This design comes from an exercise in tuning for small area on the open sky130 flow, not from production work. Function was checked by simulation only, so behaviour that the tests miss may differ from the original. The series may have gaps, and a smaller design here may also do less where the tests do not look.

$ cat flow/constraint.sdc
create_clock -name core_clock -period 5.0 [get_ports {CLOCK_Digtal}]
set_input_delay 1.0000 -clock core_clock [delete_from_list [all_inputs] [get_ports {CLOCK_Digtal}]]
set_output_delay 1.0000 -clock core_clock [all_outputs]
set_load 0.01 [all_outputs]
$ cat flow/design.v
module Digtal_Baud(
	input 		Clock,
	input 		RST,
	output 		Baud16X_Tick
);
	parameter unsigned CLOCK_Frequency = 29491200;
	parameter unsigned Baud_Frequency = 921600;
	localparam DIV = CLOCK_Frequency / Baud_Frequency / 16;
	reg [31:0]	Counter;
	reg 			Baud_16X_Reg;
	always @(posedge Clock)	begin
		if(RST == 1'B1)	begin
			Counter <= 32'D0;
			Baud_16X_Reg <= 1'B0;
		end
		else if(DIV == 2)	begin
			Counter <= Counter + 1'B1;
		end
		else	begin
			if(Counter == (DIV >> 1))	begin
				Baud_16X_Reg <= 1'B1;
				Counter <= Counter + 1'B1;
			end
			else if(Counter >= (DIV - 1))	begin
				Baud_16X_Reg <= 1'B0;
				Counter <= 32'D0;
			end
			else	begin
				Counter <= Counter + 1'B1;
			end
		end
	end
	assign Baud16X_Tick = (DIV == 2) ? ~Counter[0] : (Counter == (DIV >> 1));
endmodule
module Digtal_Rx	(
	input 			Clock,
	input 			RST,
	input 			Baud16X_Tick,
	input 			Rx,
	output			RD,
	output [7:0]	Data
);
	parameter Rx_Length = 8;
	reg 			Counter_EN;
	reg [7:0]	Counter;
	reg 			StopBit_Error;
	reg 			Receive_Complete;
	reg [7:0]	StartBit_Detection;
	reg [7:0]	Data_Reg;
	reg [7:0] 	Digtal_DATA_Reg;
	reg 			Counter_EN_Next;
	always @(posedge Clock)	begin
		if(RST == 1'B1)	begin
			StartBit_Detection <= 8'HFF;
		end
		else if(Baud16X_Tick == 1'B1)	begin
			StartBit_Detection <= {StartBit_Detection[6:0], Rx};
		end
	end
	always @(posedge Clock)	begin
		if(RST == 1'B1)	begin
			Counter <= 8'D0;
		end
		else if(Baud16X_Tick == 1'B1)	begin
			if(Counter_EN == 1'B0)	begin
				Counter <= 8'D0;
			end
			else	begin
				Counter <= Counter + 1'B1;
			end
		end
	end
	always @(posedge Clock)	begin
		if(RST == 1'B1)	begin
			Counter_EN <= 1'B0;
			StopBit_Error <= 1'B0;
			Receive_Complete <= 1'B0;
			Data_Reg <= 8'D0;
			Digtal_DATA_Reg <= 8'D0;
		end
		else if(Baud16X_Tick == 1'B1)	begin
		Counter_EN_Next = Counter_EN;
		if(StartBit_Detection == 8'B0000_0000)	begin
			Counter_EN_Next = 1'B1;
		end
		if(Counter_EN_Next == 1'B1)	begin
			if(Counter == 8'D1)	begin
				StopBit_Error <= 		1'B0;
				Receive_Complete <= 	1'B0;
			end
			else if(Counter == 8'D16)	begin
				Data_Reg[0] <= Rx;
			end
			else if(Counter == 8'D32)	begin
				Data_Reg[1] <= Rx;
			end
			else if(Counter == 8'D48)	begin
				Data_Reg[2] <= Rx;
			end
			else if(Counter == 8'D64)	begin
				Data_Reg[3] <= Rx;
			end
			else if(Counter == 8'D80)	begin
				Data_Reg[4] <= Rx;
			end
			else if(Counter == 8'D96)	begin
				Data_Reg[5] <= Rx;
			end
			else if(Counter == 8'D112)	begin
				Data_Reg[6] <= Rx;
			end
			else if(Counter == 8'D128)	begin
				Data_Reg[7] <= Rx;
			end
			else if(Counter == 8'D144)	begin
				if(Rx_Length == 8)	begin
					if(Rx == 1'B1)	begin
						StopBit_Error <= 1'B0;
						Receive_Complete <= 1'B1;
						Counter_EN_Next = 1'B0;
						Digtal_DATA_Reg[7:0] <= Data_Reg[7:0];
					end
					else	begin
						StopBit_Error <= 1'B1;
						Counter_EN_Next = 1'B0;
					end
				end
				else if(Rx_Length == 9)	begin
					StopBit_Error <= 1'B0;
				end
				else 	begin
					StopBit_Error <= 1'B0;
				end
			end
			else if(Counter == 8'D160)	begin
				if(Rx_Length == 9)	begin
					if(Rx == 1'B1)	begin
						StopBit_Error <= 1'B0;
						Receive_Complete <= 1'B1;
						Counter_EN_Next = 1'B0;
						Digtal_DATA_Reg[7:0] <= Data_Reg[7:0];
					end
					else	begin
						StopBit_Error <= 1'B1;
						Counter_EN_Next = 1'B0;
					end
				end
				else	begin
					StopBit_Error <= 1'B0;
				end
			end
			else	begin
				Counter_EN_Next = Counter_EN_Next;
			end
		end
		Counter_EN <= Counter_EN_Next;
		end
	end
	assign RD = Receive_Complete;
	assign Data[7:0] = (RD == 1'B1) ? Digtal_DATA_Reg[7:0] : 8'H00;
endmodule
module Digtal_Main(
	input 			CLOCK_Digtal,
	input 			RST,
	input 			CS,
	output [7:0]	Out_Data,
	input 			RD,
	input [7:0]		Rx_Data,
	output [7:0]	RAM_Data_In,
	output [30:0]	RAM_RDADD,
	output [30:0]	RAM_WRADD,
	output 			RAM_RDEN,
	output 			RAM_WREN,
	input [7:0]		RAM_Q
	);
	parameter unsigned 			Mode = 0;
	parameter unsigned 			Length_InsertOrFrameheader = 4;
	parameter 						Byte1_InsertOrFrameheader = 8'HEB;
	parameter 						Byte2_InsertOrFrameheader = 8'H90;
	parameter 						Byte3_InsertOrFrameheader = 8'H90;
	parameter 						Byte4_InsertOrFrameheader = 8'HEB;
	parameter 						Byte5_InsertOrFrameheader = 8'HEB;
	parameter 						Byte6_InsertOrFrameheader = 8'H90;
	parameter 						Byte7_InsertOrFrameheader = 8'H90;
	parameter 						Byte8_InsertOrFrameheader = 8'HEB;
	localparam 						Write_Delay = 15;
	localparam 						Idle_FrameMode = 8'HAA;
	localparam unsigned 			Length_Frame = 16'D50;
	reg [1:0] 	Digtal_CS_Edge;
	reg [1:0] 	Digtal_DATA_RD_Edge;
	reg 			CLK_Counter_W_EN;
	reg [7:0]	CLK_Counter_W;
	reg 			CLK_Counter_R_EN;
	reg [7:0] 	CLK_Counter_R;
	reg [31:0] 	RAM_wraddress_Reg;
	reg [31:0] 	RAM_rdaddress_Reg;
	reg [9:0] 	ByteModeStatus;
	reg [8:0]	ReceiveFrameHeaderStatus;
	reg [15:0]	ReceiveFrameStatus;
	reg 			EN_SendFrame;
	reg [8:0]	SendFrameHeaderStatus;
	reg [15:0]	SendFrameStatus;
	reg [7:0] 	OUTPUT_data_Reg;
	reg 			RAM_rden_Reg;
	reg 			RAM_wren_Reg;
	always @(posedge CLOCK_Digtal)	begin
		if(RST == 1'B1)	begin
			Digtal_CS_Edge <= 2'B00;
		end
		else	begin
			Digtal_CS_Edge <= {Digtal_CS_Edge[0], CS};
		end
	end
	always @(posedge CLOCK_Digtal)	begin
		if(RST == 1'B1)	begin
			Digtal_DATA_RD_Edge <= 2'B00;
		end
		else	begin
			Digtal_DATA_RD_Edge <= {Digtal_DATA_RD_Edge[0], RD};
		end
	end	
	always @(posedge CLOCK_Digtal)	begin
		if(RST == 1'B1)	begin
			CLK_Counter_W <= 8'D0;
			CLK_Counter_R <= 8'D0;
		end
		else	begin
		if(CLK_Counter_W_EN == 1'B1)	begin
			CLK_Counter_W <= CLK_Counter_W + 1'B1;
		end
		else	begin
			CLK_Counter_W <= 8'D0;
		end
		if(CLK_Counter_R_EN == 1'B1)	begin
			CLK_Counter_R <= CLK_Counter_R + 1'B1;
		end
		else	begin
			CLK_Counter_R <= 8'D0;
		end
		end
	end	
	always @(posedge CLOCK_Digtal)	begin
		if(RST == 1'B1)	begin
			CLK_Counter_W_EN <= 1'B0;
			CLK_Counter_R_EN <= 1'B0;
			RAM_wraddress_Reg = 32'D0;
			RAM_rdaddress_Reg = 32'D0;
			ByteModeStatus = 10'B10_0000_0001;
			ReceiveFrameHeaderStatus = 9'D0;
			ReceiveFrameStatus = 16'D0;
			EN_SendFrame = 1'B0;
			SendFrameHeaderStatus = 9'D0;
			SendFrameStatus = 16'D0;
			OUTPUT_data_Reg = 8'D0;
			RAM_rden_Reg = 1'B0;
			RAM_wren_Reg = 1'B0;
		end
		else
		if(Mode == 1)	begin
			if(CLK_Counter_W > Write_Delay)	begin
				CLK_Counter_W_EN <= 1'B0;
			end
			if(Digtal_DATA_RD_Edge == 2'B01)	begin
				CLK_Counter_W_EN <= 1'B1;
			end
			else if(Digtal_DATA_RD_Edge == 2'B10)	begin
				CLK_Counter_W_EN <= 1'B0;
			end
			else begin											
				case(CLK_Counter_W)
					8'D1:	begin
					end
					8'D2:	begin
						RAM_wren_Reg = 1'B1;
					end
					8'D3:	begin
						RAM_wren_Reg = 1'B1;
					end
					8'D4:	begin
						RAM_wren_Reg = 1'B1;
					end
					8'D5:	begin
						RAM_wren_Reg = 1'B0;
					end
					8'D6:	begin
						RAM_wraddress_Reg[31:0] = RAM_wraddress_Reg[31:0] + 1'B1;
					end
					8'D7:	begin
						RAM_wren_Reg = 1'B0;
					end
					default :	begin
						RAM_wraddress_Reg[31:0] = RAM_wraddress_Reg[31:0];
					end
				endcase
			end
			if(Digtal_CS_Edge == 2'B01)	begin
				if(ByteModeStatus[9] == 1'B1)	begin
					if(ByteModeStatus[0] == 1'B1)				OUTPUT_data_Reg = Byte1_InsertOrFrameheader;
					else if(ByteModeStatus[1] == 1'B1)		OUTPUT_data_Reg = Byte2_InsertOrFrameheader;
					else if(ByteModeStatus[2] == 1'B1)		OUTPUT_data_Reg = Byte3_InsertOrFrameheader;
					else if(ByteModeStatus[3] == 1'B1)		OUTPUT_data_Reg = Byte4_InsertOrFrameheader;
					else if(ByteModeStatus[4] == 1'B1)		OUTPUT_data_Reg = Byte5_InsertOrFrameheader;
					else if(ByteModeStatus[5] == 1'B1)		OUTPUT_data_Reg = Byte6_InsertOrFrameheader;
					else if(ByteModeStatus[6] == 1'B1)		OUTPUT_data_Reg = Byte7_InsertOrFrameheader;
					else if(ByteModeStatus[7] == 1'B1)		OUTPUT_data_Reg = Byte8_InsertOrFrameheader;
				end
				else if(ByteModeStatus[8] == 1'B1)	begin
					CLK_Counter_R_EN <= 1'B1;
				end
			end
			else if(Digtal_CS_Edge == 2'B11)	begin
				case(CLK_Counter_R)
					8'D1:	begin
						RAM_rden_Reg = 1'B1;
					end
					8'D2:	begin
						RAM_rden_Reg = 1'B1;
					end
					8'D3:	begin
						RAM_rden_Reg = 1'B1;
					end
					8'D4:	begin
						RAM_rden_Reg = 1'B1;
						OUTPUT_data_Reg = RAM_Q;
					end
					8'D5:	begin
						RAM_rden_Reg = 1'B0;
					end
					8'D6:	begin
						CLK_Counter_R_EN <= 1'B0;
						RAM_rdaddress_Reg[31:0] = RAM_rdaddress_Reg[31:0] + 1'B1;
					end
					default:	begin
						RAM_rdaddress_Reg = RAM_rdaddress_Reg;
					end
				endcase
			end
			else if(Digtal_CS_Edge == 2'B10)	begin
				if(ByteModeStatus[9] == 1'B1)	begin
					if(ByteModeStatus[0] == 1'B1)	begin
						ByteModeStatus = 10'B10_0000_0010;
					end
					else if(ByteModeStatus[1] == 1'B1)	begin
						ByteModeStatus = 10'B10_0000_0100;
					end
					else if(ByteModeStatus[2] == 1'B1)	begin
						ByteModeStatus = 10'B10_0000_1000;
					end
					else if(ByteModeStatus[3] == 1'B1)	begin
						if(Length_InsertOrFrameheader == 4)	begin
							if((RAM_rdaddress_Reg + 1) <= RAM_wraddress_Reg)	begin
								ByteModeStatus = 10'B01_0000_0000;
							end
							else begin
								ByteModeStatus = 10'B10_0000_0001;
							end
						end
						else	begin
							ByteModeStatus = 10'B10_0001_0000;
						end
					end
					else if(ByteModeStatus[4] == 1'B1)	begin
						if(Length_InsertOrFrameheader == 5)	begin
							if(RAM_rdaddress_Reg + 1 <= RAM_wraddress_Reg)	begin
								ByteModeStatus = 10'B01_0000_0000;
							end
							else begin
								ByteModeStatus = 10'B10_0000_0001;
							end
						end
						else	begin
							ByteModeStatus = 10'B10_0010_0000;
						end
					end
					else if(ByteModeStatus[5] == 1'B1)	begin
						if(Length_InsertOrFrameheader == 6)	begin
							if(RAM_rdaddress_Reg + 1 <= RAM_wraddress_Reg)	begin
								ByteModeStatus = 10'B01_0000_0000;
							end
							else begin
								ByteModeStatus = 10'B10_0000_0001;
							end
						end
						else	begin
							ByteModeStatus = 10'B10_0100_0000;
						end
					end
					else if(ByteModeStatus[6] == 1'B1)	begin
						if(Length_InsertOrFrameheader == 7)	begin
							if(RAM_rdaddress_Reg + 1 <= RAM_wraddress_Reg)	begin
								ByteModeStatus = 10'B01_0000_0000;
							end
							else begin
								ByteModeStatus = 10'B10_0000_0001;
							end
						end
						else	begin
							ByteModeStatus = 10'B10_1000_0000;
						end
					end
					else if(ByteModeStatus[7] == 1'B1)			begin
						if(RAM_rdaddress_Reg + 1 <= RAM_wraddress_Reg)	begin
							ByteModeStatus = 10'B01_0000_0000;
						end
						else begin
							ByteModeStatus = 10'B10_0000_0001;
						end
					end
				end
				else if(ByteModeStatus[9] == 1'B0)	begin
					if(RAM_rdaddress_Reg[31] == 1'B1 && RAM_wraddress_Reg[31] == 1'B1)		begin
						RAM_rdaddress_Reg[31] = 1'B0;
						RAM_wraddress_Reg[31] = 1'B0;
					end
					if(RAM_rdaddress_Reg + 1 <= RAM_wraddress_Reg)	begin
						ByteModeStatus = 10'B01_0000_0000;
					end
					else begin
						ByteModeStatus = 10'B10_0000_0001;
					end
				end
			end
			else begin
				CLK_Counter_R_EN <= 1'B0;
			end
		end
		else	begin
			if(CLK_Counter_W > Write_Delay)	begin
				CLK_Counter_W_EN <= 1'B0;
			end
			if(Digtal_DATA_RD_Edge == 2'B01)	begin
				if(ReceiveFrameHeaderStatus[8] == 1'B1)	begin
					CLK_Counter_W_EN <= 1'B1;
				end
				else	begin
					if(ReceiveFrameHeaderStatus[0] == 1'B0)	begin
						if(Rx_Data == Byte1_InsertOrFrameheader)	begin
							ReceiveFrameHeaderStatus = 9'B0_0000_0001;
							ReceiveFrameStatus = 16'D1;
						end
						else	begin
							ReceiveFrameHeaderStatus = 9'B0_0000_0000;
							ReceiveFrameStatus = 16'D0;
						end
					end
					else if(ReceiveFrameHeaderStatus[1] == 1'B0)	begin
						if(Rx_Data == Byte2_InsertOrFrameheader)	begin
							ReceiveFrameHeaderStatus[1] = 1'B1;
							ReceiveFrameStatus = 16'D2;
							if(Length_InsertOrFrameheader == 2)	begin
								ReceiveFrameHeaderStatus[8] = 1'B1;
							end
							else	begin
								ReceiveFrameHeaderStatus[8] = 1'B0;
							end
						end
						else if(Rx_Data == Byte1_InsertOrFrameheader)	begin
							ReceiveFrameHeaderStatus = 9'B0_0000_0001;
							ReceiveFrameStatus = 16'D1;
						end
						else	begin
							ReceiveFrameHeaderStatus = 9'B0_0000_0000;
							ReceiveFrameStatus = 16'D0;
						end
					end
					else if(ReceiveFrameHeaderStatus[2] == 1'B0)	begin
						if(Rx_Data == Byte3_InsertOrFrameheader)	begin
							ReceiveFrameHeaderStatus[2] = 1'B1;
							ReceiveFrameStatus = 16'D3;
							if(Length_InsertOrFrameheader == 3)	begin
								ReceiveFrameHeaderStatus[8] = 1'B1;
							end
							else	begin
								ReceiveFrameHeaderStatus[8] = 1'B0;
							end
						end
						else if(Rx_Data == Byte1_InsertOrFrameheader)	begin
							ReceiveFrameHeaderStatus = 9'B0_0000_0001;
							ReceiveFrameStatus = 16'D1;
						end
						else	begin
							ReceiveFrameHeaderStatus = 9'B0_0000_0000;
							ReceiveFrameStatus = 16'D0;
						end
					end
					else if(ReceiveFrameHeaderStatus[3] == 1'B0)	begin
						if(Rx_Data == Byte4_InsertOrFrameheader)	begin
							ReceiveFrameHeaderStatus[3] = 1'B1;
							ReceiveFrameStatus = 16'D4;
							if(Length_InsertOrFrameheader == 4)	begin
								ReceiveFrameHeaderStatus[8] = 1'B1;
							end
							else	begin
								ReceiveFrameHeaderStatus[8] = 1'B0;
							end
						end
						else if(Rx_Data == Byte1_InsertOrFrameheader)	begin
							ReceiveFrameHeaderStatus = 9'B0_0000_0001;
							ReceiveFrameStatus = 16'D1;
						end
						else	begin
							ReceiveFrameHeaderStatus = 9'B0_0000_0000;
							ReceiveFrameStatus = 16'D0;
						end
					end
					else if(ReceiveFrameHeaderStatus[4] == 1'B0)	begin
						if(Rx_Data == Byte5_InsertOrFrameheader)	begin
							ReceiveFrameHeaderStatus[4] = 1'B1;
							ReceiveFrameStatus = 16'D5;
							if(Length_InsertOrFrameheader == 5)	begin
								ReceiveFrameHeaderStatus[8] = 1'B1;
							end
							else	begin
								ReceiveFrameHeaderStatus[8] = 1'B0;
							end
						end
						else if(Rx_Data == Byte1_InsertOrFrameheader)	begin
							ReceiveFrameHeaderStatus = 9'B0_0000_0001;
							ReceiveFrameStatus = 16'D1;
						end
						else	begin
							ReceiveFrameHeaderStatus = 9'B0_0000_0000;
							ReceiveFrameStatus = 16'D0;
						end
					end
					else if(ReceiveFrameHeaderStatus[5] == 1'B0)	begin
						if(Rx_Data == Byte6_InsertOrFrameheader)	begin
							ReceiveFrameHeaderStatus[5] = 1'B1;
							ReceiveFrameStatus = 16'D6;
							if(Length_InsertOrFrameheader == 6)	begin
								ReceiveFrameHeaderStatus[8] = 1'B1;
							end
							else	begin
								ReceiveFrameHeaderStatus[8] = 1'B0;
							end
						end
						else if(Rx_Data == Byte1_InsertOrFrameheader)	begin
							ReceiveFrameHeaderStatus = 9'B0_0000_0001;
							ReceiveFrameStatus = 16'D1;
						end
						else	begin
							ReceiveFrameHeaderStatus = 9'B0_0000_0000;
							ReceiveFrameStatus = 16'D0;
						end
					end
					else if(ReceiveFrameHeaderStatus[6] == 1'B0)	begin
						if(Rx_Data == Byte7_InsertOrFrameheader)	begin
							ReceiveFrameHeaderStatus[6] = 1'B1;
							ReceiveFrameStatus = 16'D7;
							if(Length_InsertOrFrameheader == 7)	begin
								ReceiveFrameHeaderStatus[8] = 1'B1;
							end
							else	begin
								ReceiveFrameHeaderStatus[8] = 1'B0;
							end
						end
						else if(Rx_Data == Byte1_InsertOrFrameheader)	begin
							ReceiveFrameHeaderStatus = 9'B0_0000_0001;
							ReceiveFrameStatus = 16'D1;
						end
						else	begin
							ReceiveFrameHeaderStatus = 9'B0_0000_0000;
							ReceiveFrameStatus = 16'D0;
						end
					end
					else if(ReceiveFrameHeaderStatus[7] == 1'B0)	begin
						if(Rx_Data == Byte8_InsertOrFrameheader)	begin
							ReceiveFrameHeaderStatus = 9'B1_1111_1111;
							ReceiveFrameStatus = 16'D8;
						end
						else if(Rx_Data == Byte1_InsertOrFrameheader)	begin
							ReceiveFrameHeaderStatus = 9'B0_0000_0001;
							ReceiveFrameStatus = 16'D1;
						end
						else	begin
							ReceiveFrameHeaderStatus = 9'B0_0000_0000;
							ReceiveFrameStatus = 16'D0;
						end
					end
				end
			end
			else if(Digtal_DATA_RD_Edge == 2'B10)	begin
				CLK_Counter_W_EN <= 1'B0;
			end
			else begin											
				case(CLK_Counter_W)
					8'D1:	begin
					end
					8'D2:	begin
						RAM_wren_Reg = 1'B1;
					end
					8'D3:	begin
						RAM_wren_Reg = 1'B1;
					end
					8'D4:	begin
						RAM_wren_Reg = 1'B1;
					end
					8'D5:	begin
						RAM_wren_Reg = 1'B0;
						ReceiveFrameStatus = ReceiveFrameStatus + 1'B1;
					end
					8'D6:	begin
						RAM_wraddress_Reg[31:0] = RAM_wraddress_Reg[31:0] + 1'B1;
						if(ReceiveFrameStatus >= Length_Frame)	begin
							EN_SendFrame = 1'B1;
							ReceiveFrameHeaderStatus = 9'B0_0000_0000;
							ReceiveFrameStatus = 16'D0;
						end
						else	begin
							ReceiveFrameHeaderStatus = ReceiveFrameHeaderStatus ;
						end
					end
					8'D7:	begin
						RAM_wren_Reg = 1'B0;
					end
					default :	begin
						RAM_wraddress_Reg[31:0] = RAM_wraddress_Reg[31:0];
					end
				endcase
			end
			if(Digtal_CS_Edge == 2'B01)	begin
				if(EN_SendFrame == 1'B0)	begin
					OUTPUT_data_Reg = Idle_FrameMode;
				end
				else	begin
					if(SendFrameHeaderStatus[8] == 1'B0)	begin
						if(SendFrameHeaderStatus[0] == 1'B0)	begin
							OUTPUT_data_Reg = Byte1_InsertOrFrameheader;
							SendFrameHeaderStatus[0] = 1'B1;
							SendFrameStatus = 16'D1;
						end
						else if(SendFrameHeaderStatus[1] == 1'B0)	begin
							OUTPUT_data_Reg = Byte2_InsertOrFrameheader;
							SendFrameHeaderStatus[1] = 1'B1;
							SendFrameStatus = 16'D2;
							if(Length_InsertOrFrameheader == 2) 	begin
								SendFrameHeaderStatus[8] = 1'B1;
							end
						end 
						else if(SendFrameHeaderStatus[2] == 1'B0)	begin
							OUTPUT_data_Reg = Byte3_InsertOrFrameheader;
							SendFrameHeaderStatus[2] = 1'B1;
							SendFrameStatus = 16'D3;
							if(Length_InsertOrFrameheader == 3) 	begin
								SendFrameHeaderStatus[8] = 1'B1;
							end
						end 
						else if(SendFrameHeaderStatus[3] == 1'B0)	begin
							OUTPUT_data_Reg = Byte4_InsertOrFrameheader;
							SendFrameHeaderStatus[3] = 1'B1;
							SendFrameStatus = 16'D4;
							if(Length_InsertOrFrameheader == 4) 	begin
								SendFrameHeaderStatus[8] = 1'B1;
							end
						end 
						else if(SendFrameHeaderStatus[4] == 1'B0)	begin
							OUTPUT_data_Reg = Byte5_InsertOrFrameheader;
							SendFrameHeaderStatus[4] = 1'B1;
							SendFrameStatus = 16'D5;
							if(Length_InsertOrFrameheader == 5) 	begin
								SendFrameHeaderStatus[8] = 1'B1;
							end
						end
						else if(SendFrameHeaderStatus[5] == 1'B0)	begin
							OUTPUT_data_Reg = Byte6_InsertOrFrameheader;
							SendFrameHeaderStatus[5] = 1'B1;
							SendFrameStatus = 16'D6;
							if(Length_InsertOrFrameheader == 6) 	begin
								SendFrameHeaderStatus[8] = 1'B1;
							end
						end
						else if(SendFrameHeaderStatus[6] == 1'B0)	begin
							OUTPUT_data_Reg = Byte7_InsertOrFrameheader;
							SendFrameHeaderStatus[6] = 1'B1;
							SendFrameStatus = 16'D7;
							if(Length_InsertOrFrameheader == 7) 	begin
								SendFrameHeaderStatus[8] = 1'B1;
							end
						end
						else if(SendFrameHeaderStatus[7] == 1'B0)	begin
							OUTPUT_data_Reg = Byte8_InsertOrFrameheader;
							SendFrameHeaderStatus = 9'B1_1111_1111;
							SendFrameStatus = 16'D8;
						end 
					end
					else	begin
						CLK_Counter_R_EN <= 1'B1;
					end
				end 
			end
			else if(Digtal_CS_Edge == 2'B11)	begin
				case(CLK_Counter_R)
					8'D1:	begin
						RAM_rden_Reg = 1'B1;
					end
					8'D2:	begin
						RAM_rden_Reg = 1'B1;
					end
					8'D3:	begin
						RAM_rden_Reg = 1'B1;
					end
					8'D4:	begin
						RAM_rden_Reg = 1'B1;
						OUTPUT_data_Reg = RAM_Q;
					end
					8'D5:	begin
						RAM_rden_Reg = 1'B0;
					end
					8'D6:	begin
						CLK_Counter_R_EN <= 1'B0;
						RAM_rdaddress_Reg[31:0] = RAM_rdaddress_Reg[31:0] + 1'B1;
						SendFrameStatus = SendFrameStatus + 1'B1;
					end
					default:	begin
						RAM_rdaddress_Reg = RAM_rdaddress_Reg;
					end
				endcase
			end
			else if(Digtal_CS_Edge == 2'B10)	begin
				if(SendFrameStatus >= Length_Frame)		begin
					EN_SendFrame = 1'B0;
					SendFrameStatus = 16'D0;
					SendFrameHeaderStatus = 9'B0_0000_0000;
				end
				else	begin
					SendFrameHeaderStatus = SendFrameHeaderStatus;
				end
			end
			else begin
				CLK_Counter_R_EN <= 1'B0;
			end
		end
	end
	assign RAM_WREN = RAM_wren_Reg;
	assign RAM_RDEN = RAM_rden_Reg;
	assign RAM_Data_In = Rx_Data;
	assign RAM_RDADD = RAM_rdaddress_Reg[30:0];
	assign RAM_WRADD = RAM_wraddress_Reg[30:0];
	assign Out_Data = (CS == 1'B1)? OUTPUT_data_Reg : 8'H00;
endmodule
module Digtal_Top(
	input 			CLOCK_Digtal,
	input 			RST,
	input 			Rx,
	input 			CS,
	output [7:0]	Out_Data,
	output [7:0]	RAM_Data_In,
	output [30:0]	RAM_RDADD,
	output [30:0]	RAM_WRADD,
	output 			RAM_RDEN,
	output 			RAM_WREN,
	input [7:0]		RAM_Q
	);
	wire 			baud_tick;
	wire 			rx_rd;
	wire [7:0]	rx_data;
	Digtal_Baud u_baud(
		.Clock(CLOCK_Digtal),
		.RST(RST),
		.Baud16X_Tick(baud_tick)
	);
	Digtal_Rx u_rx(
		.Clock(CLOCK_Digtal),
		.RST(RST),
		.Baud16X_Tick(baud_tick),
		.Rx(Rx),
		.RD(rx_rd),
		.Data(rx_data)
	);
	Digtal_Main u_main(
		.CLOCK_Digtal(CLOCK_Digtal),
		.RST(RST),
		.CS(CS),
		.Out_Data(Out_Data),
		.RD(rx_rd),
		.Rx_Data(rx_data),
		.RAM_Data_In(RAM_Data_In),
		.RAM_RDADD(RAM_RDADD),
		.RAM_WRADD(RAM_WRADD),
		.RAM_RDEN(RAM_RDEN),
		.RAM_WREN(RAM_WREN),
		.RAM_Q(RAM_Q)
	);
endmodule
$ cat flow/config.mk
export PLATFORM = sky130hd
export DESIGN_NAME = Digtal_Top
export DESIGN_NICKNAME = Digtal_Top
export VERILOG_FILES = /design/flow/design.v
export SDC_FILE = /design/flow/constraint.sdc
export NUM_CORES = 4
export LEC_CHECK = 0
export CAP_MARGIN = 20
export CORE_MARGIN = 2
export CORE_UTILIZATION = 40
export PLACE_DENSITY = 0.6
export SLEW_MARGIN = 20
$ cat flow/run.sh
#!/bin/bash
# synth_recipe.tcl (not shown) runs the flow's synth.tcl, then flattens the netlist and writes it again
# the make line also repeats each setting of config.mk as NAME=value (left out here)
make -C /OpenROAD-flow-scripts/flow DESIGN_CONFIG=/design/flow/config.mk WORK_HOME=/design/flow/orfs CLKGATE_MAP_FILE= SYNTH_SCRIPT=/design/flow/synth_recipe.tcl finish
Figure 1. Cells colored by class (run 1).
(4 px per micron)
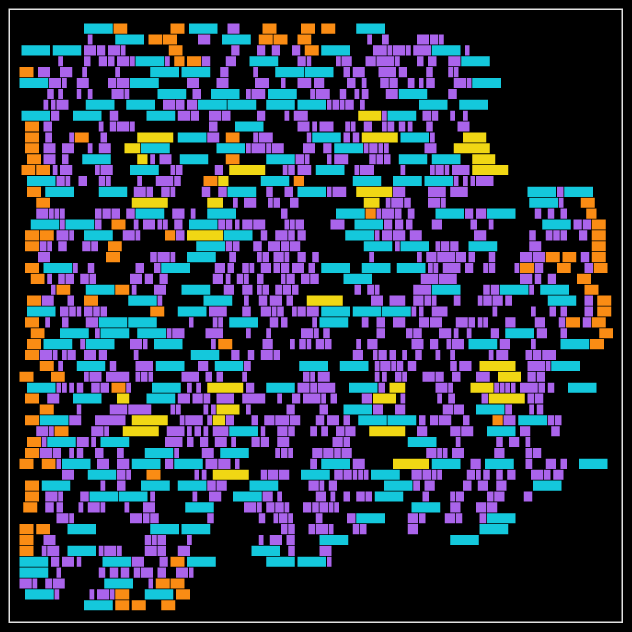
Key: orange = other buffers and delay cells [cells 96]; cyan = flip-flops [cells 180]; purple = all other logic [cells 837]; yellow = clock drivers and dummy loads [cells 32]

Figure 2. Routed clock nets over the placement (run 1).
(4 px per micron)
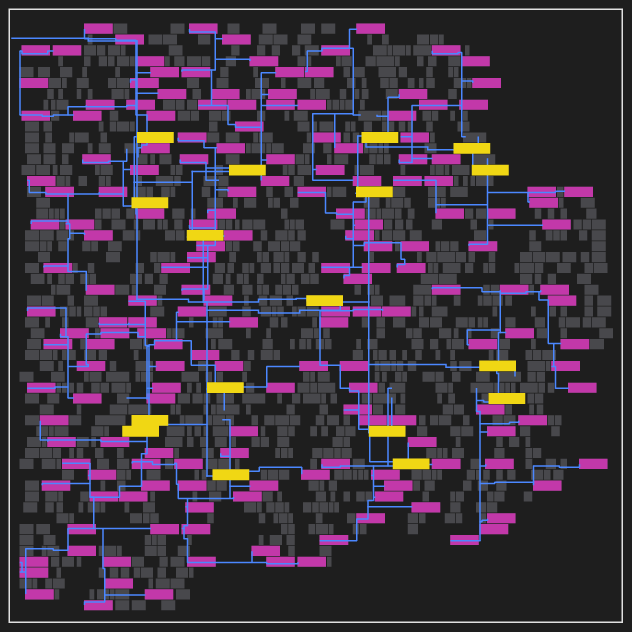
Key: magenta = flip-flops [count 180]; yellow = cells driving clock nets [count 17]; blue = clock wires [length 2,280 microns]
Position of the flops: widely spread.

Figure 3. Where the registers sit (run 1).
(3 px per micron) Other sequential cells in the stronger gray, the rest of the logic in the fainter gray.
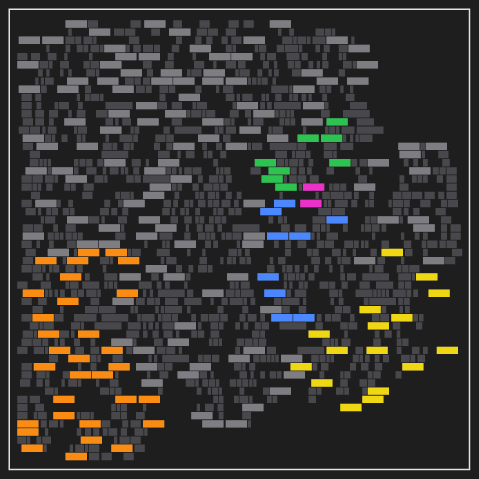
Key: magenta = u_main.Digtal_CS_Edge [sequential cells 2]; yellow = u_main.SendFrameStatus [sequential cells 16, where lower right]; blue = u_main.SendFrameHeaderStatus [sequential cells 9, where center]; green = u_main.CLK_Counter_R [sequential cells 8]; orange = u_main.RAM_wraddress_Reg [sequential cells 31]
Another 114 sequential cells are not colored.

run 1: critical path, stage by stage, from the launching register on:
cell and delay [ns]:
dfxtp_1 0.35, or4_1 0.72, nor3_4 0.26, o211a_1 0.42
o211ai_1 0.48, buf_4 0.36, or4_1 0.50, a21oi_1 0.15
run 1: synthesized netlist by cell type, types with 5 or more instances:
cell      number  area share
dfxtp_1      180        0.41
nor2_1       152       0.064
nand2_1       68       0.029
a21oi_1       62       0.035
xor2_1        55       0.054
nand3_1       53       0.030
clkbuf_1      38       0.016
nand4_1       38       0.027
inv_1         36       0.015
o21ai_0       27       0.015
xnor2_1       26       0.026
ha_1          24       0.034
nor3_1        24       0.014
and2_1        21       0.015
and3_1        21       0.015
or4_1         21       0.018
nor2b_1       19       0.013
or3_1         16       0.011
mux2i_1       14       0.016
o21a_1        13       0.011
o31ai_1       13       0.011
nor4_1        12      0.0085
a31oi_1       11      0.0078
and4_1        10      0.0099
nand2b_1      10      0.0071
o21ai_1        9      0.0051
a211o_1        8      0.0079
a211oi_1       7      0.0059
a21o_1         5      0.0042
==> flow_summary.ini, run 1 <==
[outcome]
status = timing/DRC/antenna clean

[synthesis]
synth_xor_xnor_area_share = 0.0800
synth-async-reset-ratio = 0
synth-seq-cells = 180
yosys.area_share.simple = 0.287
synth_top_family_by_area = simple AND/OR/NAND/NOR gates

[global_route]
grt_pass1_wl_microns = 35200
track_usage = 0.178
grt_antenna_before_repair = 1
overflow = 0

[final_layout]
design.seq.count = 180
buffers = 96
seq_share = 0.340
fillers = 2162
antenna_cells = 0
num-clock-buffers = 17
seq_area_sq_mm = 0.00360

[placement]
dp_cells = 1393

[sta]
maxSlewViolCount = 0
fin_skew_ns = 0.0129
setup_ws_ns = 1.67
finalHoldViolCount = 0
slew_headroom = 0.329

[setup_path]
reg2reg_depth = 7
start_kind = flop
critPathCaptureType = flop
critPathArrivalTime_ns = 3.70

[routing]
route.met3.wl_microns = 967
top_layer = met4

[clock_tree]
ctsHtreeMaxLevel = 4
clockBufferDepth = 2

[floorplan]
row_count = 54
dieArea_sq_mm = 0.0234
Figure 4. Track usage over the die (run 1).
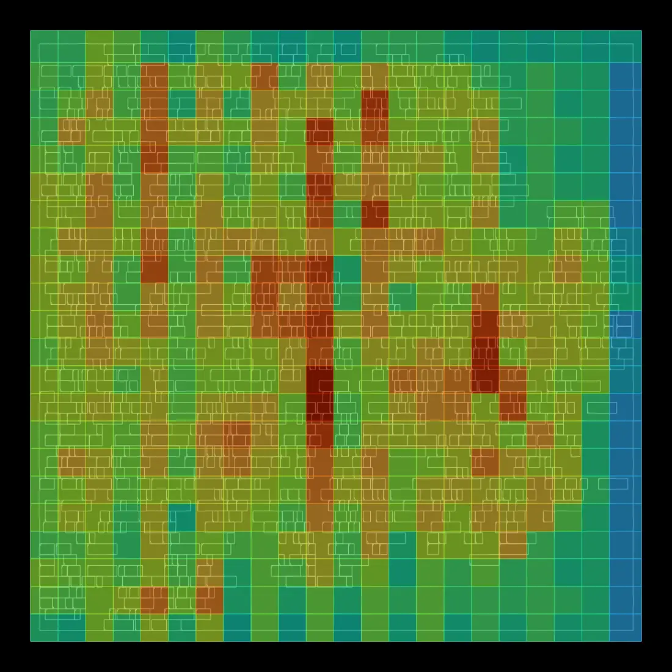

## Run 2: files that changed since run 1, shown whole
==> flow/design.v <==
module Digtal_Top(
	input 			CLOCK_Digtal,
	input 			RST,
	input 			Rx,
	input 			CS,
	output [7:0]	Out_Data,
	output [7:0]	RAM_Data_In,
	output [30:0]	RAM_RDADD,
	output [30:0]	RAM_WRADD,
	output 			RAM_RDEN,
	output 			RAM_WREN,
	input [7:0]		RAM_Q
	);
	reg 		b;
	wire 		tick = ~b;
	reg [3:0]	z;		 
	reg [7:0]	cnt;	 
	reg 		en;		 
	reg 		good;	 
	reg [7:0]	data;	 
	wire 		det  = z[3];
	wire 		hi   = cnt[7] & cnt[4];			 
	wire 		post = hi & (cnt[2:0] != 3'd0) & (cnt[2:0] != 3'd6);
	wire 		at144 = hi & (cnt[2:0] == 3'd0);
	wire 		samp = (cnt[3:0] == 4'd0) & (cnt[7:4] != 4'd0) & ~hi;
	reg [1:0]	cs_s;	 
	reg [2:0]	c;		 
	reg [5:0]	r;		 
	reg [5:0]	s;		 
	reg 		en_send;
	reg [7:0]	out;
	reg [30:0]	wradd;
	reg [30:0]	rdadd;
	wire 		frame = r[5] | r[4] | r[3] | r[2];			 
	wire 		wr_on = good & frame & hi & (((cnt[2:0] == 3'd3) & ~b) | (cnt[2:0] == 3'd4));
	wire 		ev9   = good & hi & (cnt[2:0] == 3'd5) & b;
	wire 		r_last = (r == 6'd49);
	wire 		done  = ev9 & frame & r_last;
	wire 		en_send_n = en_send | done;
	wire 		cs_rise = cs_s[0] & ~cs_s[1];
	wire 		cs_fall = ~cs_s[0] & cs_s[1];
	wire 		s_full = s[5] & s[4] & s[1];				 
	wire 		s_hdr = (s[5:2] == 4'd0);
	wire 		is_eb = (data == 8'hEB);
	wire 		is_90 = (data == 8'h90);
	always @(posedge CLOCK_Digtal) begin
		if (RST) begin
			b <= 1'b0;
			z <= 4'd0;
			cnt <= 8'd0;
			en <= 1'b0;
		end else begin
			b <= ~b;
			if (tick) begin
				if (Rx)
					z <= 4'd0;
				else if (!z[3])
					z <= z + 1'b1;
				if (en | (post & ~det))
					cnt <= cnt + 1'b1;
				else
					cnt <= 8'd0;
				if (en)
					en <= ~at144;
				else
					en <= det;
			end
		end
	end
	always @(posedge CLOCK_Digtal) begin
		if (tick & en & at144)
			good <= Rx;
		if (tick & en & samp)
			data <= {Rx, data[7:1]};
	end
	always @(posedge CLOCK_Digtal) begin
		if (RST) begin
			cs_s <= 2'b00;
			c <= 3'd0;
			r <= 6'd0;
			s <= 6'd0;
			en_send <= 1'b0;
			out <= 8'd0;
			wradd <= 31'd0;
			rdadd <= 31'd0;
		end else begin
			cs_s <= {cs_s[0], CS};
			if (ev9) begin
				if (!frame) begin
					if (is_eb)
						r <= (r == 6'd3) ? 6'd4 : 6'd1;
					else if (is_90 & (r == 6'd1 || r == 6'd2))
						r <= r + 1'b1;
					else
						r <= 6'd0;
				end else begin
					wradd <= wradd + 1'b1;
					r <= r_last ? 6'd0 : r + 1'b1;
				end
			end
			if (c != 3'd0)
				c <= c + 1'b1;
			if (c == 3'd5)
				out <= RAM_Q;
			if (c == 3'd7) begin
				rdadd <= rdadd + 1'b1;
				s <= s + 1'b1;
			end
			en_send <= en_send_n;
			if (cs_rise) begin
				if (!en_send_n)
					out <= 8'hAA;
				else if (s_hdr) begin
					out <= (s[1:0] == 2'd1 || s[1:0] == 2'd2) ? 8'h90 : 8'hEB;
					s <= s + 1'b1;
				end else
					c <= 3'd1;
			end
			if (cs_fall & s_full) begin
				en_send <= 1'b0;
				s <= 6'd0;
			end
		end
	end
	assign RAM_WREN = wr_on;
	assign RAM_RDEN = c[2] ^ (c[1] & c[0]);
	assign RAM_Data_In = data;
	assign RAM_WRADD = wradd;
	assign RAM_RDADD = rdadd;
	assign Out_Data = out;
endmodule
Figure 5. Track usage over the die (run 2).
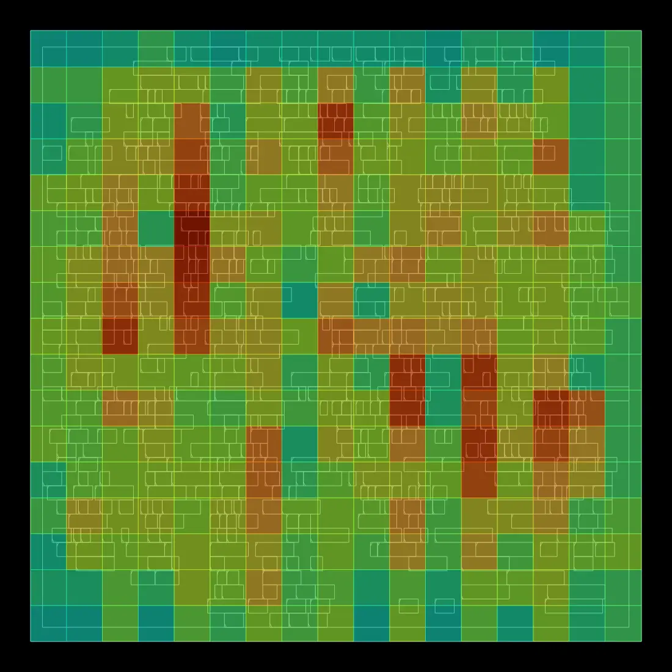
met1 track demand over resource: 0.221
Total GRT Usage: 0.175
grt met2 use: 0.287
M3 GR Usage: 0.0389
drt wl/cell: 14.1 microns

==> flow_summary.ini, run 2 <==
[setup_path]
reg2reg_depth = 7
slowest_stage = nor4_2
path_class = flop to primary output
cp_cell_sequence = nor4_2 > nor3_1 > clkdlybuf4s50_1
max_stage_delay_ns = 0.76
r2r_setup_slack_ns = 2.58
path_depth = 3
critPathCaptureType = primary output
critPathBufInv = 1
cp_top_family = simple AND/OR/NAND/NOR gates

[sta]
finalHoldViolCount = 0
fin_skew_ns = 0.00637
slew_headroom = 0.356
setup_ws_ns = 1.84

[synthesis]
synth-seq-cells = 111
synth.most_common_cell = dfxtp_1
yosys-top-cells-count = 102 x dfxtp_1, 80 x nor2_1, 40 x xor2_1
synth_area_leaders = dfxtp_1 40%, xor2_1 6.8%, nor2_1 5.8%
synth.cell_area_sq_mm = 0.00514
synth_top_area_frac = 0.397
synth_fp_nets = 600
yosysTopAreaCell = dfxtp_1

[outcome]
status = timing/DRC/antenna clean

[global_route]
grt_pass1_vias = 4173
grt_antenna_before_repair = 0
grt_pass1_wl_microns = 19900
overflow = 0

[routing]
drcViolationCount = 0
top_layer = met4
route.met3.wl_microns = 512

[clock_tree]
cts_tree = built
clockBufferDepth = 2
ctsHtreeMaxLevel = 3

[placement]
place.gp.congestion = 0.805
dp_cells = 818

[floorplan]
row_count = 41
io_pins = 92
dieArea_sq_mm = 0.0138
die_x_microns = 117

[final_layout]
antenna_cells = 0
seq_area_sq_mm = 0.00231
fillers = 1175
Figure 6. Routed clock nets over the placement (run 2).
(4 px per micron)
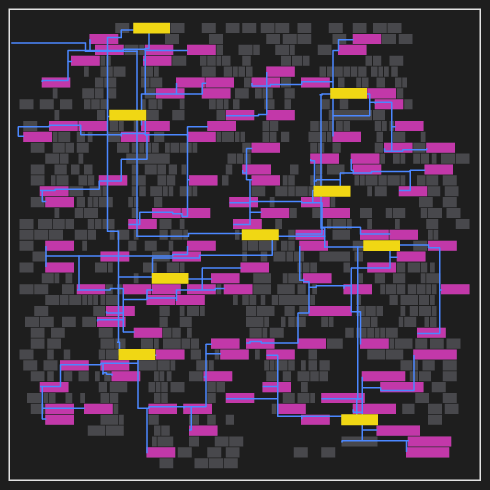
Key: yellow = cells driving clock nets [count 9]; blue = clock wires [length 1,410 microns]; magenta = flip-flops [count 111]
There are 10 routed clock nets.

## run 2: cell types whose count changed after synthesis, moves of 17 or more
cell / previous run / this run
nor2_1: 152 / 80
nand2_1: 68 / 33
clkbuf_1: 38 / 15
a21oi_1: 62 / 28
nand3_1: 53 / 25
dfxtp_1: 180 / 102
inv_1: 36 / 19
## run 2: layout make-up
cell class                 instances  share of cell area
tap                              172              0.0329
timing repair buffer              94               0.142
clock buffer                      12              0.0409
inverter                          19              0.0109
sequential                       111               0.353
multi-input combinational        422               0.409
clock inverter                     4              0.0113
## run 2: cell families after synthesis
group           after synthesis  synth area share
buf+inv                      39            0.0304
compound gates               85             0.101
xor+xnor                     54            0.0919
mux                          12            0.0236
fa+ha+maj                    16            0.0389
flops                       111             0.450
simple gates                255             0.265
Figure 7. Where the registers sit (run 2).
(4 px per micron) Other sequential cells in the stronger gray, the rest of the logic in the fainter gray.
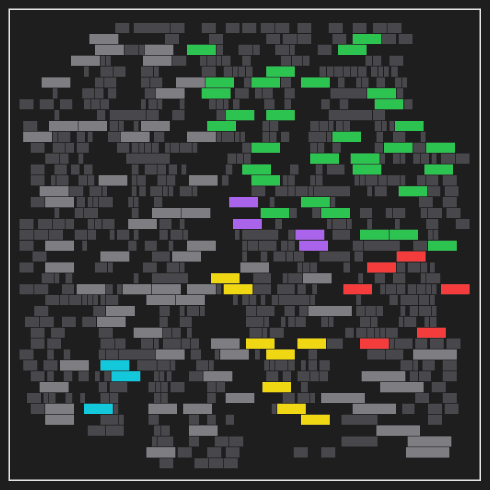

==> run 3, diff against run 2 <==
--- a/flow/config.mk
+++ b/flow/config.mk
@@ -7,6 +7,7 @@
 export LEC_CHECK = 0
+export ABC_AREA = 1
 export CAP_MARGIN = 20
 export CORE_MARGIN = 2
-export CORE_UTILIZATION = 40
-export PLACE_DENSITY = 0.6
+export CORE_UTILIZATION = 60
+export PLACE_DENSITY = 0.75
 export SLEW_MARGIN = 20
Figure 8. Where the registers sit (run 3).
(4 px per micron) Other sequential cells in the stronger gray, the rest of the logic in the fainter gray.
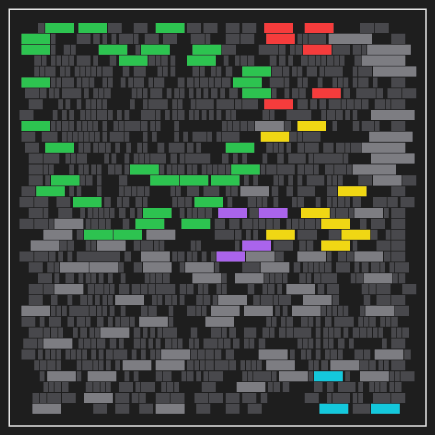
Key: purple = z [sequential cells 4, where center]; yellow = cnt [sequential cells 8, where middle right]; red = r [sequential cells 6]; cyan = c [sequential cells 3]; green = wradd [sequential cells 31]
Another 59 sequential cells are not colored.

==> flow_summary.ini, run 3 <==
[outcome]
status = timing/DRC/antenna clean

[setup_path]
r2r_setup_slack_ns = 2.38
critPathCaptureType = primary output
critPathArrivalTime_ns = 2.00
cp_cell_sequence = nor2_1 > nand3_2 > inv_1 > nor3_1 > clkdlybuf4s50_1
start_kind = flop
path_class = flop to primary output

[final_layout]
antenna_cells = 0

[synthesis]
synth-async-reset-ratio = 0
synth.cell_area_sq_mm = 0.00597
synth_area_leaders = dfxtp_1 34%, nand2_1 15%, nor2_1 7.5%
synth_fa_ha_area_frac = 0.0335
synth.most_common_cell = nand2_1
synth-seq-cells = 111
synth_fp_nets = 904
synth_xor_xnor_area_share = 0.0191
yosysTopAreaCell = dfxtp_1
synth_top_family_by_area = simple AND/OR/NAND/NOR gates

[floorplan]
dieArea_sq_mm = 0.0108
die_x_microns = 104
io_pins = 92

[clock_tree]
clockBufferDepth = 2
ctsHtreeMaxLevel = 3
cts_tree = built

[sta]
maxSlewViolCount = 0
setup_ws_ns = 2.00

[global_route]
grt_pass1_vias = 5669
Figure 9. Track usage over the die (run 3).
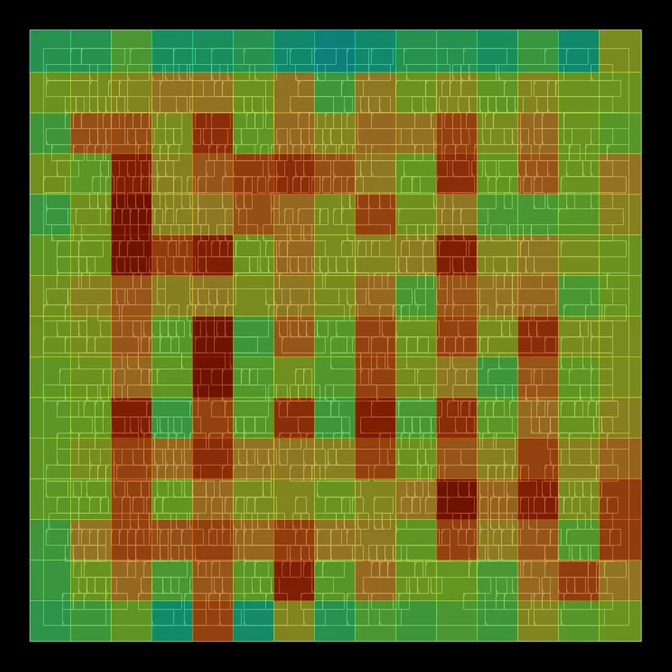
Total GRT Usage: 0.275
grt met2 use: 0.474
drt wl/cell: 13.4 microns
M3 GR Usage: 0.0755

## run 3: cells by family after synthesis
logic type	after synthesis
AOI/OAI and AO/OA	129
xor gates and xnor gates	13
adders and majority gates	16
buffers and inverters	121
DFF	111
muxes	2
and+or+nand+nor	484
## run 3: worst paths after layout
kind,to,depth (start not counted)
setup / recovery,RAM_WREN,5
hold / removal,cs_s[1]$_SDFF_PP0_,2
setup reg to reg,rdadd[17]$_SDFFE_PP0N_,9
hold reg to reg,cs_s[1]$_SDFF_PP0_,2
## run 3: layout make-up
cell class,count,area share
well taps,133,0.0231
repair buffers,94,0.129
inverters,105,0.0548
flip-flops and latches,111,0.321
multi-input cells,644,0.443
clock buffers,10,0.0191
clock inverters,6,0.00954
## run 3: critical path: cells and delay by family, from the launching register on
kind | cells | cell delay [ns]
simple gates | 3 | 0.49
buf+inv | 2 | 0.70
flops | 1 | 0.42
## run 3: layer usage
| metal | global-route usage | vias to the layer above | wire (microns) |
|---|---|---|---|
| li1 | - | 3014 | - |
| met1 | 0.333 | 2739 | 6570 |
| met2 | 0.474 | 183 | 7080 |
| met3 | 0.0755 | 18 | 879 |
| met4 | 0.0927 | 0 | 204 |
| met5 | 0 | - | 0 |
Figure 10. Routed clock nets over the placement (run 3).
(6 px per micron)
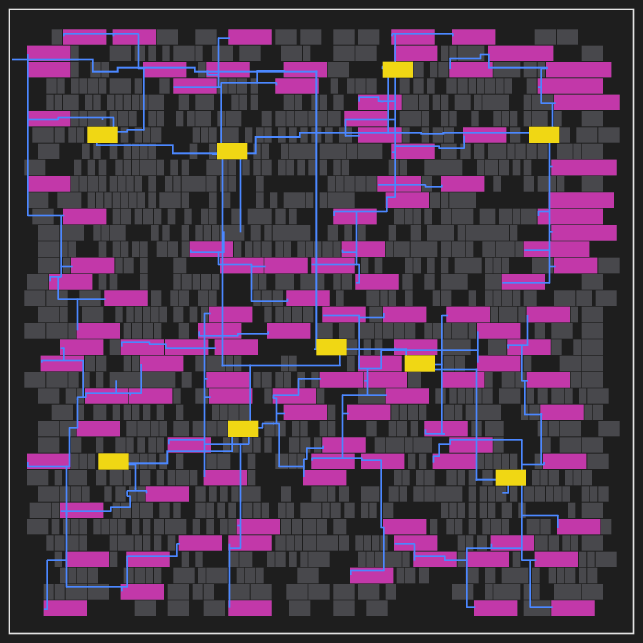

==> run 4, diff against run 3 <==
--- a/flow/design.v
+++ b/flow/design.v
@@ -35,3 +35,4 @@
 	wire 		wr_on = good & frame & hi & (((cnt[2:0] == 3'd3) & ~b) | (cnt[2:0] == 3'd4));
-	wire 		ev9   = good & hi & (cnt[2:0] == 3'd5) & b;
+	reg 		ev9;	 
+	wire 		ev8   = good & hi & (cnt[2:0] == 3'd4) & ~b;
 	wire 		r_last = (r == 6'd49);
@@ -75,2 +76,21 @@
 	end
+	wire 		wr_inc = ev9 & frame;
+	wire 		rd_inc = (c == 3'd7);
+	wire [31:0]	wt, rt;
+	assign wt[0] = wr_inc;
+	assign rt[0] = rd_inc;
+	genvar i;
+	generate for (i = 0; i < 31; i = i + 1) begin : g_add
+		if (i == 16 || i == 24) begin : g_skip
+			assign wt[i] = wt[i-8] & (&wradd[i-1:i-8]);
+			assign rt[i] = rt[i-8] & (&rdadd[i-1:i-8]);
+		end else if (i != 0) begin : g_rip
+			assign wt[i] = wt[i-1] & wradd[i-1];
+			assign rt[i] = rt[i-1] & rdadd[i-1];
+		end
+		always @(posedge CLOCK_Digtal) begin
+			wradd[i] <= ~RST & (wradd[i] ^ wt[i]);
+			rdadd[i] <= ~RST & (rdadd[i] ^ rt[i]);
+		end
+	end endgenerate
 	always @(posedge CLOCK_Digtal) begin
@@ -78,2 +98,3 @@
 			cs_s <= 2'b00;
+			ev9 <= 1'b0;
 			c <= 3'd0;
@@ -83,6 +104,5 @@
 			out <= 8'd0;
-			wradd <= 31'd0;
-			rdadd <= 31'd0;
 		end else begin
 			cs_s <= {cs_s[0], CS};
+			ev9 <= ev8;
 			if (ev9) begin
@@ -96,3 +116,2 @@
 				end else begin
-					wradd <= wradd + 1'b1;
 					r <= r_last ? 6'd0 : r + 1'b1;
@@ -105,3 +124,2 @@
 			if (c == 3'd7) begin
-				rdadd <= rdadd + 1'b1;
 				s <= s + 1'b1;
--- a/flow/config.mk
+++ b/flow/config.mk
@@ -7,7 +7,6 @@
 export LEC_CHECK = 0
-export ABC_AREA = 1
 export CAP_MARGIN = 20
 export CORE_MARGIN = 2
-export CORE_UTILIZATION = 60
-export PLACE_DENSITY = 0.75
+export CORE_UTILIZATION = 40
+export PLACE_DENSITY = 0.6
 export SLEW_MARGIN = 20
Figure 11. Routed clock nets over the placement (run 4).
(4 px per micron)
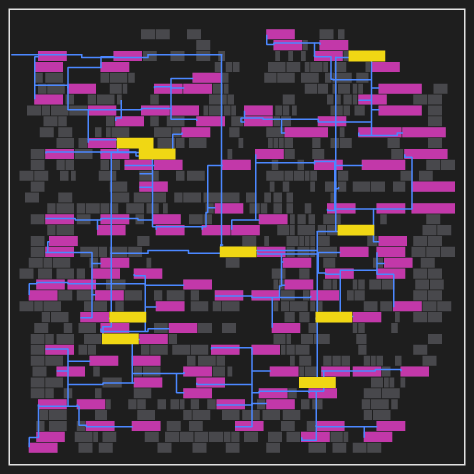
Key: magenta = flip-flops [count 112]; blue = clock wires [length 1,320 microns]; yellow = cells driving clock nets [count 9]
There are 10 routed clock nets. Position of the flops: widely spread.

==> flow_summary.ini, run 4 <==
[outcome]
status = timing/DRC/antenna clean

[final_layout]
antenna_cells = 0
seq_share = 0.379
clk_share = 0.0494
largest_cell_class = multi-input gates
fillers = 1037
buffers = 93
nonClkBufAreaFrac = 0.150
multi_input_area_share = 0.386
multi_input_gates = 310

[floorplan]
tap_cells = 143
die_x_microns = 114
io_pins = 92
row_count = 39

[synthesis]
synth-seq-cells = 112
synth_xor_xnor_area_share = 0.0347
yosys-top-cells-count = 103 x dfxtp_1, 69 x ha_1, 62 x nor2b_1
synth.cell_area_sq_mm = 0.00480
synth_top_area_frac = 0.430
synth_area_leaders = dfxtp_1 43%, ha_1 18%, nor2b_1 8.1%
synth_fa_ha_area_frac = 0.180
synth.most_common_cell = dfxtp_1
synth_top_family_by_area = simple AND/OR/NAND/NOR gates

[setup_path]
path_class = flop to flop
max_stage_delay_ns = 0.50
critPathArrivalTime_ns = 4.41
crit_top_cell = ha_1
cp_top_family = adder cells
start_kind = flop
r2r_setup_slack_ns = 0.79
cp_cell_sequence = nor4_2 > nor2b_1 > ha_1 > ha_1 > ha_1 > ha_1 > ha_1 > ha_1 > ha_1 > ha_1 > nand2_1 > nor3_1 > ha_1 > ha_1 > ha_1 > ha_1 > ha_1 > ha_1 > ha_1 > nor2b_1
reg2reg_depth = 20
reg2reg_to = wradd[22]$_DFF_P_
critPathBufInv = 0

[global_route]
grt_antenna_before_repair = 0
overflow = 0
grt_pass1_vias = 3400
grt_pass1_wl_microns = 15900

[routing]
top_layer = met4
route.met3.wl_microns = 529
routedWlPerCell_microns = 13.5
drt-met1-wl_microns = 4590
wl_met2_microns = 4000
drcViolationCount = 0

[placement]
place.gp.congestion = 0.840

[sta]
finalHoldViolCount = 0
fin_skew_ns = 0.00489
slew_headroom = 0.325

[clock_tree]
cts_tree = built
clockBufferDepth = 2
ctsHtreeMaxLevel = 3

[min_path]
holdPathEnd = cs_s[1]$_SDFF_PP0_
min_path_cells = 1
Figure 12. Track usage over the die (run 4).
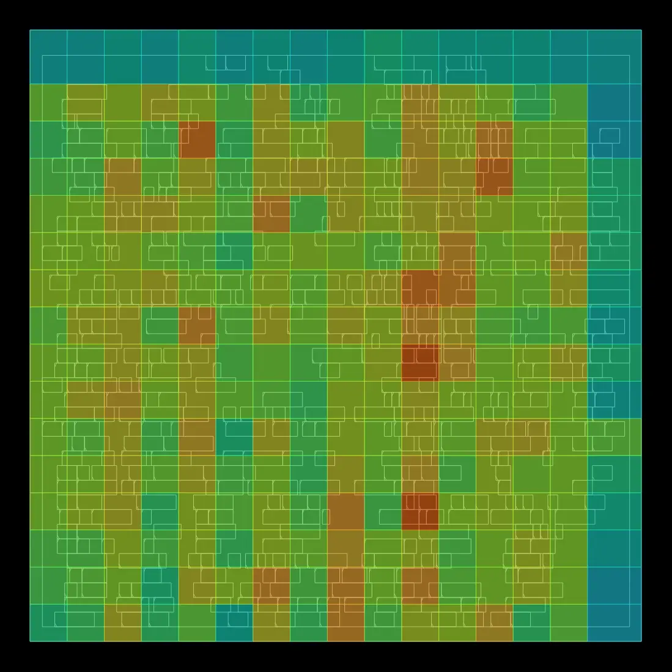
Finished Core Util: 0.532
Total GRT Usage: 0.154
met1 track demand over resource: 0.207

[run 4: cell types whose count changed in the layout (fill, tap and decap cells not counted), sizes merged, moves of 58 or more]
cell,delta
nand2,-220
nor2,-96
inv,-92
a21oi,-58
nor2b,+62
[run 4: worst max-delay path by stage]
| stage | endpoint | slack [ns] | cells past startpoint |
|---|---|---|---|
| final | wradd[22]$_DFF_P_ | 0.79 | 20 |
| after detailed placement | wradd[22]$_DFF_P_ | 0.77 | 20 |
| after CTS | wradd[22]$_DFF_P_ | 0.75 | 20 |
| after global placement | wradd[22]$_DFF_P_ | 0.85 | 20 |
| after floorplan | wradd[22]$_DFF_P_ | 1.11 | 20 |
| after global routing | wradd[30]$_DFF_P_ | 0.51 | 21 |
[run 4: layer usage]
layer | GRT usage | vias up
met5 | 0 | -
met4 | 0.0634 | 0
met3 | 0.0446 | 12
met2 | 0.232 | 75
met1 | 0.207 | 1566
li1 | - | 1745
[run 4: cells by family (layout without fill, tap and decap cells)]
family | count (synthesis) | after routing
buffers and inverters | 24 | 121
xor gates and xnor gates | 19 | 19
muxes | 11 | 11
and+or+nand+nor | 165 | 165
adders and majority gates | 69 | 69
DFF | 112 | 112
AOI/OAI and AO/OA | 46 | 46
Figure 13. Cells colored by class (run 4).
(4 px per micron)
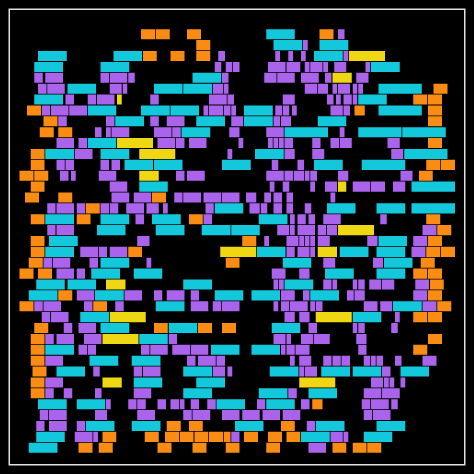

==> run 5, diff against run 4 <==
==> flow/flow/run.sh (new file) <==
#!/bin/bash
# Standard ORFS layout; ports are buffered with the smallest buffer and the
# clock tree is built from small clock buffers without dummy loads.
set -euo pipefail
export BUFFER_PORTS_ARGS="-buffer_cell sky130_fd_sc_hd__buf_1"
export CTS_ARGS="-sink_clustering_enable -repair_clock_nets -dont_use_dummy_load -buf_list {sky130_fd_sc_hd__clkbuf_2 sky130_fd_sc_hd__clkbuf_4 sky130_fd_sc_hd__clkbuf_8}"
bash standard.sh > standard.log 2>&1
==> flow/standard.sh (new file) <==
#!/bin/bash
# synth_recipe.tcl (not shown) runs the flow's synth.tcl, then flattens the netlist and writes it again
# the make line also repeats each setting of config.mk as NAME=value (left out here)
make -C /OpenROAD-flow-scripts/flow DESIGN_CONFIG=/design/flow/config.mk WORK_HOME=/design/flow/orfs CLKGATE_MAP_FILE= SYNTH_SCRIPT=/design/flow/synth_recipe.tcl "${@:-finish}"
removed: flow/run.sh
Figure 14. Cells colored by class (run 5).
(4 px per micron)
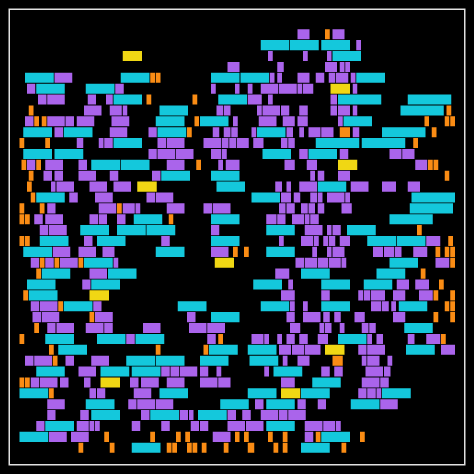
Key: orange = other buffers and delay cells [cells 93]; cyan = flip-flops [cells 112]; yellow = cells driving clock nets [cells 9]; purple = all other logic [cells 322]

==> flow_summary.ini, run 5 <==
[outcome]
status = timing/DRC/antenna clean

[global_route]
grt_pass1_vias = 3280
use_met1 = 0.194
overflow = 0
grt-busiest-layer = met2

[final_layout]
seq_share = 0.431
num-clock-buffers = 9
nNonClkInverters = 12
fillers = 1104
post-route-util = 0.468
buffers = 93
antenna_cells = 0
multi_input_area_share = 0.439

[setup_path]
reg2reg_depth = 20
reg2reg_to = wradd[22]$_DFF_P_
critPathCaptureType = flop
critPathArrivalTime_ns = 4.46
path_class = flop to flop
r2r_setup_slack_ns = 0.78
crit_path_end = wradd[22]$_DFF_P_

[clock_tree]
clockBufferDepth = 2

[synthesis]
synth.cell_area_sq_mm = 0.00480
yosys-top-cells-count = 103 x dfxtp_1, 69 x ha_1, 62 x nor2b_1
synth-seq-cells = 112
synth_top_family_by_area = simple AND/OR/NAND/NOR gates
yosysTopAreaCell = dfxtp_1
synth.most_common_cell = dfxtp_1
synthMuxAreaShare = 0.0230
synth_fp_nets = 527
synth_top_area_frac = 0.430
yosys.area_share.simple = 0.193

[routing]
routedWlPerCell_microns = 13.5
drt-met1-wl_microns = 4470
top_layer = met4
drcViolationCount = 0

[sta]
finalHoldViolCount = 0
slew_headroom = 0.325
setup_ws_ns = 0.781

[min_path]
min_path_cells = 1

[floorplan]
die_x_microns = 114
Figure 15. Where the registers sit (run 5).
(4 px per micron) Other sequential cells in the stronger gray, the rest of the logic in the fainter gray.
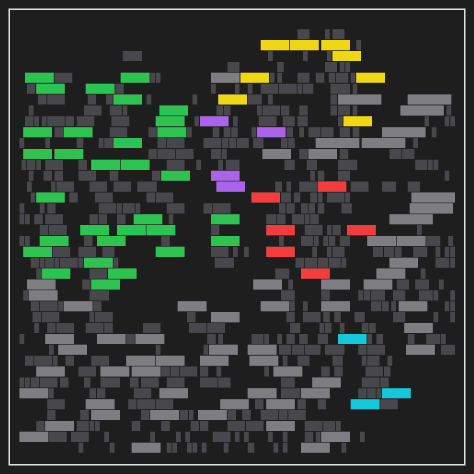
Key: green = wradd [sequential cells 31]; yellow = cnt [sequential cells 8]; purple = z [sequential cells 4]; cyan = c [sequential cells 3]; red = r [sequential cells 6]

-- run 5: critical path: stages, from the launching register on --
cell and delay [ns]:
dfxtp_1 0.36, nor4_2 0.50, nor2b_1 0.14, ha_1 0.21
ha_1 0.19, ha_1 0.18, ha_1 0.18, ha_1 0.17
ha_1 0.18, ha_1 0.18, ha_1 0.21, nand2_1 0.08
nor3_1 0.06, ha_1 0.18, ha_1 0.18, ha_1 0.17
ha_1 0.17, ha_1 0.18, ha_1 0.18, ha_1 0.26
nor2b_1 0.12
-- run 5: cells by family (layout without fill, tap and decap cells) --
| logic type | Yosys count | count (layout) |
|---|---|---|
| and+or+nand+nor | 165 | 165 |
| DFF | 112 | 112 |
| adders and majority gates | 69 | 69 |
| AOI/OAI and AO/OA | 46 | 46 |
| buffers and inverters | 24 | 114 |
| xor gates and xnor gates | 19 | 19 |
| muxes | 11 | 11 |
Figure 16. Routed clock nets over the placement (run 5).
(4 px per micron)
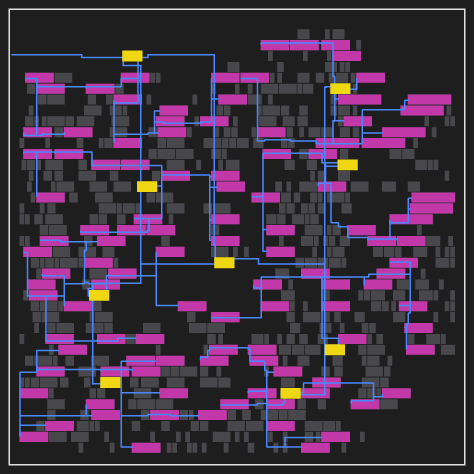

==> run 6, diff against run 5 <==
==> flow/flow/run.sh (replaced) <==
#!/bin/bash
# Standard ORFS layout with three changes:
#  - synthesis maps logic with an area-oriented ABC script (flow/abc.script);
#    everything else in synthesis is the standard script, so the registers
#    are those of the standard synthesis
#  - ports are buffered with the smallest buffer
#  - the clock tree is built from small clock buffers without dummy loads
set -euo pipefail
here=$(pwd)
rm -rf "$here/scripts_abc"
cp -r "$FLOW_HOME/scripts" "$here/scripts_abc"
cp "$here/flow/abc.script" "$here/scripts_abc/abc_speed.script"
export BUFFER_PORTS_ARGS="-buffer_cell sky130_fd_sc_hd__buf_1"
export CTS_ARGS="-sink_clustering_enable -repair_clock_nets -dont_use_dummy_load -buf_list {sky130_fd_sc_hd__clkbuf_2 sky130_fd_sc_hd__clkbuf_4 sky130_fd_sc_hd__clkbuf_8}"
bash standard.sh SCRIPTS_DIR="$here/scripts_abc" synth > "$here/synth.log" 2>&1
bash standard.sh > "$here/standard.log" 2>&1
==> flow/flow/abc.script (new file) <==
&get -n
&st
&deepsyn -T 20
&dch
&nf -a -R 1000
&put
topo
stime -c
Figure 17. Routed clock nets over the placement (run 6).
(4 px per micron)
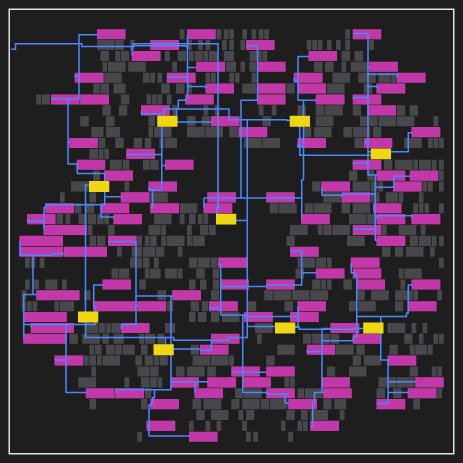
Key: magenta = flip-flops [count 112]; blue = clock wires [length 1,290 microns]; yellow = cells driving clock nets [count 9]
There are 10 routed clock nets.

Figure 18. Where the registers sit (run 6).
(4 px per micron) Other sequential cells in the stronger gray, the rest of the logic in the fainter gray.
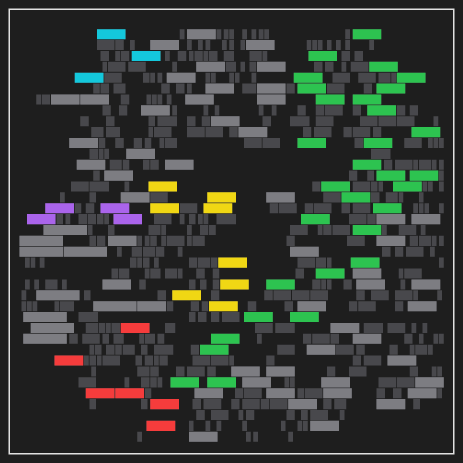
Key: purple = z [sequential cells 4, where middle left]; red = r [sequential cells 6, where lower left]; green = wradd [sequential cells 31]; yellow = cnt [sequential cells 8, where center]; cyan = c [sequential cells 3]
Another 60 sequential cells are not colored.

==> flow_summary.ini, run 6 <==
[routing]
routedWlPerCell_microns = 12.6
route.met3.wl_microns = 424
drcViolationCount = 0

[sta]
fin_skew_ns = 0.0220
slew_headroom = 0.626

[synthesis]
synth-seq-cells = 112
synth_top_area_frac = 0.452
yosys-top-cells-count = 103 x dfxtp_1, 69 x ha_1, 62 x nor2b_1
yosys.area_share.simple = 0.209
yosysTopAreaCell = dfxtp_1
synth_fp_nets = 504
synthMuxAreaShare = 0
synth.most_common_cell = dfxtp_1
synth_compound_area_frac = 0.0601

[final_layout]
largest_cell_class = flip-flops and latches
antenna_cells = 0
seq_share = 0.446
nNonClkInverters = 13

[setup_path]
critPathCaptureType = flop
r2r_setup_slack_ns = 0.90
critPathArrivalTime_ns = 4.38
reg2reg_to = wradd[22]$_DFF_P_

[min_path]
holdPathEnd = z[2]$_SDFFE_PP0P_
min_path_cells = 1

[floorplan]
io_pins = 92
row_count = 38
tap_cells = 140
dieArea_sq_mm = 0.0123

[clock_tree]
cts_tree = built

[outcome]
status = timing/DRC/antenna clean

[global_route]
track_usage = 0.144
## run 6: stage by stage
stage / cell area [sq um] / setup slack [ns] / instances
floorplan: 4560 / 1.16 / 423
global placement: 5100 / 0.933 / 657
detailed placement: 5100 / 0.845 / 657
CTS: 5220 / 0.851 / 666
global route: 5220 / 0.596 / 666
finish: 5220 / 0.897 / 666
## run 6: critical path, stage by stage, from the launching register on
cell and delay, ns:
dfxtp_1 0.35, nor4_1 0.46, nor2b_1 0.11, ha_1 0.20, ha_1 0.18, ha_1 0.18, ha_1 0.18, ha_1 0.18
ha_1 0.18, ha_1 0.17, ha_1 0.21, nand3_1 0.09, nor3_1 0.07, ha_1 0.18, ha_1 0.17, ha_1 0.18
ha_1 0.18, ha_1 0.18, ha_1 0.18, ha_1 0.26, nor2b_1 0.12
Figure 19. Track usage over the die (run 6).
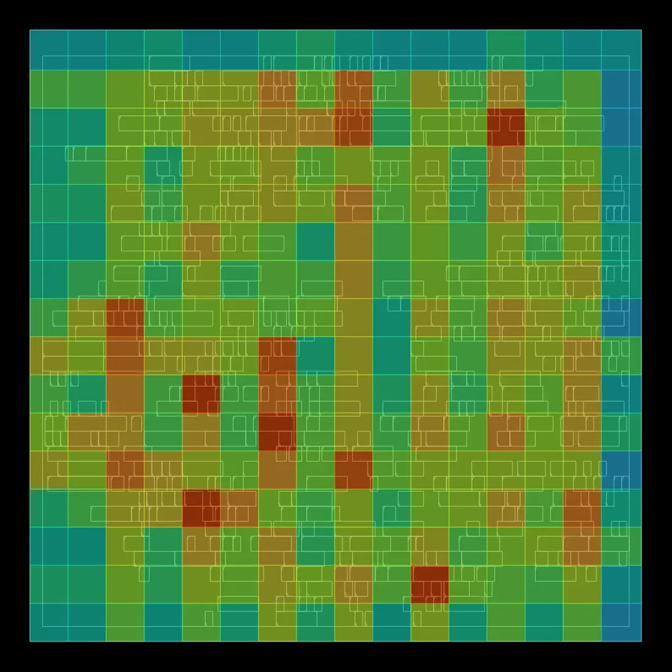

==> run 7, diff against run 6 <==
--- a/flow/design.v
+++ b/flow/design.v
@@ -15,17 +15,15 @@
 	wire 		tick = ~b;
-	reg [3:0]	z;		 
-	reg [7:0]	cnt;	 
-	reg 		en;		 
-	reg 		good;	 
-	reg [7:0]	data;	 
+	reg [3:0]	z;
+	reg [7:0]	cnt;
+	reg [7:0]	data;
 	wire 		det  = z[3];
-	wire 		hi   = cnt[7] & cnt[4];			 
+	wire 		hi   = cnt[7] & cnt[4];
+	wire 		rcv  = ~hi | (cnt[2:0] == 3'd0);
 	wire 		post = hi & (cnt[2:0] != 3'd0) & (cnt[2:0] != 3'd6);
-	wire 		at144 = hi & (cnt[2:0] == 3'd0);
 	wire 		samp = (cnt[3:0] == 4'd0) & (cnt[7:4] != 4'd0) & ~hi;
-	reg [1:0]	cs_s;	 
-	reg [2:0]	c;		 
-	reg [5:0]	r;		 
+	reg good;
+	reg [1:0]	cs_s;
+	reg [2:0]	c;
+	reg [5:0]	r;
 	reg [5:0]	s;		 
-	reg 		en_send;
 	reg [7:0]	out;
@@ -33,13 +31,12 @@
 	reg [30:0]	rdadd;
-	wire 		frame = r[5] | r[4] | r[3] | r[2];			 
+	reg 		ev9;	 
+	wire 		frame = r[5] | r[4] | r[3] | r[2];
+	wire 		ev8   = good & hi & (cnt[2:0] == 3'd4) & ~b;
 	wire 		wr_on = good & frame & hi & (((cnt[2:0] == 3'd3) & ~b) | (cnt[2:0] == 3'd4));
-	reg 		ev9;	 
-	wire 		ev8   = good & hi & (cnt[2:0] == 3'd4) & ~b;
 	wire 		r_last = (r == 6'd49);
 	wire 		done  = ev9 & frame & r_last;
-	wire 		en_send_n = en_send | done;
+	wire 		dis   = s[5] & s[4] & s[3];
+	wire [5:0]	s_cur = (done & dis) ? 6'd0 : s;
 	wire 		cs_rise = cs_s[0] & ~cs_s[1];
 	wire 		cs_fall = ~cs_s[0] & cs_s[1];
-	wire 		s_full = s[5] & s[4] & s[1];				 
-	wire 		s_hdr = (s[5:2] == 4'd0);
 	wire 		is_eb = (data == 8'hEB);
@@ -50,4 +47,3 @@
 			z <= 4'd0;
-			cnt <= 8'd0;
-			en <= 1'b0;
+			cnt <= 8'd150;
 		end else begin
@@ -59,10 +55,8 @@
 					z <= z + 1'b1;
-				if (en | (post & ~det))
+				if (rcv) begin
 					cnt <= cnt + 1'b1;
-				else
+				end else if (det)
 					cnt <= 8'd0;
-				if (en)
-					en <= ~at144;
-				else
-					en <= det;
+				else if (post)
+					cnt <= cnt + 1'b1;
 			end
@@ -71,6 +65,6 @@
 	always @(posedge CLOCK_Digtal) begin
-		if (tick & en & at144)
+		if (tick & rcv & samp)
+			data <= {Rx, data[7:1]};
+		if (tick & rcv & hi)
 			good <= Rx;
-		if (tick & en & samp)
-			data <= {Rx, data[7:1]};
 	end
@@ -101,4 +95,3 @@
 			r <= 6'd0;
-			s <= 6'd0;
-			en_send <= 1'b0;
+			s <= 6'd56;
 			out <= 8'd0;
@@ -115,5 +108,4 @@
 						r <= 6'd0;
-				end else begin
+				end else
 					r <= r_last ? 6'd0 : r + 1'b1;
-				end
 			end
@@ -123,12 +115,11 @@
 				out <= RAM_Q;
-			if (c == 3'd7) begin
-				s <= s + 1'b1;
-			end
-			en_send <= en_send_n;
+			s <= s_cur;
+			if (c == 3'd7)
+				s <= s_cur + 1'b1;
 			if (cs_rise) begin
-				if (!en_send_n)
+				if (dis & ~done)
 					out <= 8'hAA;
-				else if (s_hdr) begin
-					out <= (s[1:0] == 2'd1 || s[1:0] == 2'd2) ? 8'h90 : 8'hEB;
-					s <= s + 1'b1;
+				else if (s_cur[5:2] == 4'd0) begin
+					out <= (s_cur[1:0] == 2'd1 || s_cur[1:0] == 2'd2) ? 8'h90 : 8'hEB;
+					s <= s_cur + 1'b1;
 				end else
@@ -136,5 +127,4 @@
 			end
-			if (cs_fall & s_full) begin
-				en_send <= 1'b0;
-				s <= 6'd0;
+			if (cs_fall & s_cur[5] & s_cur[4] & s_cur[1]) begin
+				s <= 6'd56;
 			end
Figure 20. Track usage over the die (run 7).
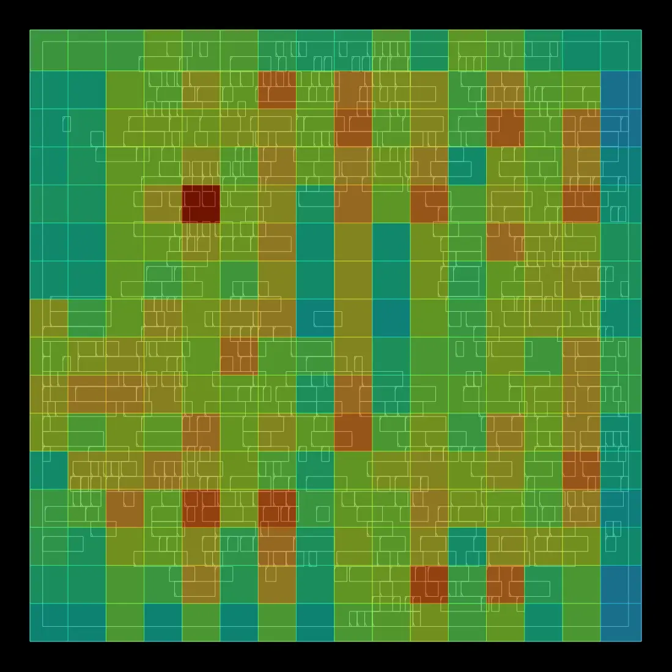
Finished Core Util: 0.464
grt peak-use layer: met2
grt met2 use: 0.232
met1 track demand over resource: 0.178
M3 GR Usage: 0.0596

==> flow_summary.ini, run 7 <==
[outcome]
status = timing/DRC/antenna clean

[synthesis]
synth_compound_area_frac = 0.0512
yosysTopAreaCell = dfxtp_1
synth_xor_xnor_area_share = 0.0230
synth_top_family_by_area = simple AND/OR/NAND/NOR gates
synth.cell_area_sq_mm = 0.00457
yosys-top-cells-count = 101 x dfxtp_1, 69 x ha_1, 59 x nor2b_1
synth.most_common_cell = dfxtp_1
synth-async-reset-ratio = 0

[final_layout]
antenna_cells = 0
largest_cell_class = flip-flops and latches
multi_input_area_share = 0.426
multi_input_gates = 307
nNonClkInverters = 14
seq_area_sq_mm = 0.00229
nonClkBufAreaFrac = 0.0684
buffers = 93
design.seq.count = 110
design_area_sq_mm = 0.00523
num-clock-buffers = 9

[sta]
fin_skew_ns = 0.0260
slew_headroom = 0.317
finalHoldViolCount = 0

[setup_path]
critPathArrivalTime_ns = 4.54
crit_top_cell = ha_1
critPathBufInv = 0
slowest_stage = or4_1
critPathCaptureType = flop
cp_top_family = adder cells
reg2reg_depth = 20
crit_path_end = wradd[22]$_DFF_P_
path_depth = 20
path_class = flop to flop
max_stage_delay_ns = 0.61

[floorplan]
dieArea_sq_mm = 0.0123
die_x_microns = 111
row_count = 39
io_pins = 92

[routing]
routedWlPerCell_microns = 12.3
drt-met1-wl_microns = 3960
top_layer = met4
wl_met2_microns = 3740

[clock_tree]
ctsHtreeMaxLevel = 3
cts_tree = built

[placement]
place.gp.congestion = 0.802
place_area_sq_mm = 0.00511
dp_cells = 667

[global_route]
track_usage = 0.145
grt_pass1_vias = 3221

[min_path]
min_path_cells = 1
Figure 21. Routed clock nets over the placement (run 7).
(4 px per micron)
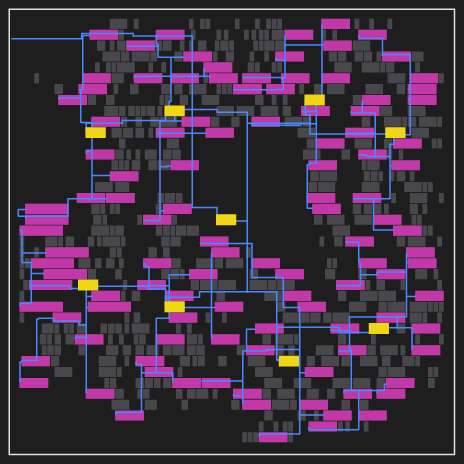
Key: magenta = flip-flops [count 110]; blue = clock wires [length 1,300 microns]; yellow = cells driving clock nets [count 9]
Position of the flops: widely spread. There are 10 routed clock nets.

-- run 7: cell types whose count changed in the layout (fill, tap and decap cells not counted), sizes merged, moves of 3 or more --
cell	change
xnor2	+3
a21oi	-5
nand2	+7
nor3	-4
and4	+3
a31oi	+3
and2	+6
nor2b	-3
-- run 7: cells by family after synthesis --
family	Yosys count
multiplexers	1
AO/OA/AOI/OAI	38
XOR/XNOR	12
adder cells (fa/ha/maj)	69
flip-flops	110
buffers and inverters	14
AND/OR/NAND/NOR	187
-- run 7: metrics by stage --
| step | util | setup slack, ns |
|---|---|---|
| floorplan | - | 0.938 |
| global placement | 0.453 | 0.781 |
| detailed placement | 0.453 | 0.670 |
| CTS | 0.464 | 0.670 |
| global route | 0.464 | 0.471 |
| finish | 0.464 | 0.709 |
Figure 22. Where the registers sit (run 7).
(4 px per micron) Other sequential cells in the stronger gray, the rest of the logic in the fainter gray.
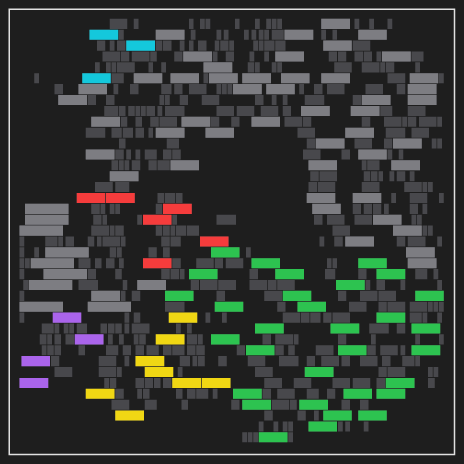

==> run 8, diff against run 7 <==
--- a/flow/flow/run.sh
+++ b/flow/flow/run.sh
@@ -2,3 +2,4 @@
 # Standard ORFS layout with three changes:
-#  - synthesis maps logic with an area-oriented ABC script (flow/abc.script);
+#  - synthesis maps all logic, adders included, with an area-oriented ABC
+#    script (flow/abc.script) instead of extracting half adders first;
 #    everything else in synthesis is the standard script, so the registers
@@ -14,3 +15,3 @@
 export CTS_ARGS="-sink_clustering_enable -repair_clock_nets -dont_use_dummy_load -buf_list {sky130_fd_sc_hd__clkbuf_2 sky130_fd_sc_hd__clkbuf_4 sky130_fd_sc_hd__clkbuf_8}"
-bash standard.sh SCRIPTS_DIR="$here/scripts_abc" synth > "$here/synth.log" 2>&1
+bash standard.sh SCRIPTS_DIR="$here/scripts_abc" ADDER_MAP_FILE= synth > "$here/synth.log" 2>&1
 bash standard.sh > "$here/standard.log" 2>&1
==> flow/flow/abc.script (replaced) <==
&get -n
&st
&deepsyn -T 20
&dch
&nf -R 1000
&put
topo
stime -c
Figure 23. Where the registers sit (run 8).
(4 px per micron) Other sequential cells in the stronger gray, the rest of the logic in the fainter gray.
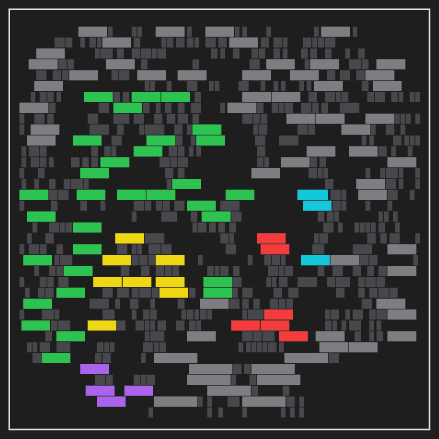
Key: cyan = c [sequential cells 3]; yellow = cnt [sequential cells 8]; green = wradd [sequential cells 31]; red = r [sequential cells 6]; purple = z [sequential cells 4, where lower left]
Another 58 sequential cells are not colored.

==> flow_summary.ini, run 8 <==
[placement]
place_area_sq_mm = 0.00469
dp_cells = 674
dp_slack_ns = 0.0105
place.gp.congestion = 0.777

[floorplan]
die_x_microns = 105
tap_cells = 133
dieArea_sq_mm = 0.0110
row_count = 36

[synthesis]
synth_top_area_frac = 0.498
synth_fa_ha_area_frac = 0
synth_top_family_by_area = simple AND/OR/NAND/NOR gates
synth_area_leaders = dfxtp_1 50%, nor3_1 6.9%, a21oi_1 6.7%
synth_xor_xnor_area_share = 0.00648
yosys.area_share.simple = 0.268
yosys-top-cells-count = 101 x dfxtp_1, 56 x nor3_1, 54 x a21oi_1
yosysTopAreaCell = dfxtp_1
synth-async-reset-ratio = 0
synth_compound_area_frac = 0.158
synth_fp_nets = 446

[setup_path]
reg2reg_to = wradd[30]$_DFF_P_
start_kind = flop
path_class = flop to flop
critPathCaptureType = flop

[global_route]
grt_pass1_wl_microns = 13800
overflow = 0
use_met1 = 0.175
grt_pass1_vias = 3126
grt-busiest-layer = met2

[final_layout]
seq_share = 0.473
multi_input_gates = 321
fillers = 997
design_area_sq_mm = 0.00485
seq_area_sq_mm = 0.00229
largest_cell_class = flip-flops and latches
final_cells = 683
multi_input_area_share = 0.370
buffers = 107
post-route-util = 0.494

[sta]
fin_skew_ns = 0.0299
finalHoldViolCount = 0
slew_headroom = 0.579
setup_ws_ns = 0.326

[min_path]
holdPathEnd = out[4]$_SDFF_PP0_
min_path_cells = 1

[outcome]
status = timing/DRC/antenna clean

[routing]
route.met3.wl_microns = 419
wl_met2_microns = 3750

[clock_tree]
clockBufferDepth = 2
Figure 24. Track usage over the die (run 8).
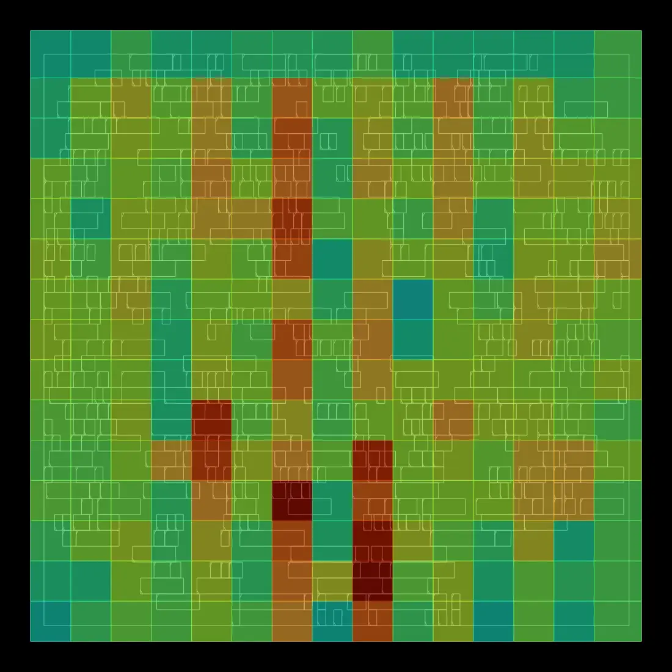
M3 GR Usage: 0.0530
Total GRT Usage: 0.153
drt wl/cell: 11.8 microns

==> run 8: cell types whose count changed after synthesis, sizes merged, moves of 3 or more <==
cell / before / now
a21oi: 12 / 54
a31oi: 6 / 1
and2: 9 / 24
and3: 8 / 28
clkinv: 14 / 3
ha: 69 / 0
nand2: 22 / 19
nand4: 7 / 2
nor2: 38 / 53
nor2b: 59 / 3
nor3: 14 / 56
o21a: 0 / 22
xnor2: 10 / 1
==> run 8: worst max-delay path, cell delays in order (launching register included) <==
cell,delay [ns]
dfxtp_1,0.34
nor2_2,0.12
nand2_1,0.08
and3_1,0.20
and2_0,0.17
and3_1,0.20
and2_0,0.18
and3_4,0.19
and2_0,0.16
and3_1,0.20
and2_0,0.16
and3_1,0.20
and2_0,0.17
and3_4,0.19
and2_2,0.22
and3_1,0.21
and2_4,0.18
and3_1,0.20
and2_2,0.22
and3_1,0.21
and2_4,0.18
and3_1,0.20
and2_4,0.18
and3_1,0.19
nor3_2,0.09
==> run 8: kinds of logic (layout without fill, tap and decap cells) <==
kind of cell    after synthesis  after routing
compound gates              105            105
xor+xnor                      3              3
buf+inv                       3            119
flops                       110            110
simple gates                213            213
Figure 25. Routed clock nets over the placement (run 8).
(6 px per micron)
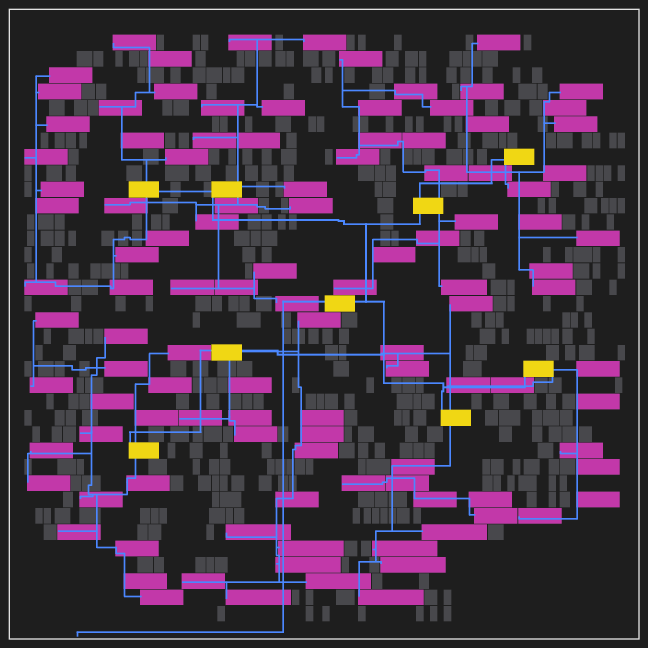

==> run 9, diff against run 8 <==
--- a/flow/design.v
+++ b/flow/design.v
@@ -72,11 +72,13 @@
 	wire 		rd_inc = (c == 3'd7);
+	reg 		wcy, rcy;
 	wire [31:0]	wt, rt;
-	assign wt[0] = wr_inc;
-	assign rt[0] = rd_inc;
 	genvar i;
 	generate for (i = 0; i < 31; i = i + 1) begin : g_add
-		if (i == 16 || i == 24) begin : g_skip
-			assign wt[i] = wt[i-8] & (&wradd[i-1:i-8]);
-			assign rt[i] = rt[i-8] & (&rdadd[i-1:i-8]);
-		end else if (i != 0) begin : g_rip
+		if (i == 0) begin : g_lo
+			assign wt[i] = wr_inc;
+			assign rt[i] = rd_inc;
+		end else if (i == 16) begin : g_hi
+			assign wt[i] = wcy;
+			assign rt[i] = rcy;
+		end else begin : g_rip
 			assign wt[i] = wt[i-1] & wradd[i-1];
@@ -89,2 +91,6 @@
 	end endgenerate
+	always @(posedge CLOCK_Digtal) begin
+		wcy <= ~RST & wt[15] & wradd[15];
+		rcy <= ~RST & rt[15] & rdadd[15];
+	end
 	always @(posedge CLOCK_Digtal) begin
Figure 26. Routed clock nets over the placement (run 9).
(6 px per micron)
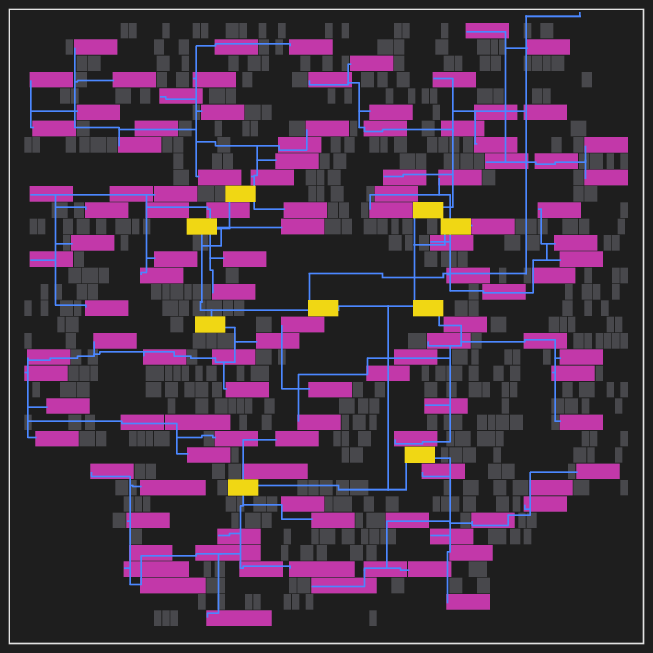
Key: blue = clock wires [length 1,220 microns]; magenta = flip-flops [count 112]; yellow = cells driving clock nets [count 9]
There are 10 routed clock nets.

Figure 27. Gate families picked out (run 9).
(6 px per micron)
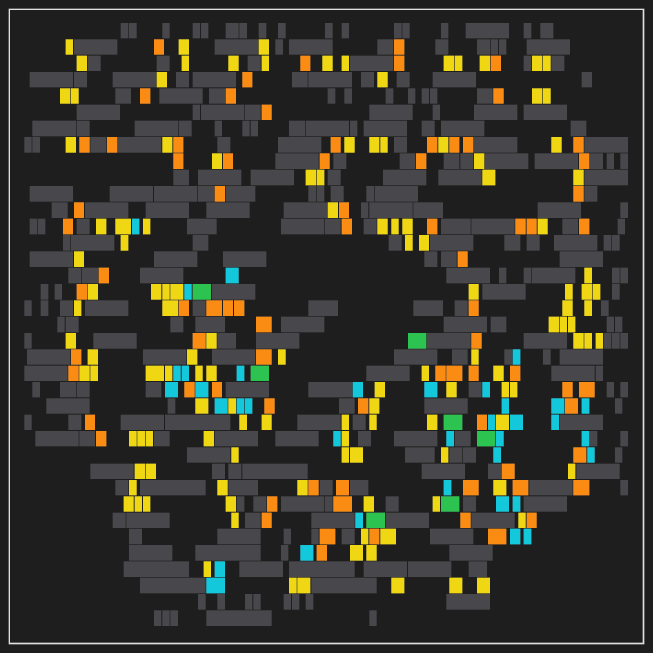
Key: yellow = NOR gates [cells 125, where widely spread]; cyan = NAND gates [cells 36]; green = XOR/XNOR gates [cells 7]; orange = inverting AOI/OAI gates [cells 77, where widely spread]

==> flow_summary.ini, run 9 <==
[outcome]
status = timing/DRC/antenna clean

[final_layout]
antenna_cells = 0
nNonClkInverters = 1
nonClkBufAreaFrac = 0.0765
clk_share = 0.0259
seq_share = 0.488
buffers = 94
fillers = 978
multi_input_area_share = 0.373
largest_cell_class = flip-flops and latches

[setup_path]
critPathBufInv = 0
r2r_setup_slack_ns = 1.90
crit_path_end = rdadd[15]$_DFF_P_
slowest_stage = dfxtp_1
path_class = flop to flop

[synthesis]
synth_top_family_by_area = simple AND/OR/NAND/NOR gates
synth_area_leaders = dfxtp_1 50%, nor3_1 6.9%, a21oi_1 6.7%
synth_fa_ha_area_frac = 0
synth-async-reset-ratio = 0
yosys.area_share.simple = 0.268
synth_compound_area_frac = 0.150
synth-seq-cells = 112

[routing]
routedWlPerCell_microns = 12.2

[placement]
dp_slack_ns = 1.92
dp_cells = 669

[clock_tree]
ctsHtreeMaxLevel = 3

[global_route]
grt_pass1_wl_microns = 14200
grt_pass1_vias = 3136

[sta]
fin_skew_ns = 0.0295
maxSlewViolCount = 0
setup_ws_ns = 1.90

[floorplan]
dieArea_sq_mm = 0.0111
==> run 9: cell types whose count changed after synthesis, sizes merged, moves of 3 or more <==
cell,previous run,this run
and2,24,17
a31oi,1,5
and3,28,32
nand2,19,23
nor2b,3,7
a211oi,3,0
nand3,6,3
nand4,2,5
o21a,22,25
o22ai,3,0
xor2,2,5
==> run 9: layer usage <==
metal	part of all wire	routed length (microns)
met1	0.48	4010
met2	0.47	3910
met3	0.038	314
met4	0.0092	76
met5	0	0
==> run 9: how the worst min path moves through the flow <==
stage / start / endpoint
finish: cs_s[0]$_SDFF_PP0_ / cs_s[1]$_SDFF_PP0_
global route: cs_s[0]$_SDFF_PP0_ / cs_s[1]$_SDFF_PP0_
CTS: cs_s[0]$_SDFF_PP0_ / cs_s[1]$_SDFF_PP0_
detailed placement: cs_s[0]$_SDFF_PP0_ / cs_s[1]$_SDFF_PP0_
global placement: wradd[15]$_DFF_P_ / wcy$_DFF_P_
floorplan: cs_s[0]$_SDFF_PP0_ / cs_s[1]$_SDFF_PP0_
Figure 28. Cells colored by class (run 9).
(6 px per micron)
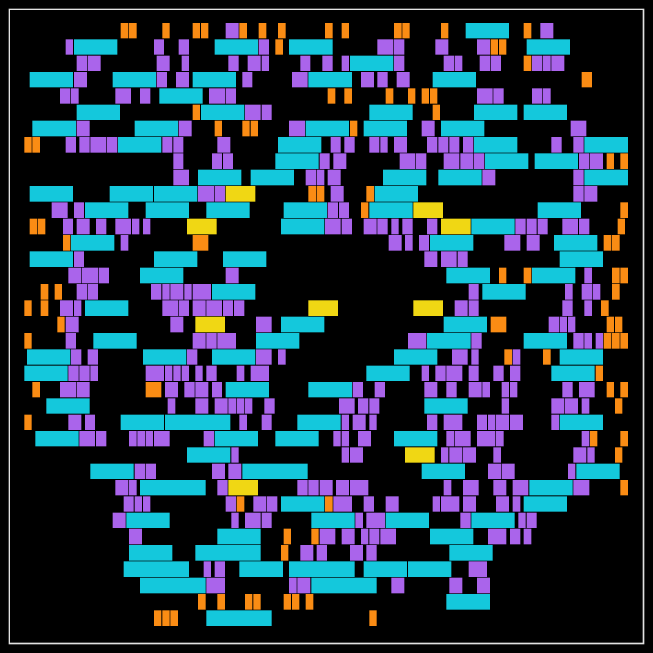

==> run 10, diff against run 9 <==
==> flow/flow/abc.script (replaced) <==
&get -n
&st
&deepsyn -J 50 -T 100
&dch -f
&nf -R 1000
&put
topo
stime -c
Figure 29. Cells colored by class (run 10).
(6 px per micron)
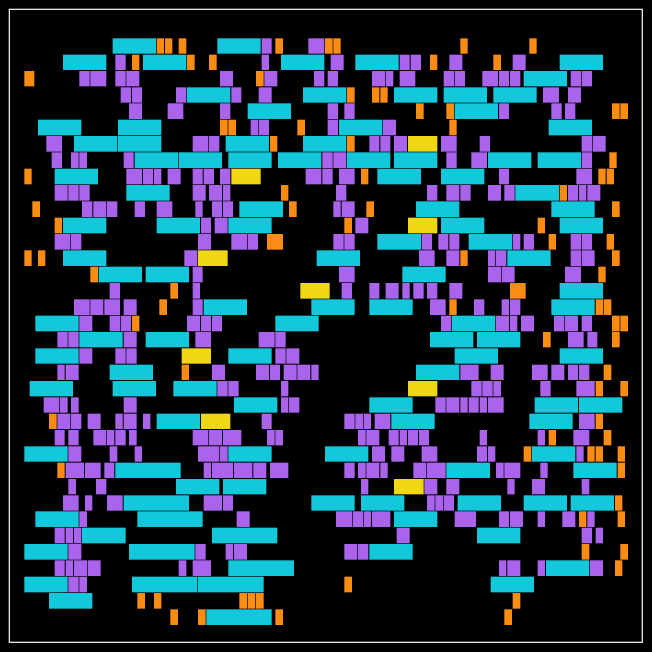
Key: purple = all other logic [cells 321]; yellow = cells driving clock nets [cells 9]; orange = other buffers and delay cells [cells 93]; cyan = flip-flops [cells 112]

Figure 30. Where the registers sit (run 10).
(4 px per micron) Other sequential cells in the stronger gray, the rest of the logic in the fainter gray.
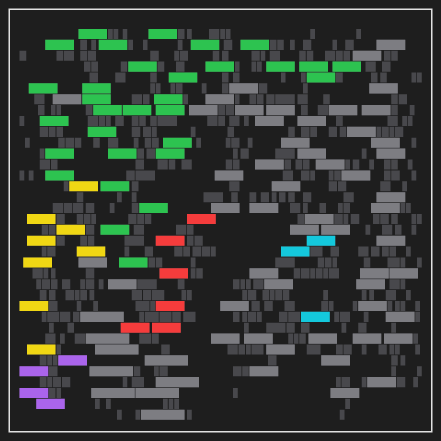
Key: red = r [sequential cells 6]; cyan = c [sequential cells 3]; yellow = cnt [sequential cells 8, where middle left]; purple = z [sequential cells 4, where lower left]; green = wradd [sequential cells 31]
Another 60 sequential cells are not colored.

==> flow_summary.ini, run 10 <==
[outcome]
status = timing/DRC/antenna clean

[synthesis]
synth_xor_xnor_area_share = 0.00854
synthMuxAreaShare = 0.00244
synth_fp_nets = 445
synth_fa_ha_area_frac = 0
synth_area_leaders = dfxtp_1 50%, a21oi_1 7.3%, edfxtp_1 6.6%
synth.cell_area_sq_mm = 0.00410
synth_compound_area_frac = 0.165
yosys.area_share.simple = 0.253
synth_top_area_frac = 0.503
yosysTopAreaCell = dfxtp_1
synth-seq-cells = 112

[min_path]
hp-start = wradd[15]$_DFF_P_

[setup_path]
max_stage_delay_ns = 0.59
cp_top_family = simple AND/OR/NAND/NOR gates
critPathArrivalTime_ns = 3.64
slowest_stage = or4_1
path_class = flop to flop
crit_top_cell = and3_1
start_kind = flop
cp_cell_sequence = or4_1 > and3_1 > and3_1 > and3_1 > and3_1 > and2_0 > and3_1 > and2_0 > and3_1 > and3_1 > a21oi_1 > o21a_1

[floorplan]
die_x_microns = 105
dieArea_sq_mm = 0.0111
io_pins = 92

[routing]
route.met3.wl_microns = 510
drt-met1-wl_microns = 3930
routedWlPerCell_microns = 12.5
top_layer = met4
drcViolationCount = 0
wl_met2_microns = 3680

[final_layout]
antenna_cells = 0
post-route-util = 0.482

[global_route]
use_met1 = 0.194
grt_antenna_before_repair = 0
overflow = 0
grt-busiest-layer = met2
grt_pass1_vias = 3116
use_met2 = 0.234
track_usage = 0.151
use_met3 = 0.0396
grt_pass1_wl_microns = 13900

[clock_tree]
cts_tree = built
cts.sinks = 112
clockBufferDepth = 2

[sta]
finalHoldViolCount = 0
maxSlewViolCount = 0
fin_skew_ns = 0.0296
slew_headroom = 0.315

[flow_run]
cap_violations = 0

[placement]
place.gp.congestion = 0.782
-- run 10: changes by cell type in the layout (fill, tap and decap cells not counted), moves of 3 or more --
cell / change
nor3_1: -5
o21a_1: -22
xor2_1: -4
o22ai_1: +3
nor2b_1: -3
nor2_1: -8
a21oi_1: +5
o21bai_1: +21
nand2_1: -4
-- run 10: through the flow --
step,area [sq um],setup slack (ns),std cells,hold WS [ns]
4_1_cts,4750,1.65,668,0.472
6_report,4750,1.67,668,0.469
2_1_floorplan,4100,1.93,433,0.445
5_1_grt,4750,1.38,668,0.492
3_3_place_gp,4630,1.77,659,0.450
3_5_place_dp,4630,1.69,659,0.456
-- run 10: cell type report --
class,count,area (sq um),share of cell area
flip-flops and latches,112,2330,0.491
multi-input cells,318,1760,0.370
repair buffers,93,358,0.0753
well taps,133,166,0.0350
clock buffers,9,124,0.0261
inverters,3,11.3,0.00237
-- run 10: path summary, 6_finish.rpt --
path / to / slack (ns) / cells after the start
worst max-delay path: wradd[15]$_DFF_P_ / 1.67 / 12
worst min register to register: wcy$_DFF_P_ / 0.47 / 2
worst max register to register: wradd[15]$_DFF_P_ / 1.67 / 12
worst min-delay path: wcy$_DFF_P_ / 0.47 / 2
==> run 11, diff against run 10 <==
--- a/flow/flow/run.sh
+++ b/flow/flow/run.sh
@@ -14,3 +14,3 @@
 export BUFFER_PORTS_ARGS="-buffer_cell sky130_fd_sc_hd__buf_1"
-export CTS_ARGS="-sink_clustering_enable -repair_clock_nets -dont_use_dummy_load -buf_list {sky130_fd_sc_hd__clkbuf_2 sky130_fd_sc_hd__clkbuf_4 sky130_fd_sc_hd__clkbuf_8}"
+export CTS_ARGS="-sink_clustering_enable -repair_clock_nets -dont_use_dummy_load -sink_clustering_size 20 -buf_list {sky130_fd_sc_hd__clkbuf_8}"
 bash standard.sh SCRIPTS_DIR="$here/scripts_abc" ADDER_MAP_FILE= synth > "$here/synth.log" 2>&1
Figure 31. Gate families picked out (run 11).
(6 px per micron)
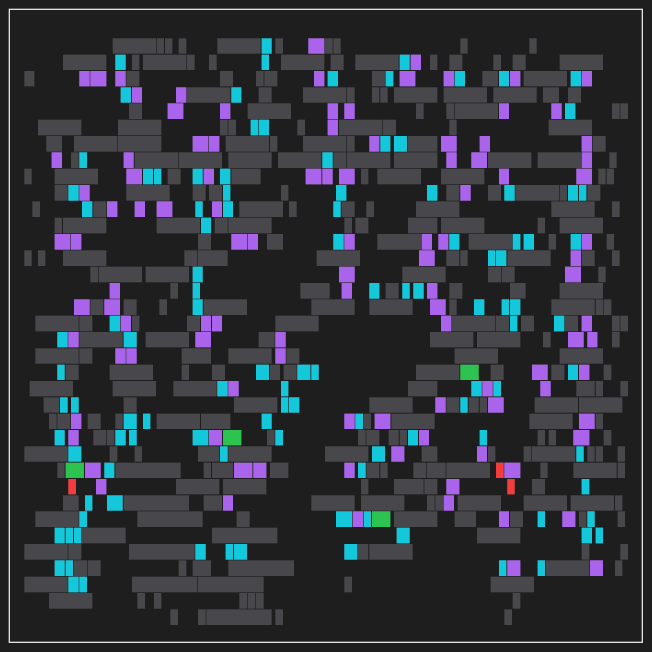
Key: cyan = NOR gates [cells 110, where widely spread]; green = XOR/XNOR gates [cells 4]; purple = inverting AOI/OAI gates [cells 105]; red = inverters [cells 3]

==> flow_summary.ini, run 11 <==
[floorplan]
io_pins = 92

[sta]
finalHoldViolCount = 0
maxSlewViolCount = 0
slew_headroom = 0.315
fin_skew_ns = 0.0296

[min_path]
holdPathEnd = wcy$_DFF_P_
min_path_cells = 2
hp-start = wradd[15]$_DFF_P_

[flow_run]
cap_violations = 0

[clock_tree]
cts_tree = built
clockBufferDepth = 2

[synthesis]
synth.most_common_cell = dfxtp_1
synth_compound_area_frac = 0.165
synth_area_leaders = dfxtp_1 50%, a21oi_1 7.3%, edfxtp_1 6.6%
synth_fp_nets = 445
yosys-top-cells-count = 103 x dfxtp_1, 60 x a21oi_1, 52 x nor3_1
synth_fa_ha_area_frac = 0
synth-seq-cells = 112

[setup_path]
cp_cell_sequence = or4_1 > and3_1 > and3_1 > and3_1 > and3_1 > and2_0 > and3_1 > and2_0 > and3_1 > and3_1 > a21oi_1 > o21a_1
start_kind = flop
crit_top_cell = and3_1
critPathBufInv = 0
cp_top_family = simple AND/OR/NAND/NOR gates
critPathArrivalTime_ns = 3.64
critPathCaptureType = flop

[routing]
routedWlPerCell_microns = 12.5
drcViolationCount = 0

[placement]
dp_slack_ns = 1.69
place.gp.congestion = 0.782
dp_cells = 659

[final_layout]
multi_input_area_sq_mm = 0.00176
seq_area_sq_mm = 0.00233
post-route-util = 0.482
fillers = 946
final_cells = 668

[outcome]
status = timing/DRC/antenna clean

[global_route]
grt_antenna_before_repair = 0
Figure 32. Routed clock nets over the placement (run 11).
(6 px per micron)
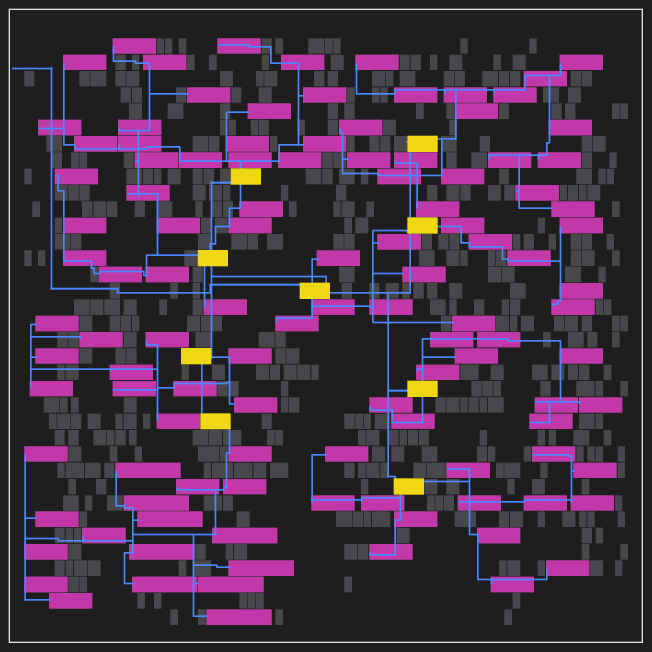
Key: yellow = cells driving clock nets [count 9]; blue = clock wires [length 1,180 microns]; magenta = flip-flops [count 112]
There are 10 routed clock nets.

-- run 11: cell type report --
cell class	count	share of cell area
Timing Repair Buffer	93	0.0753
Inverter	3	0.00237
Multi-Input combinational cell	318	0.370
Clock buffer	9	0.0261
Sequential cell	112	0.491
Tap cell	133	0.0350
-- run 11: routing by layer --
| metal | wire length [microns] | GRT usage |
|---|---|---|
| met5 | 0 | 0 |
| met4 | 242 | 0.0781 |
| met3 | 510 | 0.0396 |
| met2 | 3680 | 0.234 |
| met1 | 3930 | 0.194 |
-- run 11: how the worst max path moves through the flow --
stage | from | end | slack [ns] | depth (start not counted)
5_1_grt | r[2]$_SDFFE_PP0P_ | wradd[15]$_DFF_P_ | 1.38 | 12
4_1_cts | r[2]$_SDFFE_PP0P_ | wradd[15]$_DFF_P_ | 1.65 | 12
2_1_floorplan | r[2]$_SDFFE_PP0P_ | wradd[15]$_DFF_P_ | 1.93 | 12
3_5_place_dp | r[2]$_SDFFE_PP0P_ | wradd[15]$_DFF_P_ | 1.69 | 12
6_report | r[2]$_SDFFE_PP0P_ | wradd[15]$_DFF_P_ | 1.67 | 12
3_3_place_gp | r[2]$_SDFFE_PP0P_ | wradd[15]$_DFF_P_ | 1.77 | 12
Figure 33. Track usage over the die (run 11).
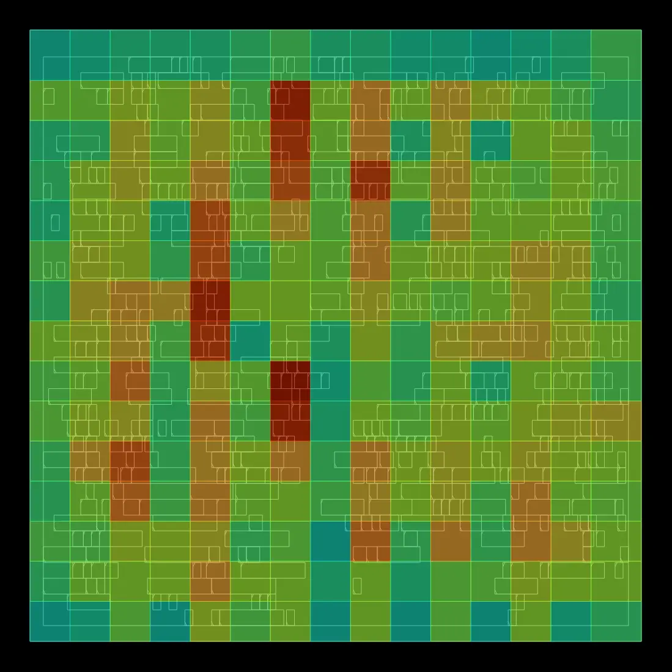

==> run 12, diff against run 11 <==
--- a/flow/design.v
+++ b/flow/design.v
@@ -72,13 +72,11 @@
 	wire 		rd_inc = (c == 3'd7);
-	reg 		wcy, rcy;
 	wire [31:0]	wt, rt;
+	assign wt[0] = wr_inc;
+	assign rt[0] = rd_inc;
 	genvar i;
 	generate for (i = 0; i < 31; i = i + 1) begin : g_add
-		if (i == 0) begin : g_lo
-			assign wt[i] = wr_inc;
-			assign rt[i] = rd_inc;
-		end else if (i == 16) begin : g_hi
-			assign wt[i] = wcy;
-			assign rt[i] = rcy;
-		end else begin : g_rip
+		if (i == 16 || i == 24) begin : g_skip
+			assign wt[i] = wt[i-8] & (&wradd[i-1:i-8]);
+			assign rt[i] = rt[i-8] & (&rdadd[i-1:i-8]);
+		end else if (i != 0) begin : g_rip
 			assign wt[i] = wt[i-1] & wradd[i-1];
@@ -91,6 +89,2 @@
 	end endgenerate
-	always @(posedge CLOCK_Digtal) begin
-		wcy <= ~RST & wt[15] & wradd[15];
-		rcy <= ~RST & rt[15] & rdadd[15];
-	end
 	always @(posedge CLOCK_Digtal) begin
==> flow/flow/run.sh (replaced) <==
#!/bin/bash
# Standard ORFS layout; ports are buffered with the smallest buffer and the
# clock tree is built from small clock buffers without dummy loads.
set -euo pipefail
export BUFFER_PORTS_ARGS="-buffer_cell sky130_fd_sc_hd__buf_1"
export CTS_ARGS="-sink_clustering_enable -repair_clock_nets -dont_use_dummy_load -buf_list {sky130_fd_sc_hd__clkbuf_2 sky130_fd_sc_hd__clkbuf_4 sky130_fd_sc_hd__clkbuf_8}"
bash standard.sh > standard.log 2>&1
removed: flow/flow/abc.script
Figure 34. Track usage over the die (run 12).
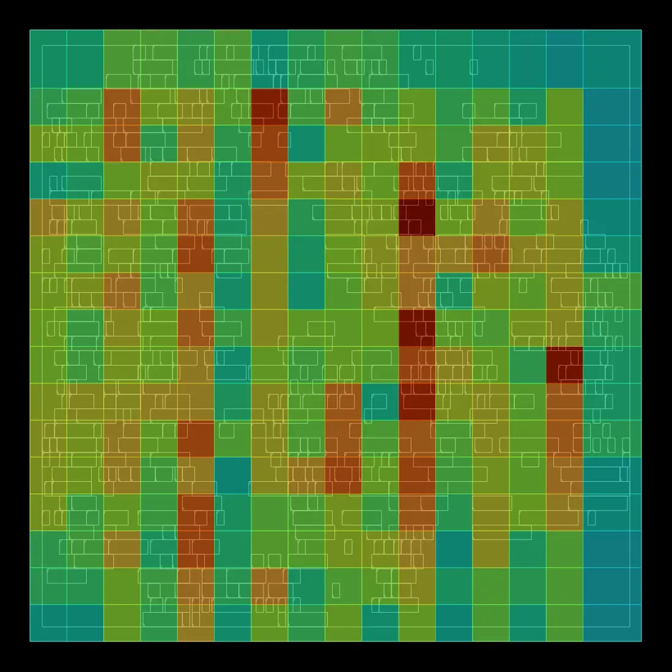
grt met2 use: 0.226
Finished Core Util: 0.456
drt wl/cell: 13.8 microns
Total GRT Usage: 0.154
met1 track demand over resource: 0.211

Figure 35. Routed clock nets over the placement (run 12).
(4 px per micron)
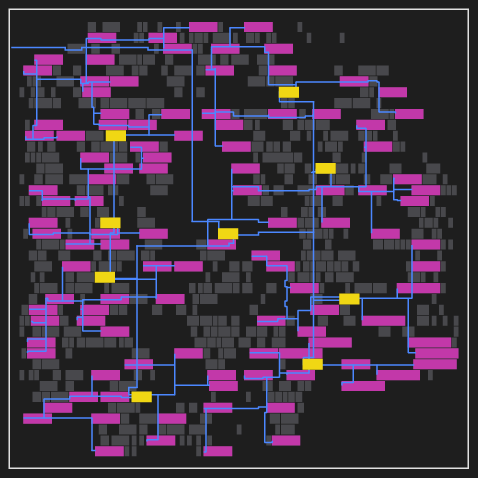
Key: magenta = flip-flops [count 110]; yellow = cells driving clock nets [count 9]; blue = clock wires [length 1,310 microns]
Position of the flops: widely spread.

==> flow_summary.ini, run 12 <==
[setup_path]
path_class = flop to flop
crit_top_cell = ha_1
start_kind = flop
max_stage_delay_ns = 0.49
critPathArrivalTime_ns = 4.54
cp_top_family = adder cells
cp_cell_sequence = nor4_1 > nor2_1 > ha_1 > ha_1 > ha_1 > ha_1 > ha_1 > ha_1 > ha_1 > ha_1 > nand3_1 > nor3_1 > ha_1 > ha_1 > ha_1 > ha_1 > ha_1 > ha_1 > ha_1 > xnor2_1 > nor2_1
critPathCaptureType = flop
slowest_stage = nor4_1

[clock_tree]
ctsHtreeMaxLevel = 3
cts.sinks = 110

[routing]
top_layer = met4
route.met3.wl_microns = 643
wl_met2_microns = 4170
drcViolationCount = 0

[synthesis]
yosysTopAreaCell = dfxtp_1
synth_top_area_frac = 0.415
yosys-top-cells-count = 101 x dfxtp_1, 69 x ha_1, 60 x nor2b_1
synth_area_leaders = dfxtp_1 41%, ha_1 18%, nor2b_1 7.7%
synth-async-reset-ratio = 0
synth.most_common_cell = dfxtp_1

[sta]
maxSlewViolCount = 0
slew_headroom = 0.565
setup_ws_ns = 0.708
fin_skew_ns = 0.0227
finalHoldViolCount = 0
holdWs_ns = 0.485

[final_layout]
antenna_cells = 0
final_cells = 699
design_area_sq_mm = 0.00546

[placement]
dp_slack_ns = 0.701
place_area_sq_mm = 0.00533
dp_cells = 690
place.gp.congestion = 0.815

[global_route]
grt-busiest-layer = met2
grt_antenna_before_repair = 0
grt_pass1_wl_microns = 16000

[floorplan]
row_count = 40
io_pins = 92

[flow_run]
cap_violations = 0

[outcome]
status = timing/DRC/antenna clean
## run 12: cell families (layout without fill, tap and decap cells)
family,Yosys count,in the layout,synth area share
XOR/XNOR,13,13,0.0234
AND/OR/NAND/NOR,181,181,0.206
flip-flops,110,110,0.470
adder cells (fa/ha/maj),69,69,0.177
AO/OA/AOI/OAI,62,62,0.0898
multiplexers,3,3,0.00616
buffers and inverters,33,114,0.0275
## run 12: path summary, 6_finish.rpt
check                                          to  depth (start not counted)  slack, ns               from
worst min register to register  out[2]$_SDFF_PP0_                          2       0.49  out[2]$_SDFF_PP0_
worst max register to register  wradd[23]$_DFF_P_                         21       0.71  r[4]$_SDFFE_PP0P_
worst max-delay path            wradd[23]$_DFF_P_                         21       0.71  r[4]$_SDFFE_PP0P_
worst min-delay path            out[2]$_SDFF_PP0_                          2       0.49  out[2]$_SDFF_PP0_
## run 12: cell type report
| cell class | count | area (sq um) |
|---|---|---|
| clock buffer | 9 | 124 |
| fill | 1172 | 6500 |
| inverter | 12 | 45.0 |
| multi-input combinational | 328 | 2450 |
| sequential | 110 | 2290 |
| tap | 147 | 184 |
| timing repair buffer | 93 | 358 |
Figure 36. Cells colored by class (run 12).
(4 px per micron)
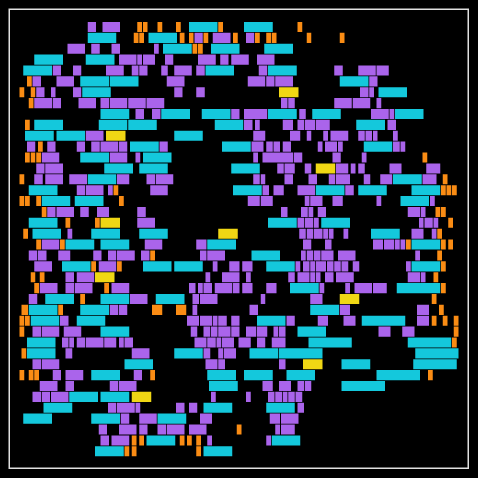

==> run 13, diff against run 12 <==
--- a/flow/design.v
+++ b/flow/design.v
@@ -72,11 +72,13 @@
 	wire 		rd_inc = (c == 3'd7);
+	reg 		wcy, rcy;
 	wire [31:0]	wt, rt;
-	assign wt[0] = wr_inc;
-	assign rt[0] = rd_inc;
 	genvar i;
 	generate for (i = 0; i < 31; i = i + 1) begin : g_add
-		if (i == 16 || i == 24) begin : g_skip
-			assign wt[i] = wt[i-8] & (&wradd[i-1:i-8]);
-			assign rt[i] = rt[i-8] & (&rdadd[i-1:i-8]);
-		end else if (i != 0) begin : g_rip
+		if (i == 0) begin : g_lo
+			assign wt[i] = wr_inc;
+			assign rt[i] = rd_inc;
+		end else if (i == 16) begin : g_hi
+			assign wt[i] = wcy;
+			assign rt[i] = rcy;
+		end else begin : g_rip
 			assign wt[i] = wt[i-1] & wradd[i-1];
@@ -89,2 +91,6 @@
 	end endgenerate
+	always @(posedge CLOCK_Digtal) begin
+		wcy <= ~RST & wt[15] & wradd[15];
+		rcy <= ~RST & rt[15] & rdadd[15];
+	end
 	always @(posedge CLOCK_Digtal) begin
==> flow/flow/run.sh (replaced) <==
#!/bin/bash
# Standard ORFS layout with three changes:
#  - synthesis maps all logic, adders included, with an area-oriented ABC
#    script (flow/abc.script) instead of extracting half adders first; it is
#    run with several random seeds for ABC's &deepsyn and the smallest
#    netlist is kept. Everything else in synthesis is the standard script, so
#    the registers are those of the standard synthesis.
#  - ports are buffered with the smallest buffer
#  - the clock tree is built from small clock buffers without dummy loads
set -euo pipefail
here=$(pwd)
orfs="$here/orfs"
export BUFFER_PORTS_ARGS="-buffer_cell sky130_fd_sc_hd__buf_1"
export CTS_ARGS="-sink_clustering_enable -repair_clock_nets -dont_use_dummy_load -buf_list {sky130_fd_sc_hd__clkbuf_2 sky130_fd_sc_hd__clkbuf_4 sky130_fd_sc_hd__clkbuf_8}"
best=""
best_area=""
for seed in 0 1 2 3 4 5 6 7; do
	rm -rf "$here/scripts_abc" "$orfs"
	cp -r "$FLOW_HOME/scripts" "$here/scripts_abc"
	sed "s/SEED/$seed/" "$here/flow/abc.script" > "$here/scripts_abc/abc_speed.script"
	if bash standard.sh SCRIPTS_DIR="$here/scripts_abc" ADDER_MAP_FILE= synth > "$here/synth_$seed.log" 2>&1; then
		area=$(grep "Chip area for module" "$orfs"/reports/*/*/base/synth_stat.txt | awk '{print $NF}')
		echo "seed $seed area $area" >> "$here/synth_choice.log"
		if [[ -z "$best_area" ]] || awk "BEGIN{exit !($area < $best_area)}"; then
			best=$seed
			best_area=$area
			rm -rf "$here/orfs_best"
			cp -a "$orfs" "$here/orfs_best"
		fi
	fi
done
echo "kept seed $best area $best_area" >> "$here/synth_choice.log"
rm -rf "$orfs" "$here/scripts_abc"
mv "$here/orfs_best" "$orfs"
bash standard.sh > "$here/standard.log" 2>&1
==> flow/flow/abc.script (new file) <==
&get -n
&st
&deepsyn -J 50 -T 100 -S SEED
&dch -f
&nf -R 1000
&put
topo
stime -c
Figure 37. Cells colored by class (run 13).
(6 px per micron)
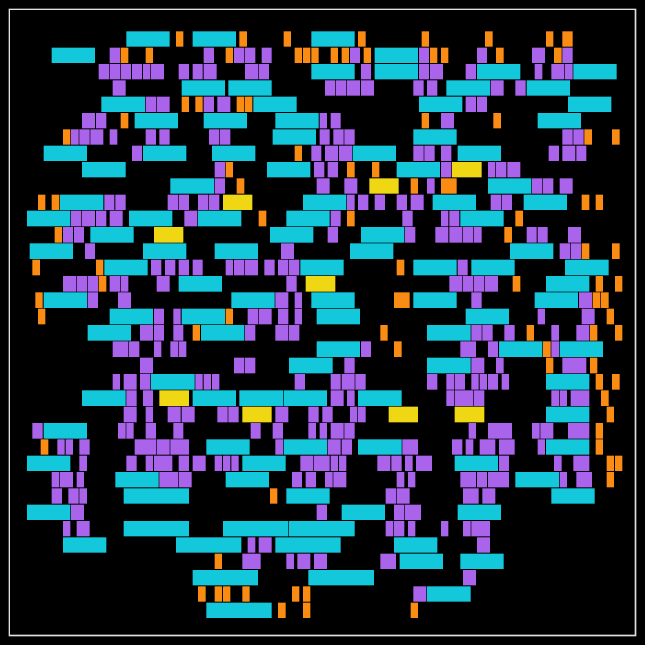
Key: orange = other buffers and delay cells [cells 93]; cyan = flip-flops [cells 112]; yellow = cells driving clock nets [cells 9]; purple = all other logic [cells 319]

==> flow_summary.ini, run 13 <==
[outcome]
status = timing/DRC/antenna clean

[final_layout]
nonClkBufAreaFrac = 0.0767
num-clock-buffers = 9
final_cells = 666
multi_input_area_sq_mm = 0.00167
seq_area_sq_mm = 0.00233
nNonClkInverters = 3
clk_share = 0.0266
design_area_sq_mm = 0.00466
largest_cell_class = flip-flops and latches
antenna_cells = 0

[floorplan]
row_count = 36
tap_cells = 133
die_x_microns = 104

[clock_tree]
cts.sinks = 112
ctsHtreeMaxLevel = 3

[global_route]
grt_pass1_wl_microns = 13800
use_met3 = 0.0501
track_usage = 0.154
overflow = 0
use_met2 = 0.254
use_met1 = 0.195

[routing]
routedWlPerCell_microns = 12.6
drt-met1-wl_microns = 4020
drcViolationCount = 0

[synthesis]
synth_fp_nets = 443
synth.most_common_cell = dfxtp_1
synth_area_leaders = dfxtp_1 51%, a21oi_1 7.9%, edfxtp_1 6.7%
synth-async-reset-ratio = 0

[sta]
setup_ws_ns = 1.99
holdWs_ns = 0.472
slew_headroom = 0.523

[placement]
place_area_sq_mm = 0.00453
place.gp.congestion = 0.719
dp_cells = 657

[setup_path]
slowest_stage = dfxtp_1
critPathCaptureType = flop
start_kind = flop
crit_top_cell = and3_1
path_class = flop to flop
critPathArrivalTime_ns = 3.21

[flow_run]
cap_violations = 0
Figure 38. Gate families picked out (run 13).
(6 px per micron)
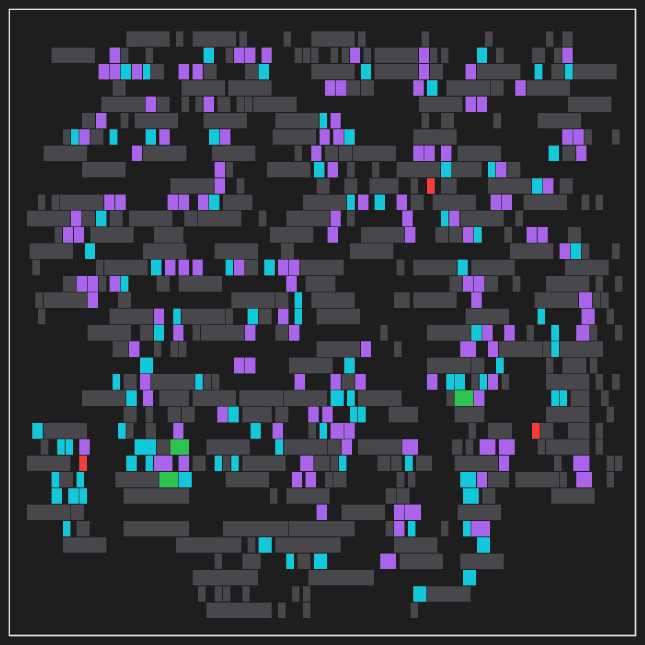
Key: purple = inverting AOI/OAI gates [cells 128, where widely spread]; cyan = NOR gates [cells 89, where widely spread]; green = XOR/XNOR gates [cells 3]; red = inverters [cells 3]

-- run 13: final timing paths --
check	from	end	slack (ns)	cells after the start
max	c[0]$_SDFF_PP0_	rdadd[15]$_DFF_P_	1.99	11
min	cs_s[0]$_SDFF_PP0_	cs_s[1]$_SDFF_PP0_	0.47	1
max reg2reg	c[0]$_SDFF_PP0_	rdadd[15]$_DFF_P_	1.99	11
min reg2reg	cs_s[0]$_SDFF_PP0_	cs_s[1]$_SDFF_PP0_	0.47	1
-- run 13: cells by family (layout without fill, tap and decap cells) --
family / count (synthesis) / in the layout / share of synthesized area
simple gates: 178 / 178 / 0.224
compound gates: 135 / 135 / 0.185
buf+inv: 3 / 105 / 0.00281
flops: 112 / 112 / 0.582
xor+xnor: 3 / 3 / 0.00655
Figure 39. Routed clock nets over the placement (run 13).
(6 px per micron)
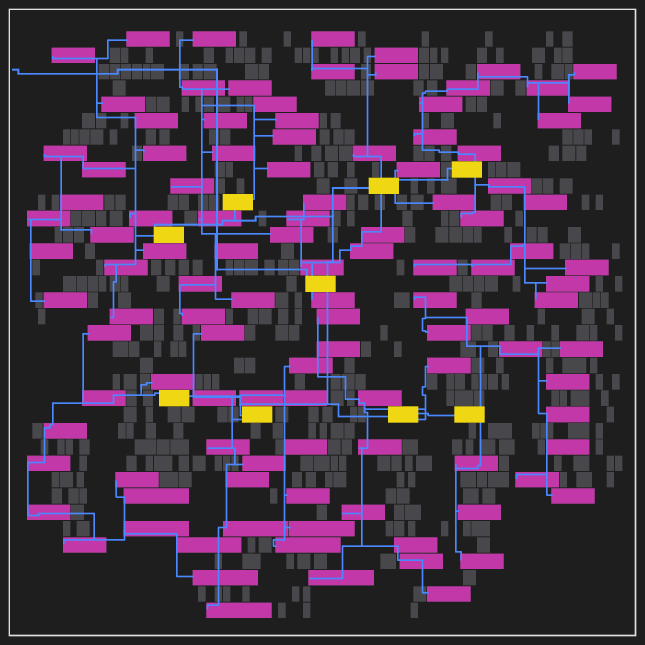

==> run 14, diff against run 13 <==
--- a/flow/design.v
+++ b/flow/design.v
@@ -23,3 +23,2 @@
 	wire 		samp = (cnt[3:0] == 4'd0) & (cnt[7:4] != 4'd0) & ~hi;
-	reg good;
 	reg [1:0]	cs_s;
@@ -31,6 +30,5 @@
 	reg [30:0]	rdadd;
-	reg 		ev9;	 
 	wire 		frame = r[5] | r[4] | r[3] | r[2];
-	wire 		ev8   = good & hi & (cnt[2:0] == 3'd4) & ~b;
-	wire 		wr_on = good & frame & hi & (((cnt[2:0] == 3'd3) & ~b) | (cnt[2:0] == 3'd4));
+	wire 		ev9   = hi & (cnt[2:0] == 3'd5) & b;	 
+	wire 		wr_on = frame & hi & (((cnt[2:0] == 3'd3) & ~b) | (cnt[2:0] == 3'd4));
 	wire 		r_last = (r == 6'd49);
@@ -56,3 +54,6 @@
 				if (rcv) begin
-					cnt <= cnt + 1'b1;
+					if (hi)
+						cnt <= Rx ? 8'd145 : 8'd150;
+					else
+						cnt <= cnt + 1'b1;
 				end else if (det)
@@ -64,8 +65,5 @@
 	end
-	always @(posedge CLOCK_Digtal) begin
+	always @(posedge CLOCK_Digtal)
 		if (tick & rcv & samp)
 			data <= {Rx, data[7:1]};
-		if (tick & rcv & hi)
-			good <= Rx;
-	end
 	wire 		wr_inc = ev9 & frame;
@@ -98,3 +96,2 @@
 			cs_s <= 2'b00;
-			ev9 <= 1'b0;
 			c <= 3'd0;
@@ -105,3 +102,2 @@
 			cs_s <= {cs_s[0], CS};
-			ev9 <= ev8;
 			if (ev9) begin
Figure 40. Routed clock nets over the placement (run 14).
(6 px per micron)
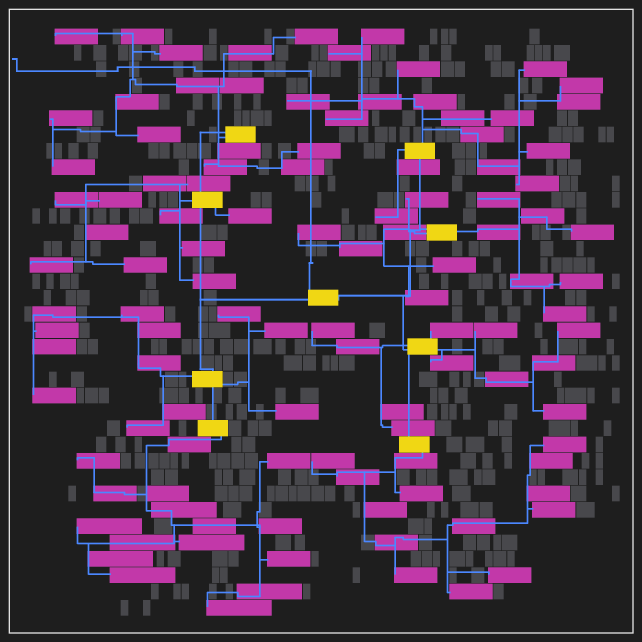
Key: blue = clock wires [length 1,170 microns]; yellow = cells driving clock nets [count 9]; magenta = flip-flops [count 110]
There are 10 routed clock nets.

==> flow_summary.ini, run 14 <==
[global_route]
grt-busiest-layer = met2
overflow = 0
grt_antenna_before_repair = 0

[final_layout]
clk_share = 0.0267
nNonClkInverters = 2
fillers = 988
final_cells = 656
antenna_cells = 0
design_area_sq_mm = 0.00463
seq_area_sq_mm = 0.00228
largest_cell_class = flip-flops and latches
buffers = 94

[outcome]
status = timing/DRC/antenna clean

[floorplan]
tap_cells = 133
dieArea_sq_mm = 0.0108
die_x_microns = 104
io_pins = 92

[setup_path]
cp_top_family = simple AND/OR/NAND/NOR gates
critPathCaptureType = flop
start_kind = flop
path_class = flop to flop
crit_top_cell = and3_1

[routing]
top_layer = met4
route.met3.wl_microns = 340
drt-met1-wl_microns = 4070
wl_met2_microns = 3940

[synthesis]
synth_top_area_frac = 0.514
synth.most_common_cell = dfxtp_1
synth-seq-cells = 110
synth-async-reset-ratio = 0
synth_fp_nets = 432

[sta]
fin_skew_ns = 0.0215
finalHoldViolCount = 0
maxSlewViolCount = 0

[clock_tree]
cts.sinks = 110

[placement]
place_area_sq_mm = 0.00451
place.gp.congestion = 0.794
Figure 41. Track usage over the die (run 14).
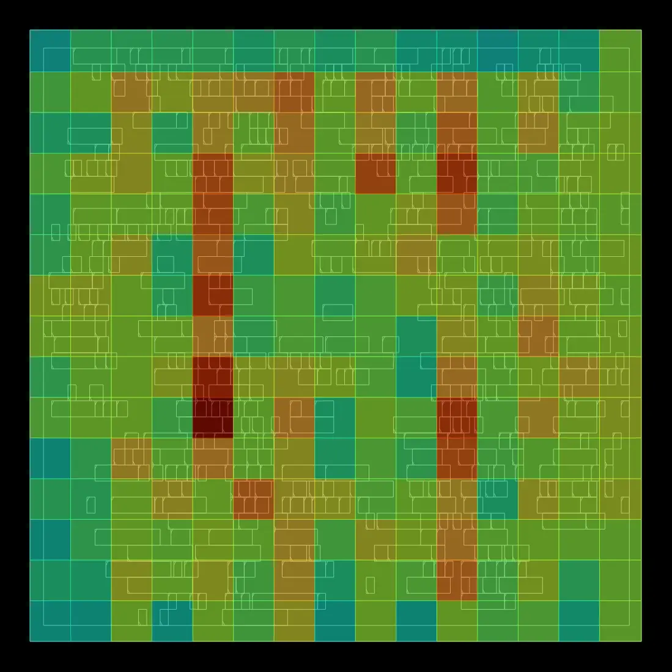
M3 GR Usage: 0.0315
Total GRT Usage: 0.157

## run 14: changes by cell type after synthesis, sizes merged, moves of 2 or more
| cell | previous run | this run |
|---|---|---|
| xnor2 | 2 | 4 |
| and3 | 38 | 35 |
| nor4 | 4 | 10 |
| or2 | 3 | 0 |
| and2 | 14 | 21 |
| or3 | 2 | 0 |
| o21ai | 50 | 47 |
| nor3 | 34 | 36 |
| nand3 | 4 | 1 |
| o22ai | 3 | 0 |
| a221o | 1 | 4 |
| nor2 | 45 | 32 |
| nand2 | 24 | 19 |
| o21a | 2 | 6 |
## run 14: cells by family after synthesis
group                  share of synthesized area
AO/OA/AOI/OAI                              0.187
multiplexers                             0.00252
buffers and inverters                    0.00189
AND/OR/NAND/NOR                            0.224
XOR/XNOR                                  0.0110
flip-flops                                 0.574
## run 14: path summary, 6_finish.rpt
check | start | end | slack, ns | cells past startpoint
max | b$_SDFF_PP0_ | wradd[15]$_DFF_P_ | 1.17 | 13
min | wradd[10]$_DFF_P_ | wradd[10]$_DFF_P_ | 0.49 | 1
max reg2reg | b$_SDFF_PP0_ | wradd[15]$_DFF_P_ | 1.17 | 13
min reg2reg | wradd[10]$_DFF_P_ | wradd[10]$_DFF_P_ | 0.49 | 1

## re-timing with driven ports
How much do the figures lean on ideal ports? The routed layouts below were timed once more, with nothing changed but the port constraints.
Step 1: set_driving_cell puts a clkbuf_16 on CLOCK_Digtal and a buf_2 on each other input, an assumption about the parent block.
Step 2, shift: input delay + t, output delay - t, t = (earliest + latest rising clock arrival at the registers) / 2. This alone moves slack from input paths to output paths.
Three values: ideal, step 1, step 2; two values: the first two.
| run | t (ns) | setup slack, ns | hold slack, ns |
|---|---|---|---|
| run 1 | 0.480 | 1.667 / 1.667 / 1.667 | 0.462 / 0.462 / 0.462 |
| run 2 | 0.393 | 1.838 / 1.796 / 2.189 | 0.485 / 0.485 / 0.485 |
| run 3 | 0.423 | 2.001 / 1.965 / 1.684 | 0.462 / 0.462 / 0.462 |
| run 4 | 0.379 | 0.792 / 0.792 / 0.792 | 0.483 / 0.483 / 0.483 |
| run 5 | 0.405 | 0.781 / 0.781 / 0.781 | 0.494 / 0.494 / 0.494 |
| run 6 | 0.401 | 0.897 / 0.897 / 0.897 | 0.479 / 0.479 / 0.479 |
| run 7 | 0.396 | 0.709 / 0.709 / 0.709 | 0.482 / 0.482 / 0.482 |
| run 8 | 0.381 | 0.326 / 0.326 / 0.326 | 0.452 / 0.452 / 0.452 |
| run 9 | 0.375 | 1.899 / 1.899 / 1.899 | 0.473 / 0.473 / 0.473 |
| run 10 | 0.374 | 1.670 / 1.670 / 1.670 | 0.469 / 0.469 / 0.469 |
| run 11 | 0.374 | 1.670 / 1.670 / 1.670 | 0.469 / 0.469 / 0.469 |
| run 12 | 0.402 | 0.708 / 0.708 / 0.708 | 0.485 / 0.485 / 0.485 |
| run 13 | 0.379 | 1.991 / 1.991 / 1.991 | 0.472 / 0.472 / 0.472 |
| run 14 | 0.375 | 1.173 / 1.173 / 1.173 | 0.488 / 0.488 / 0.488 |
After both steps setup and hold are still met in every run listed. The setup slack of run 3, which loses most, moves by -0.036 ns with the drivers and by -0.317 ns with both steps.
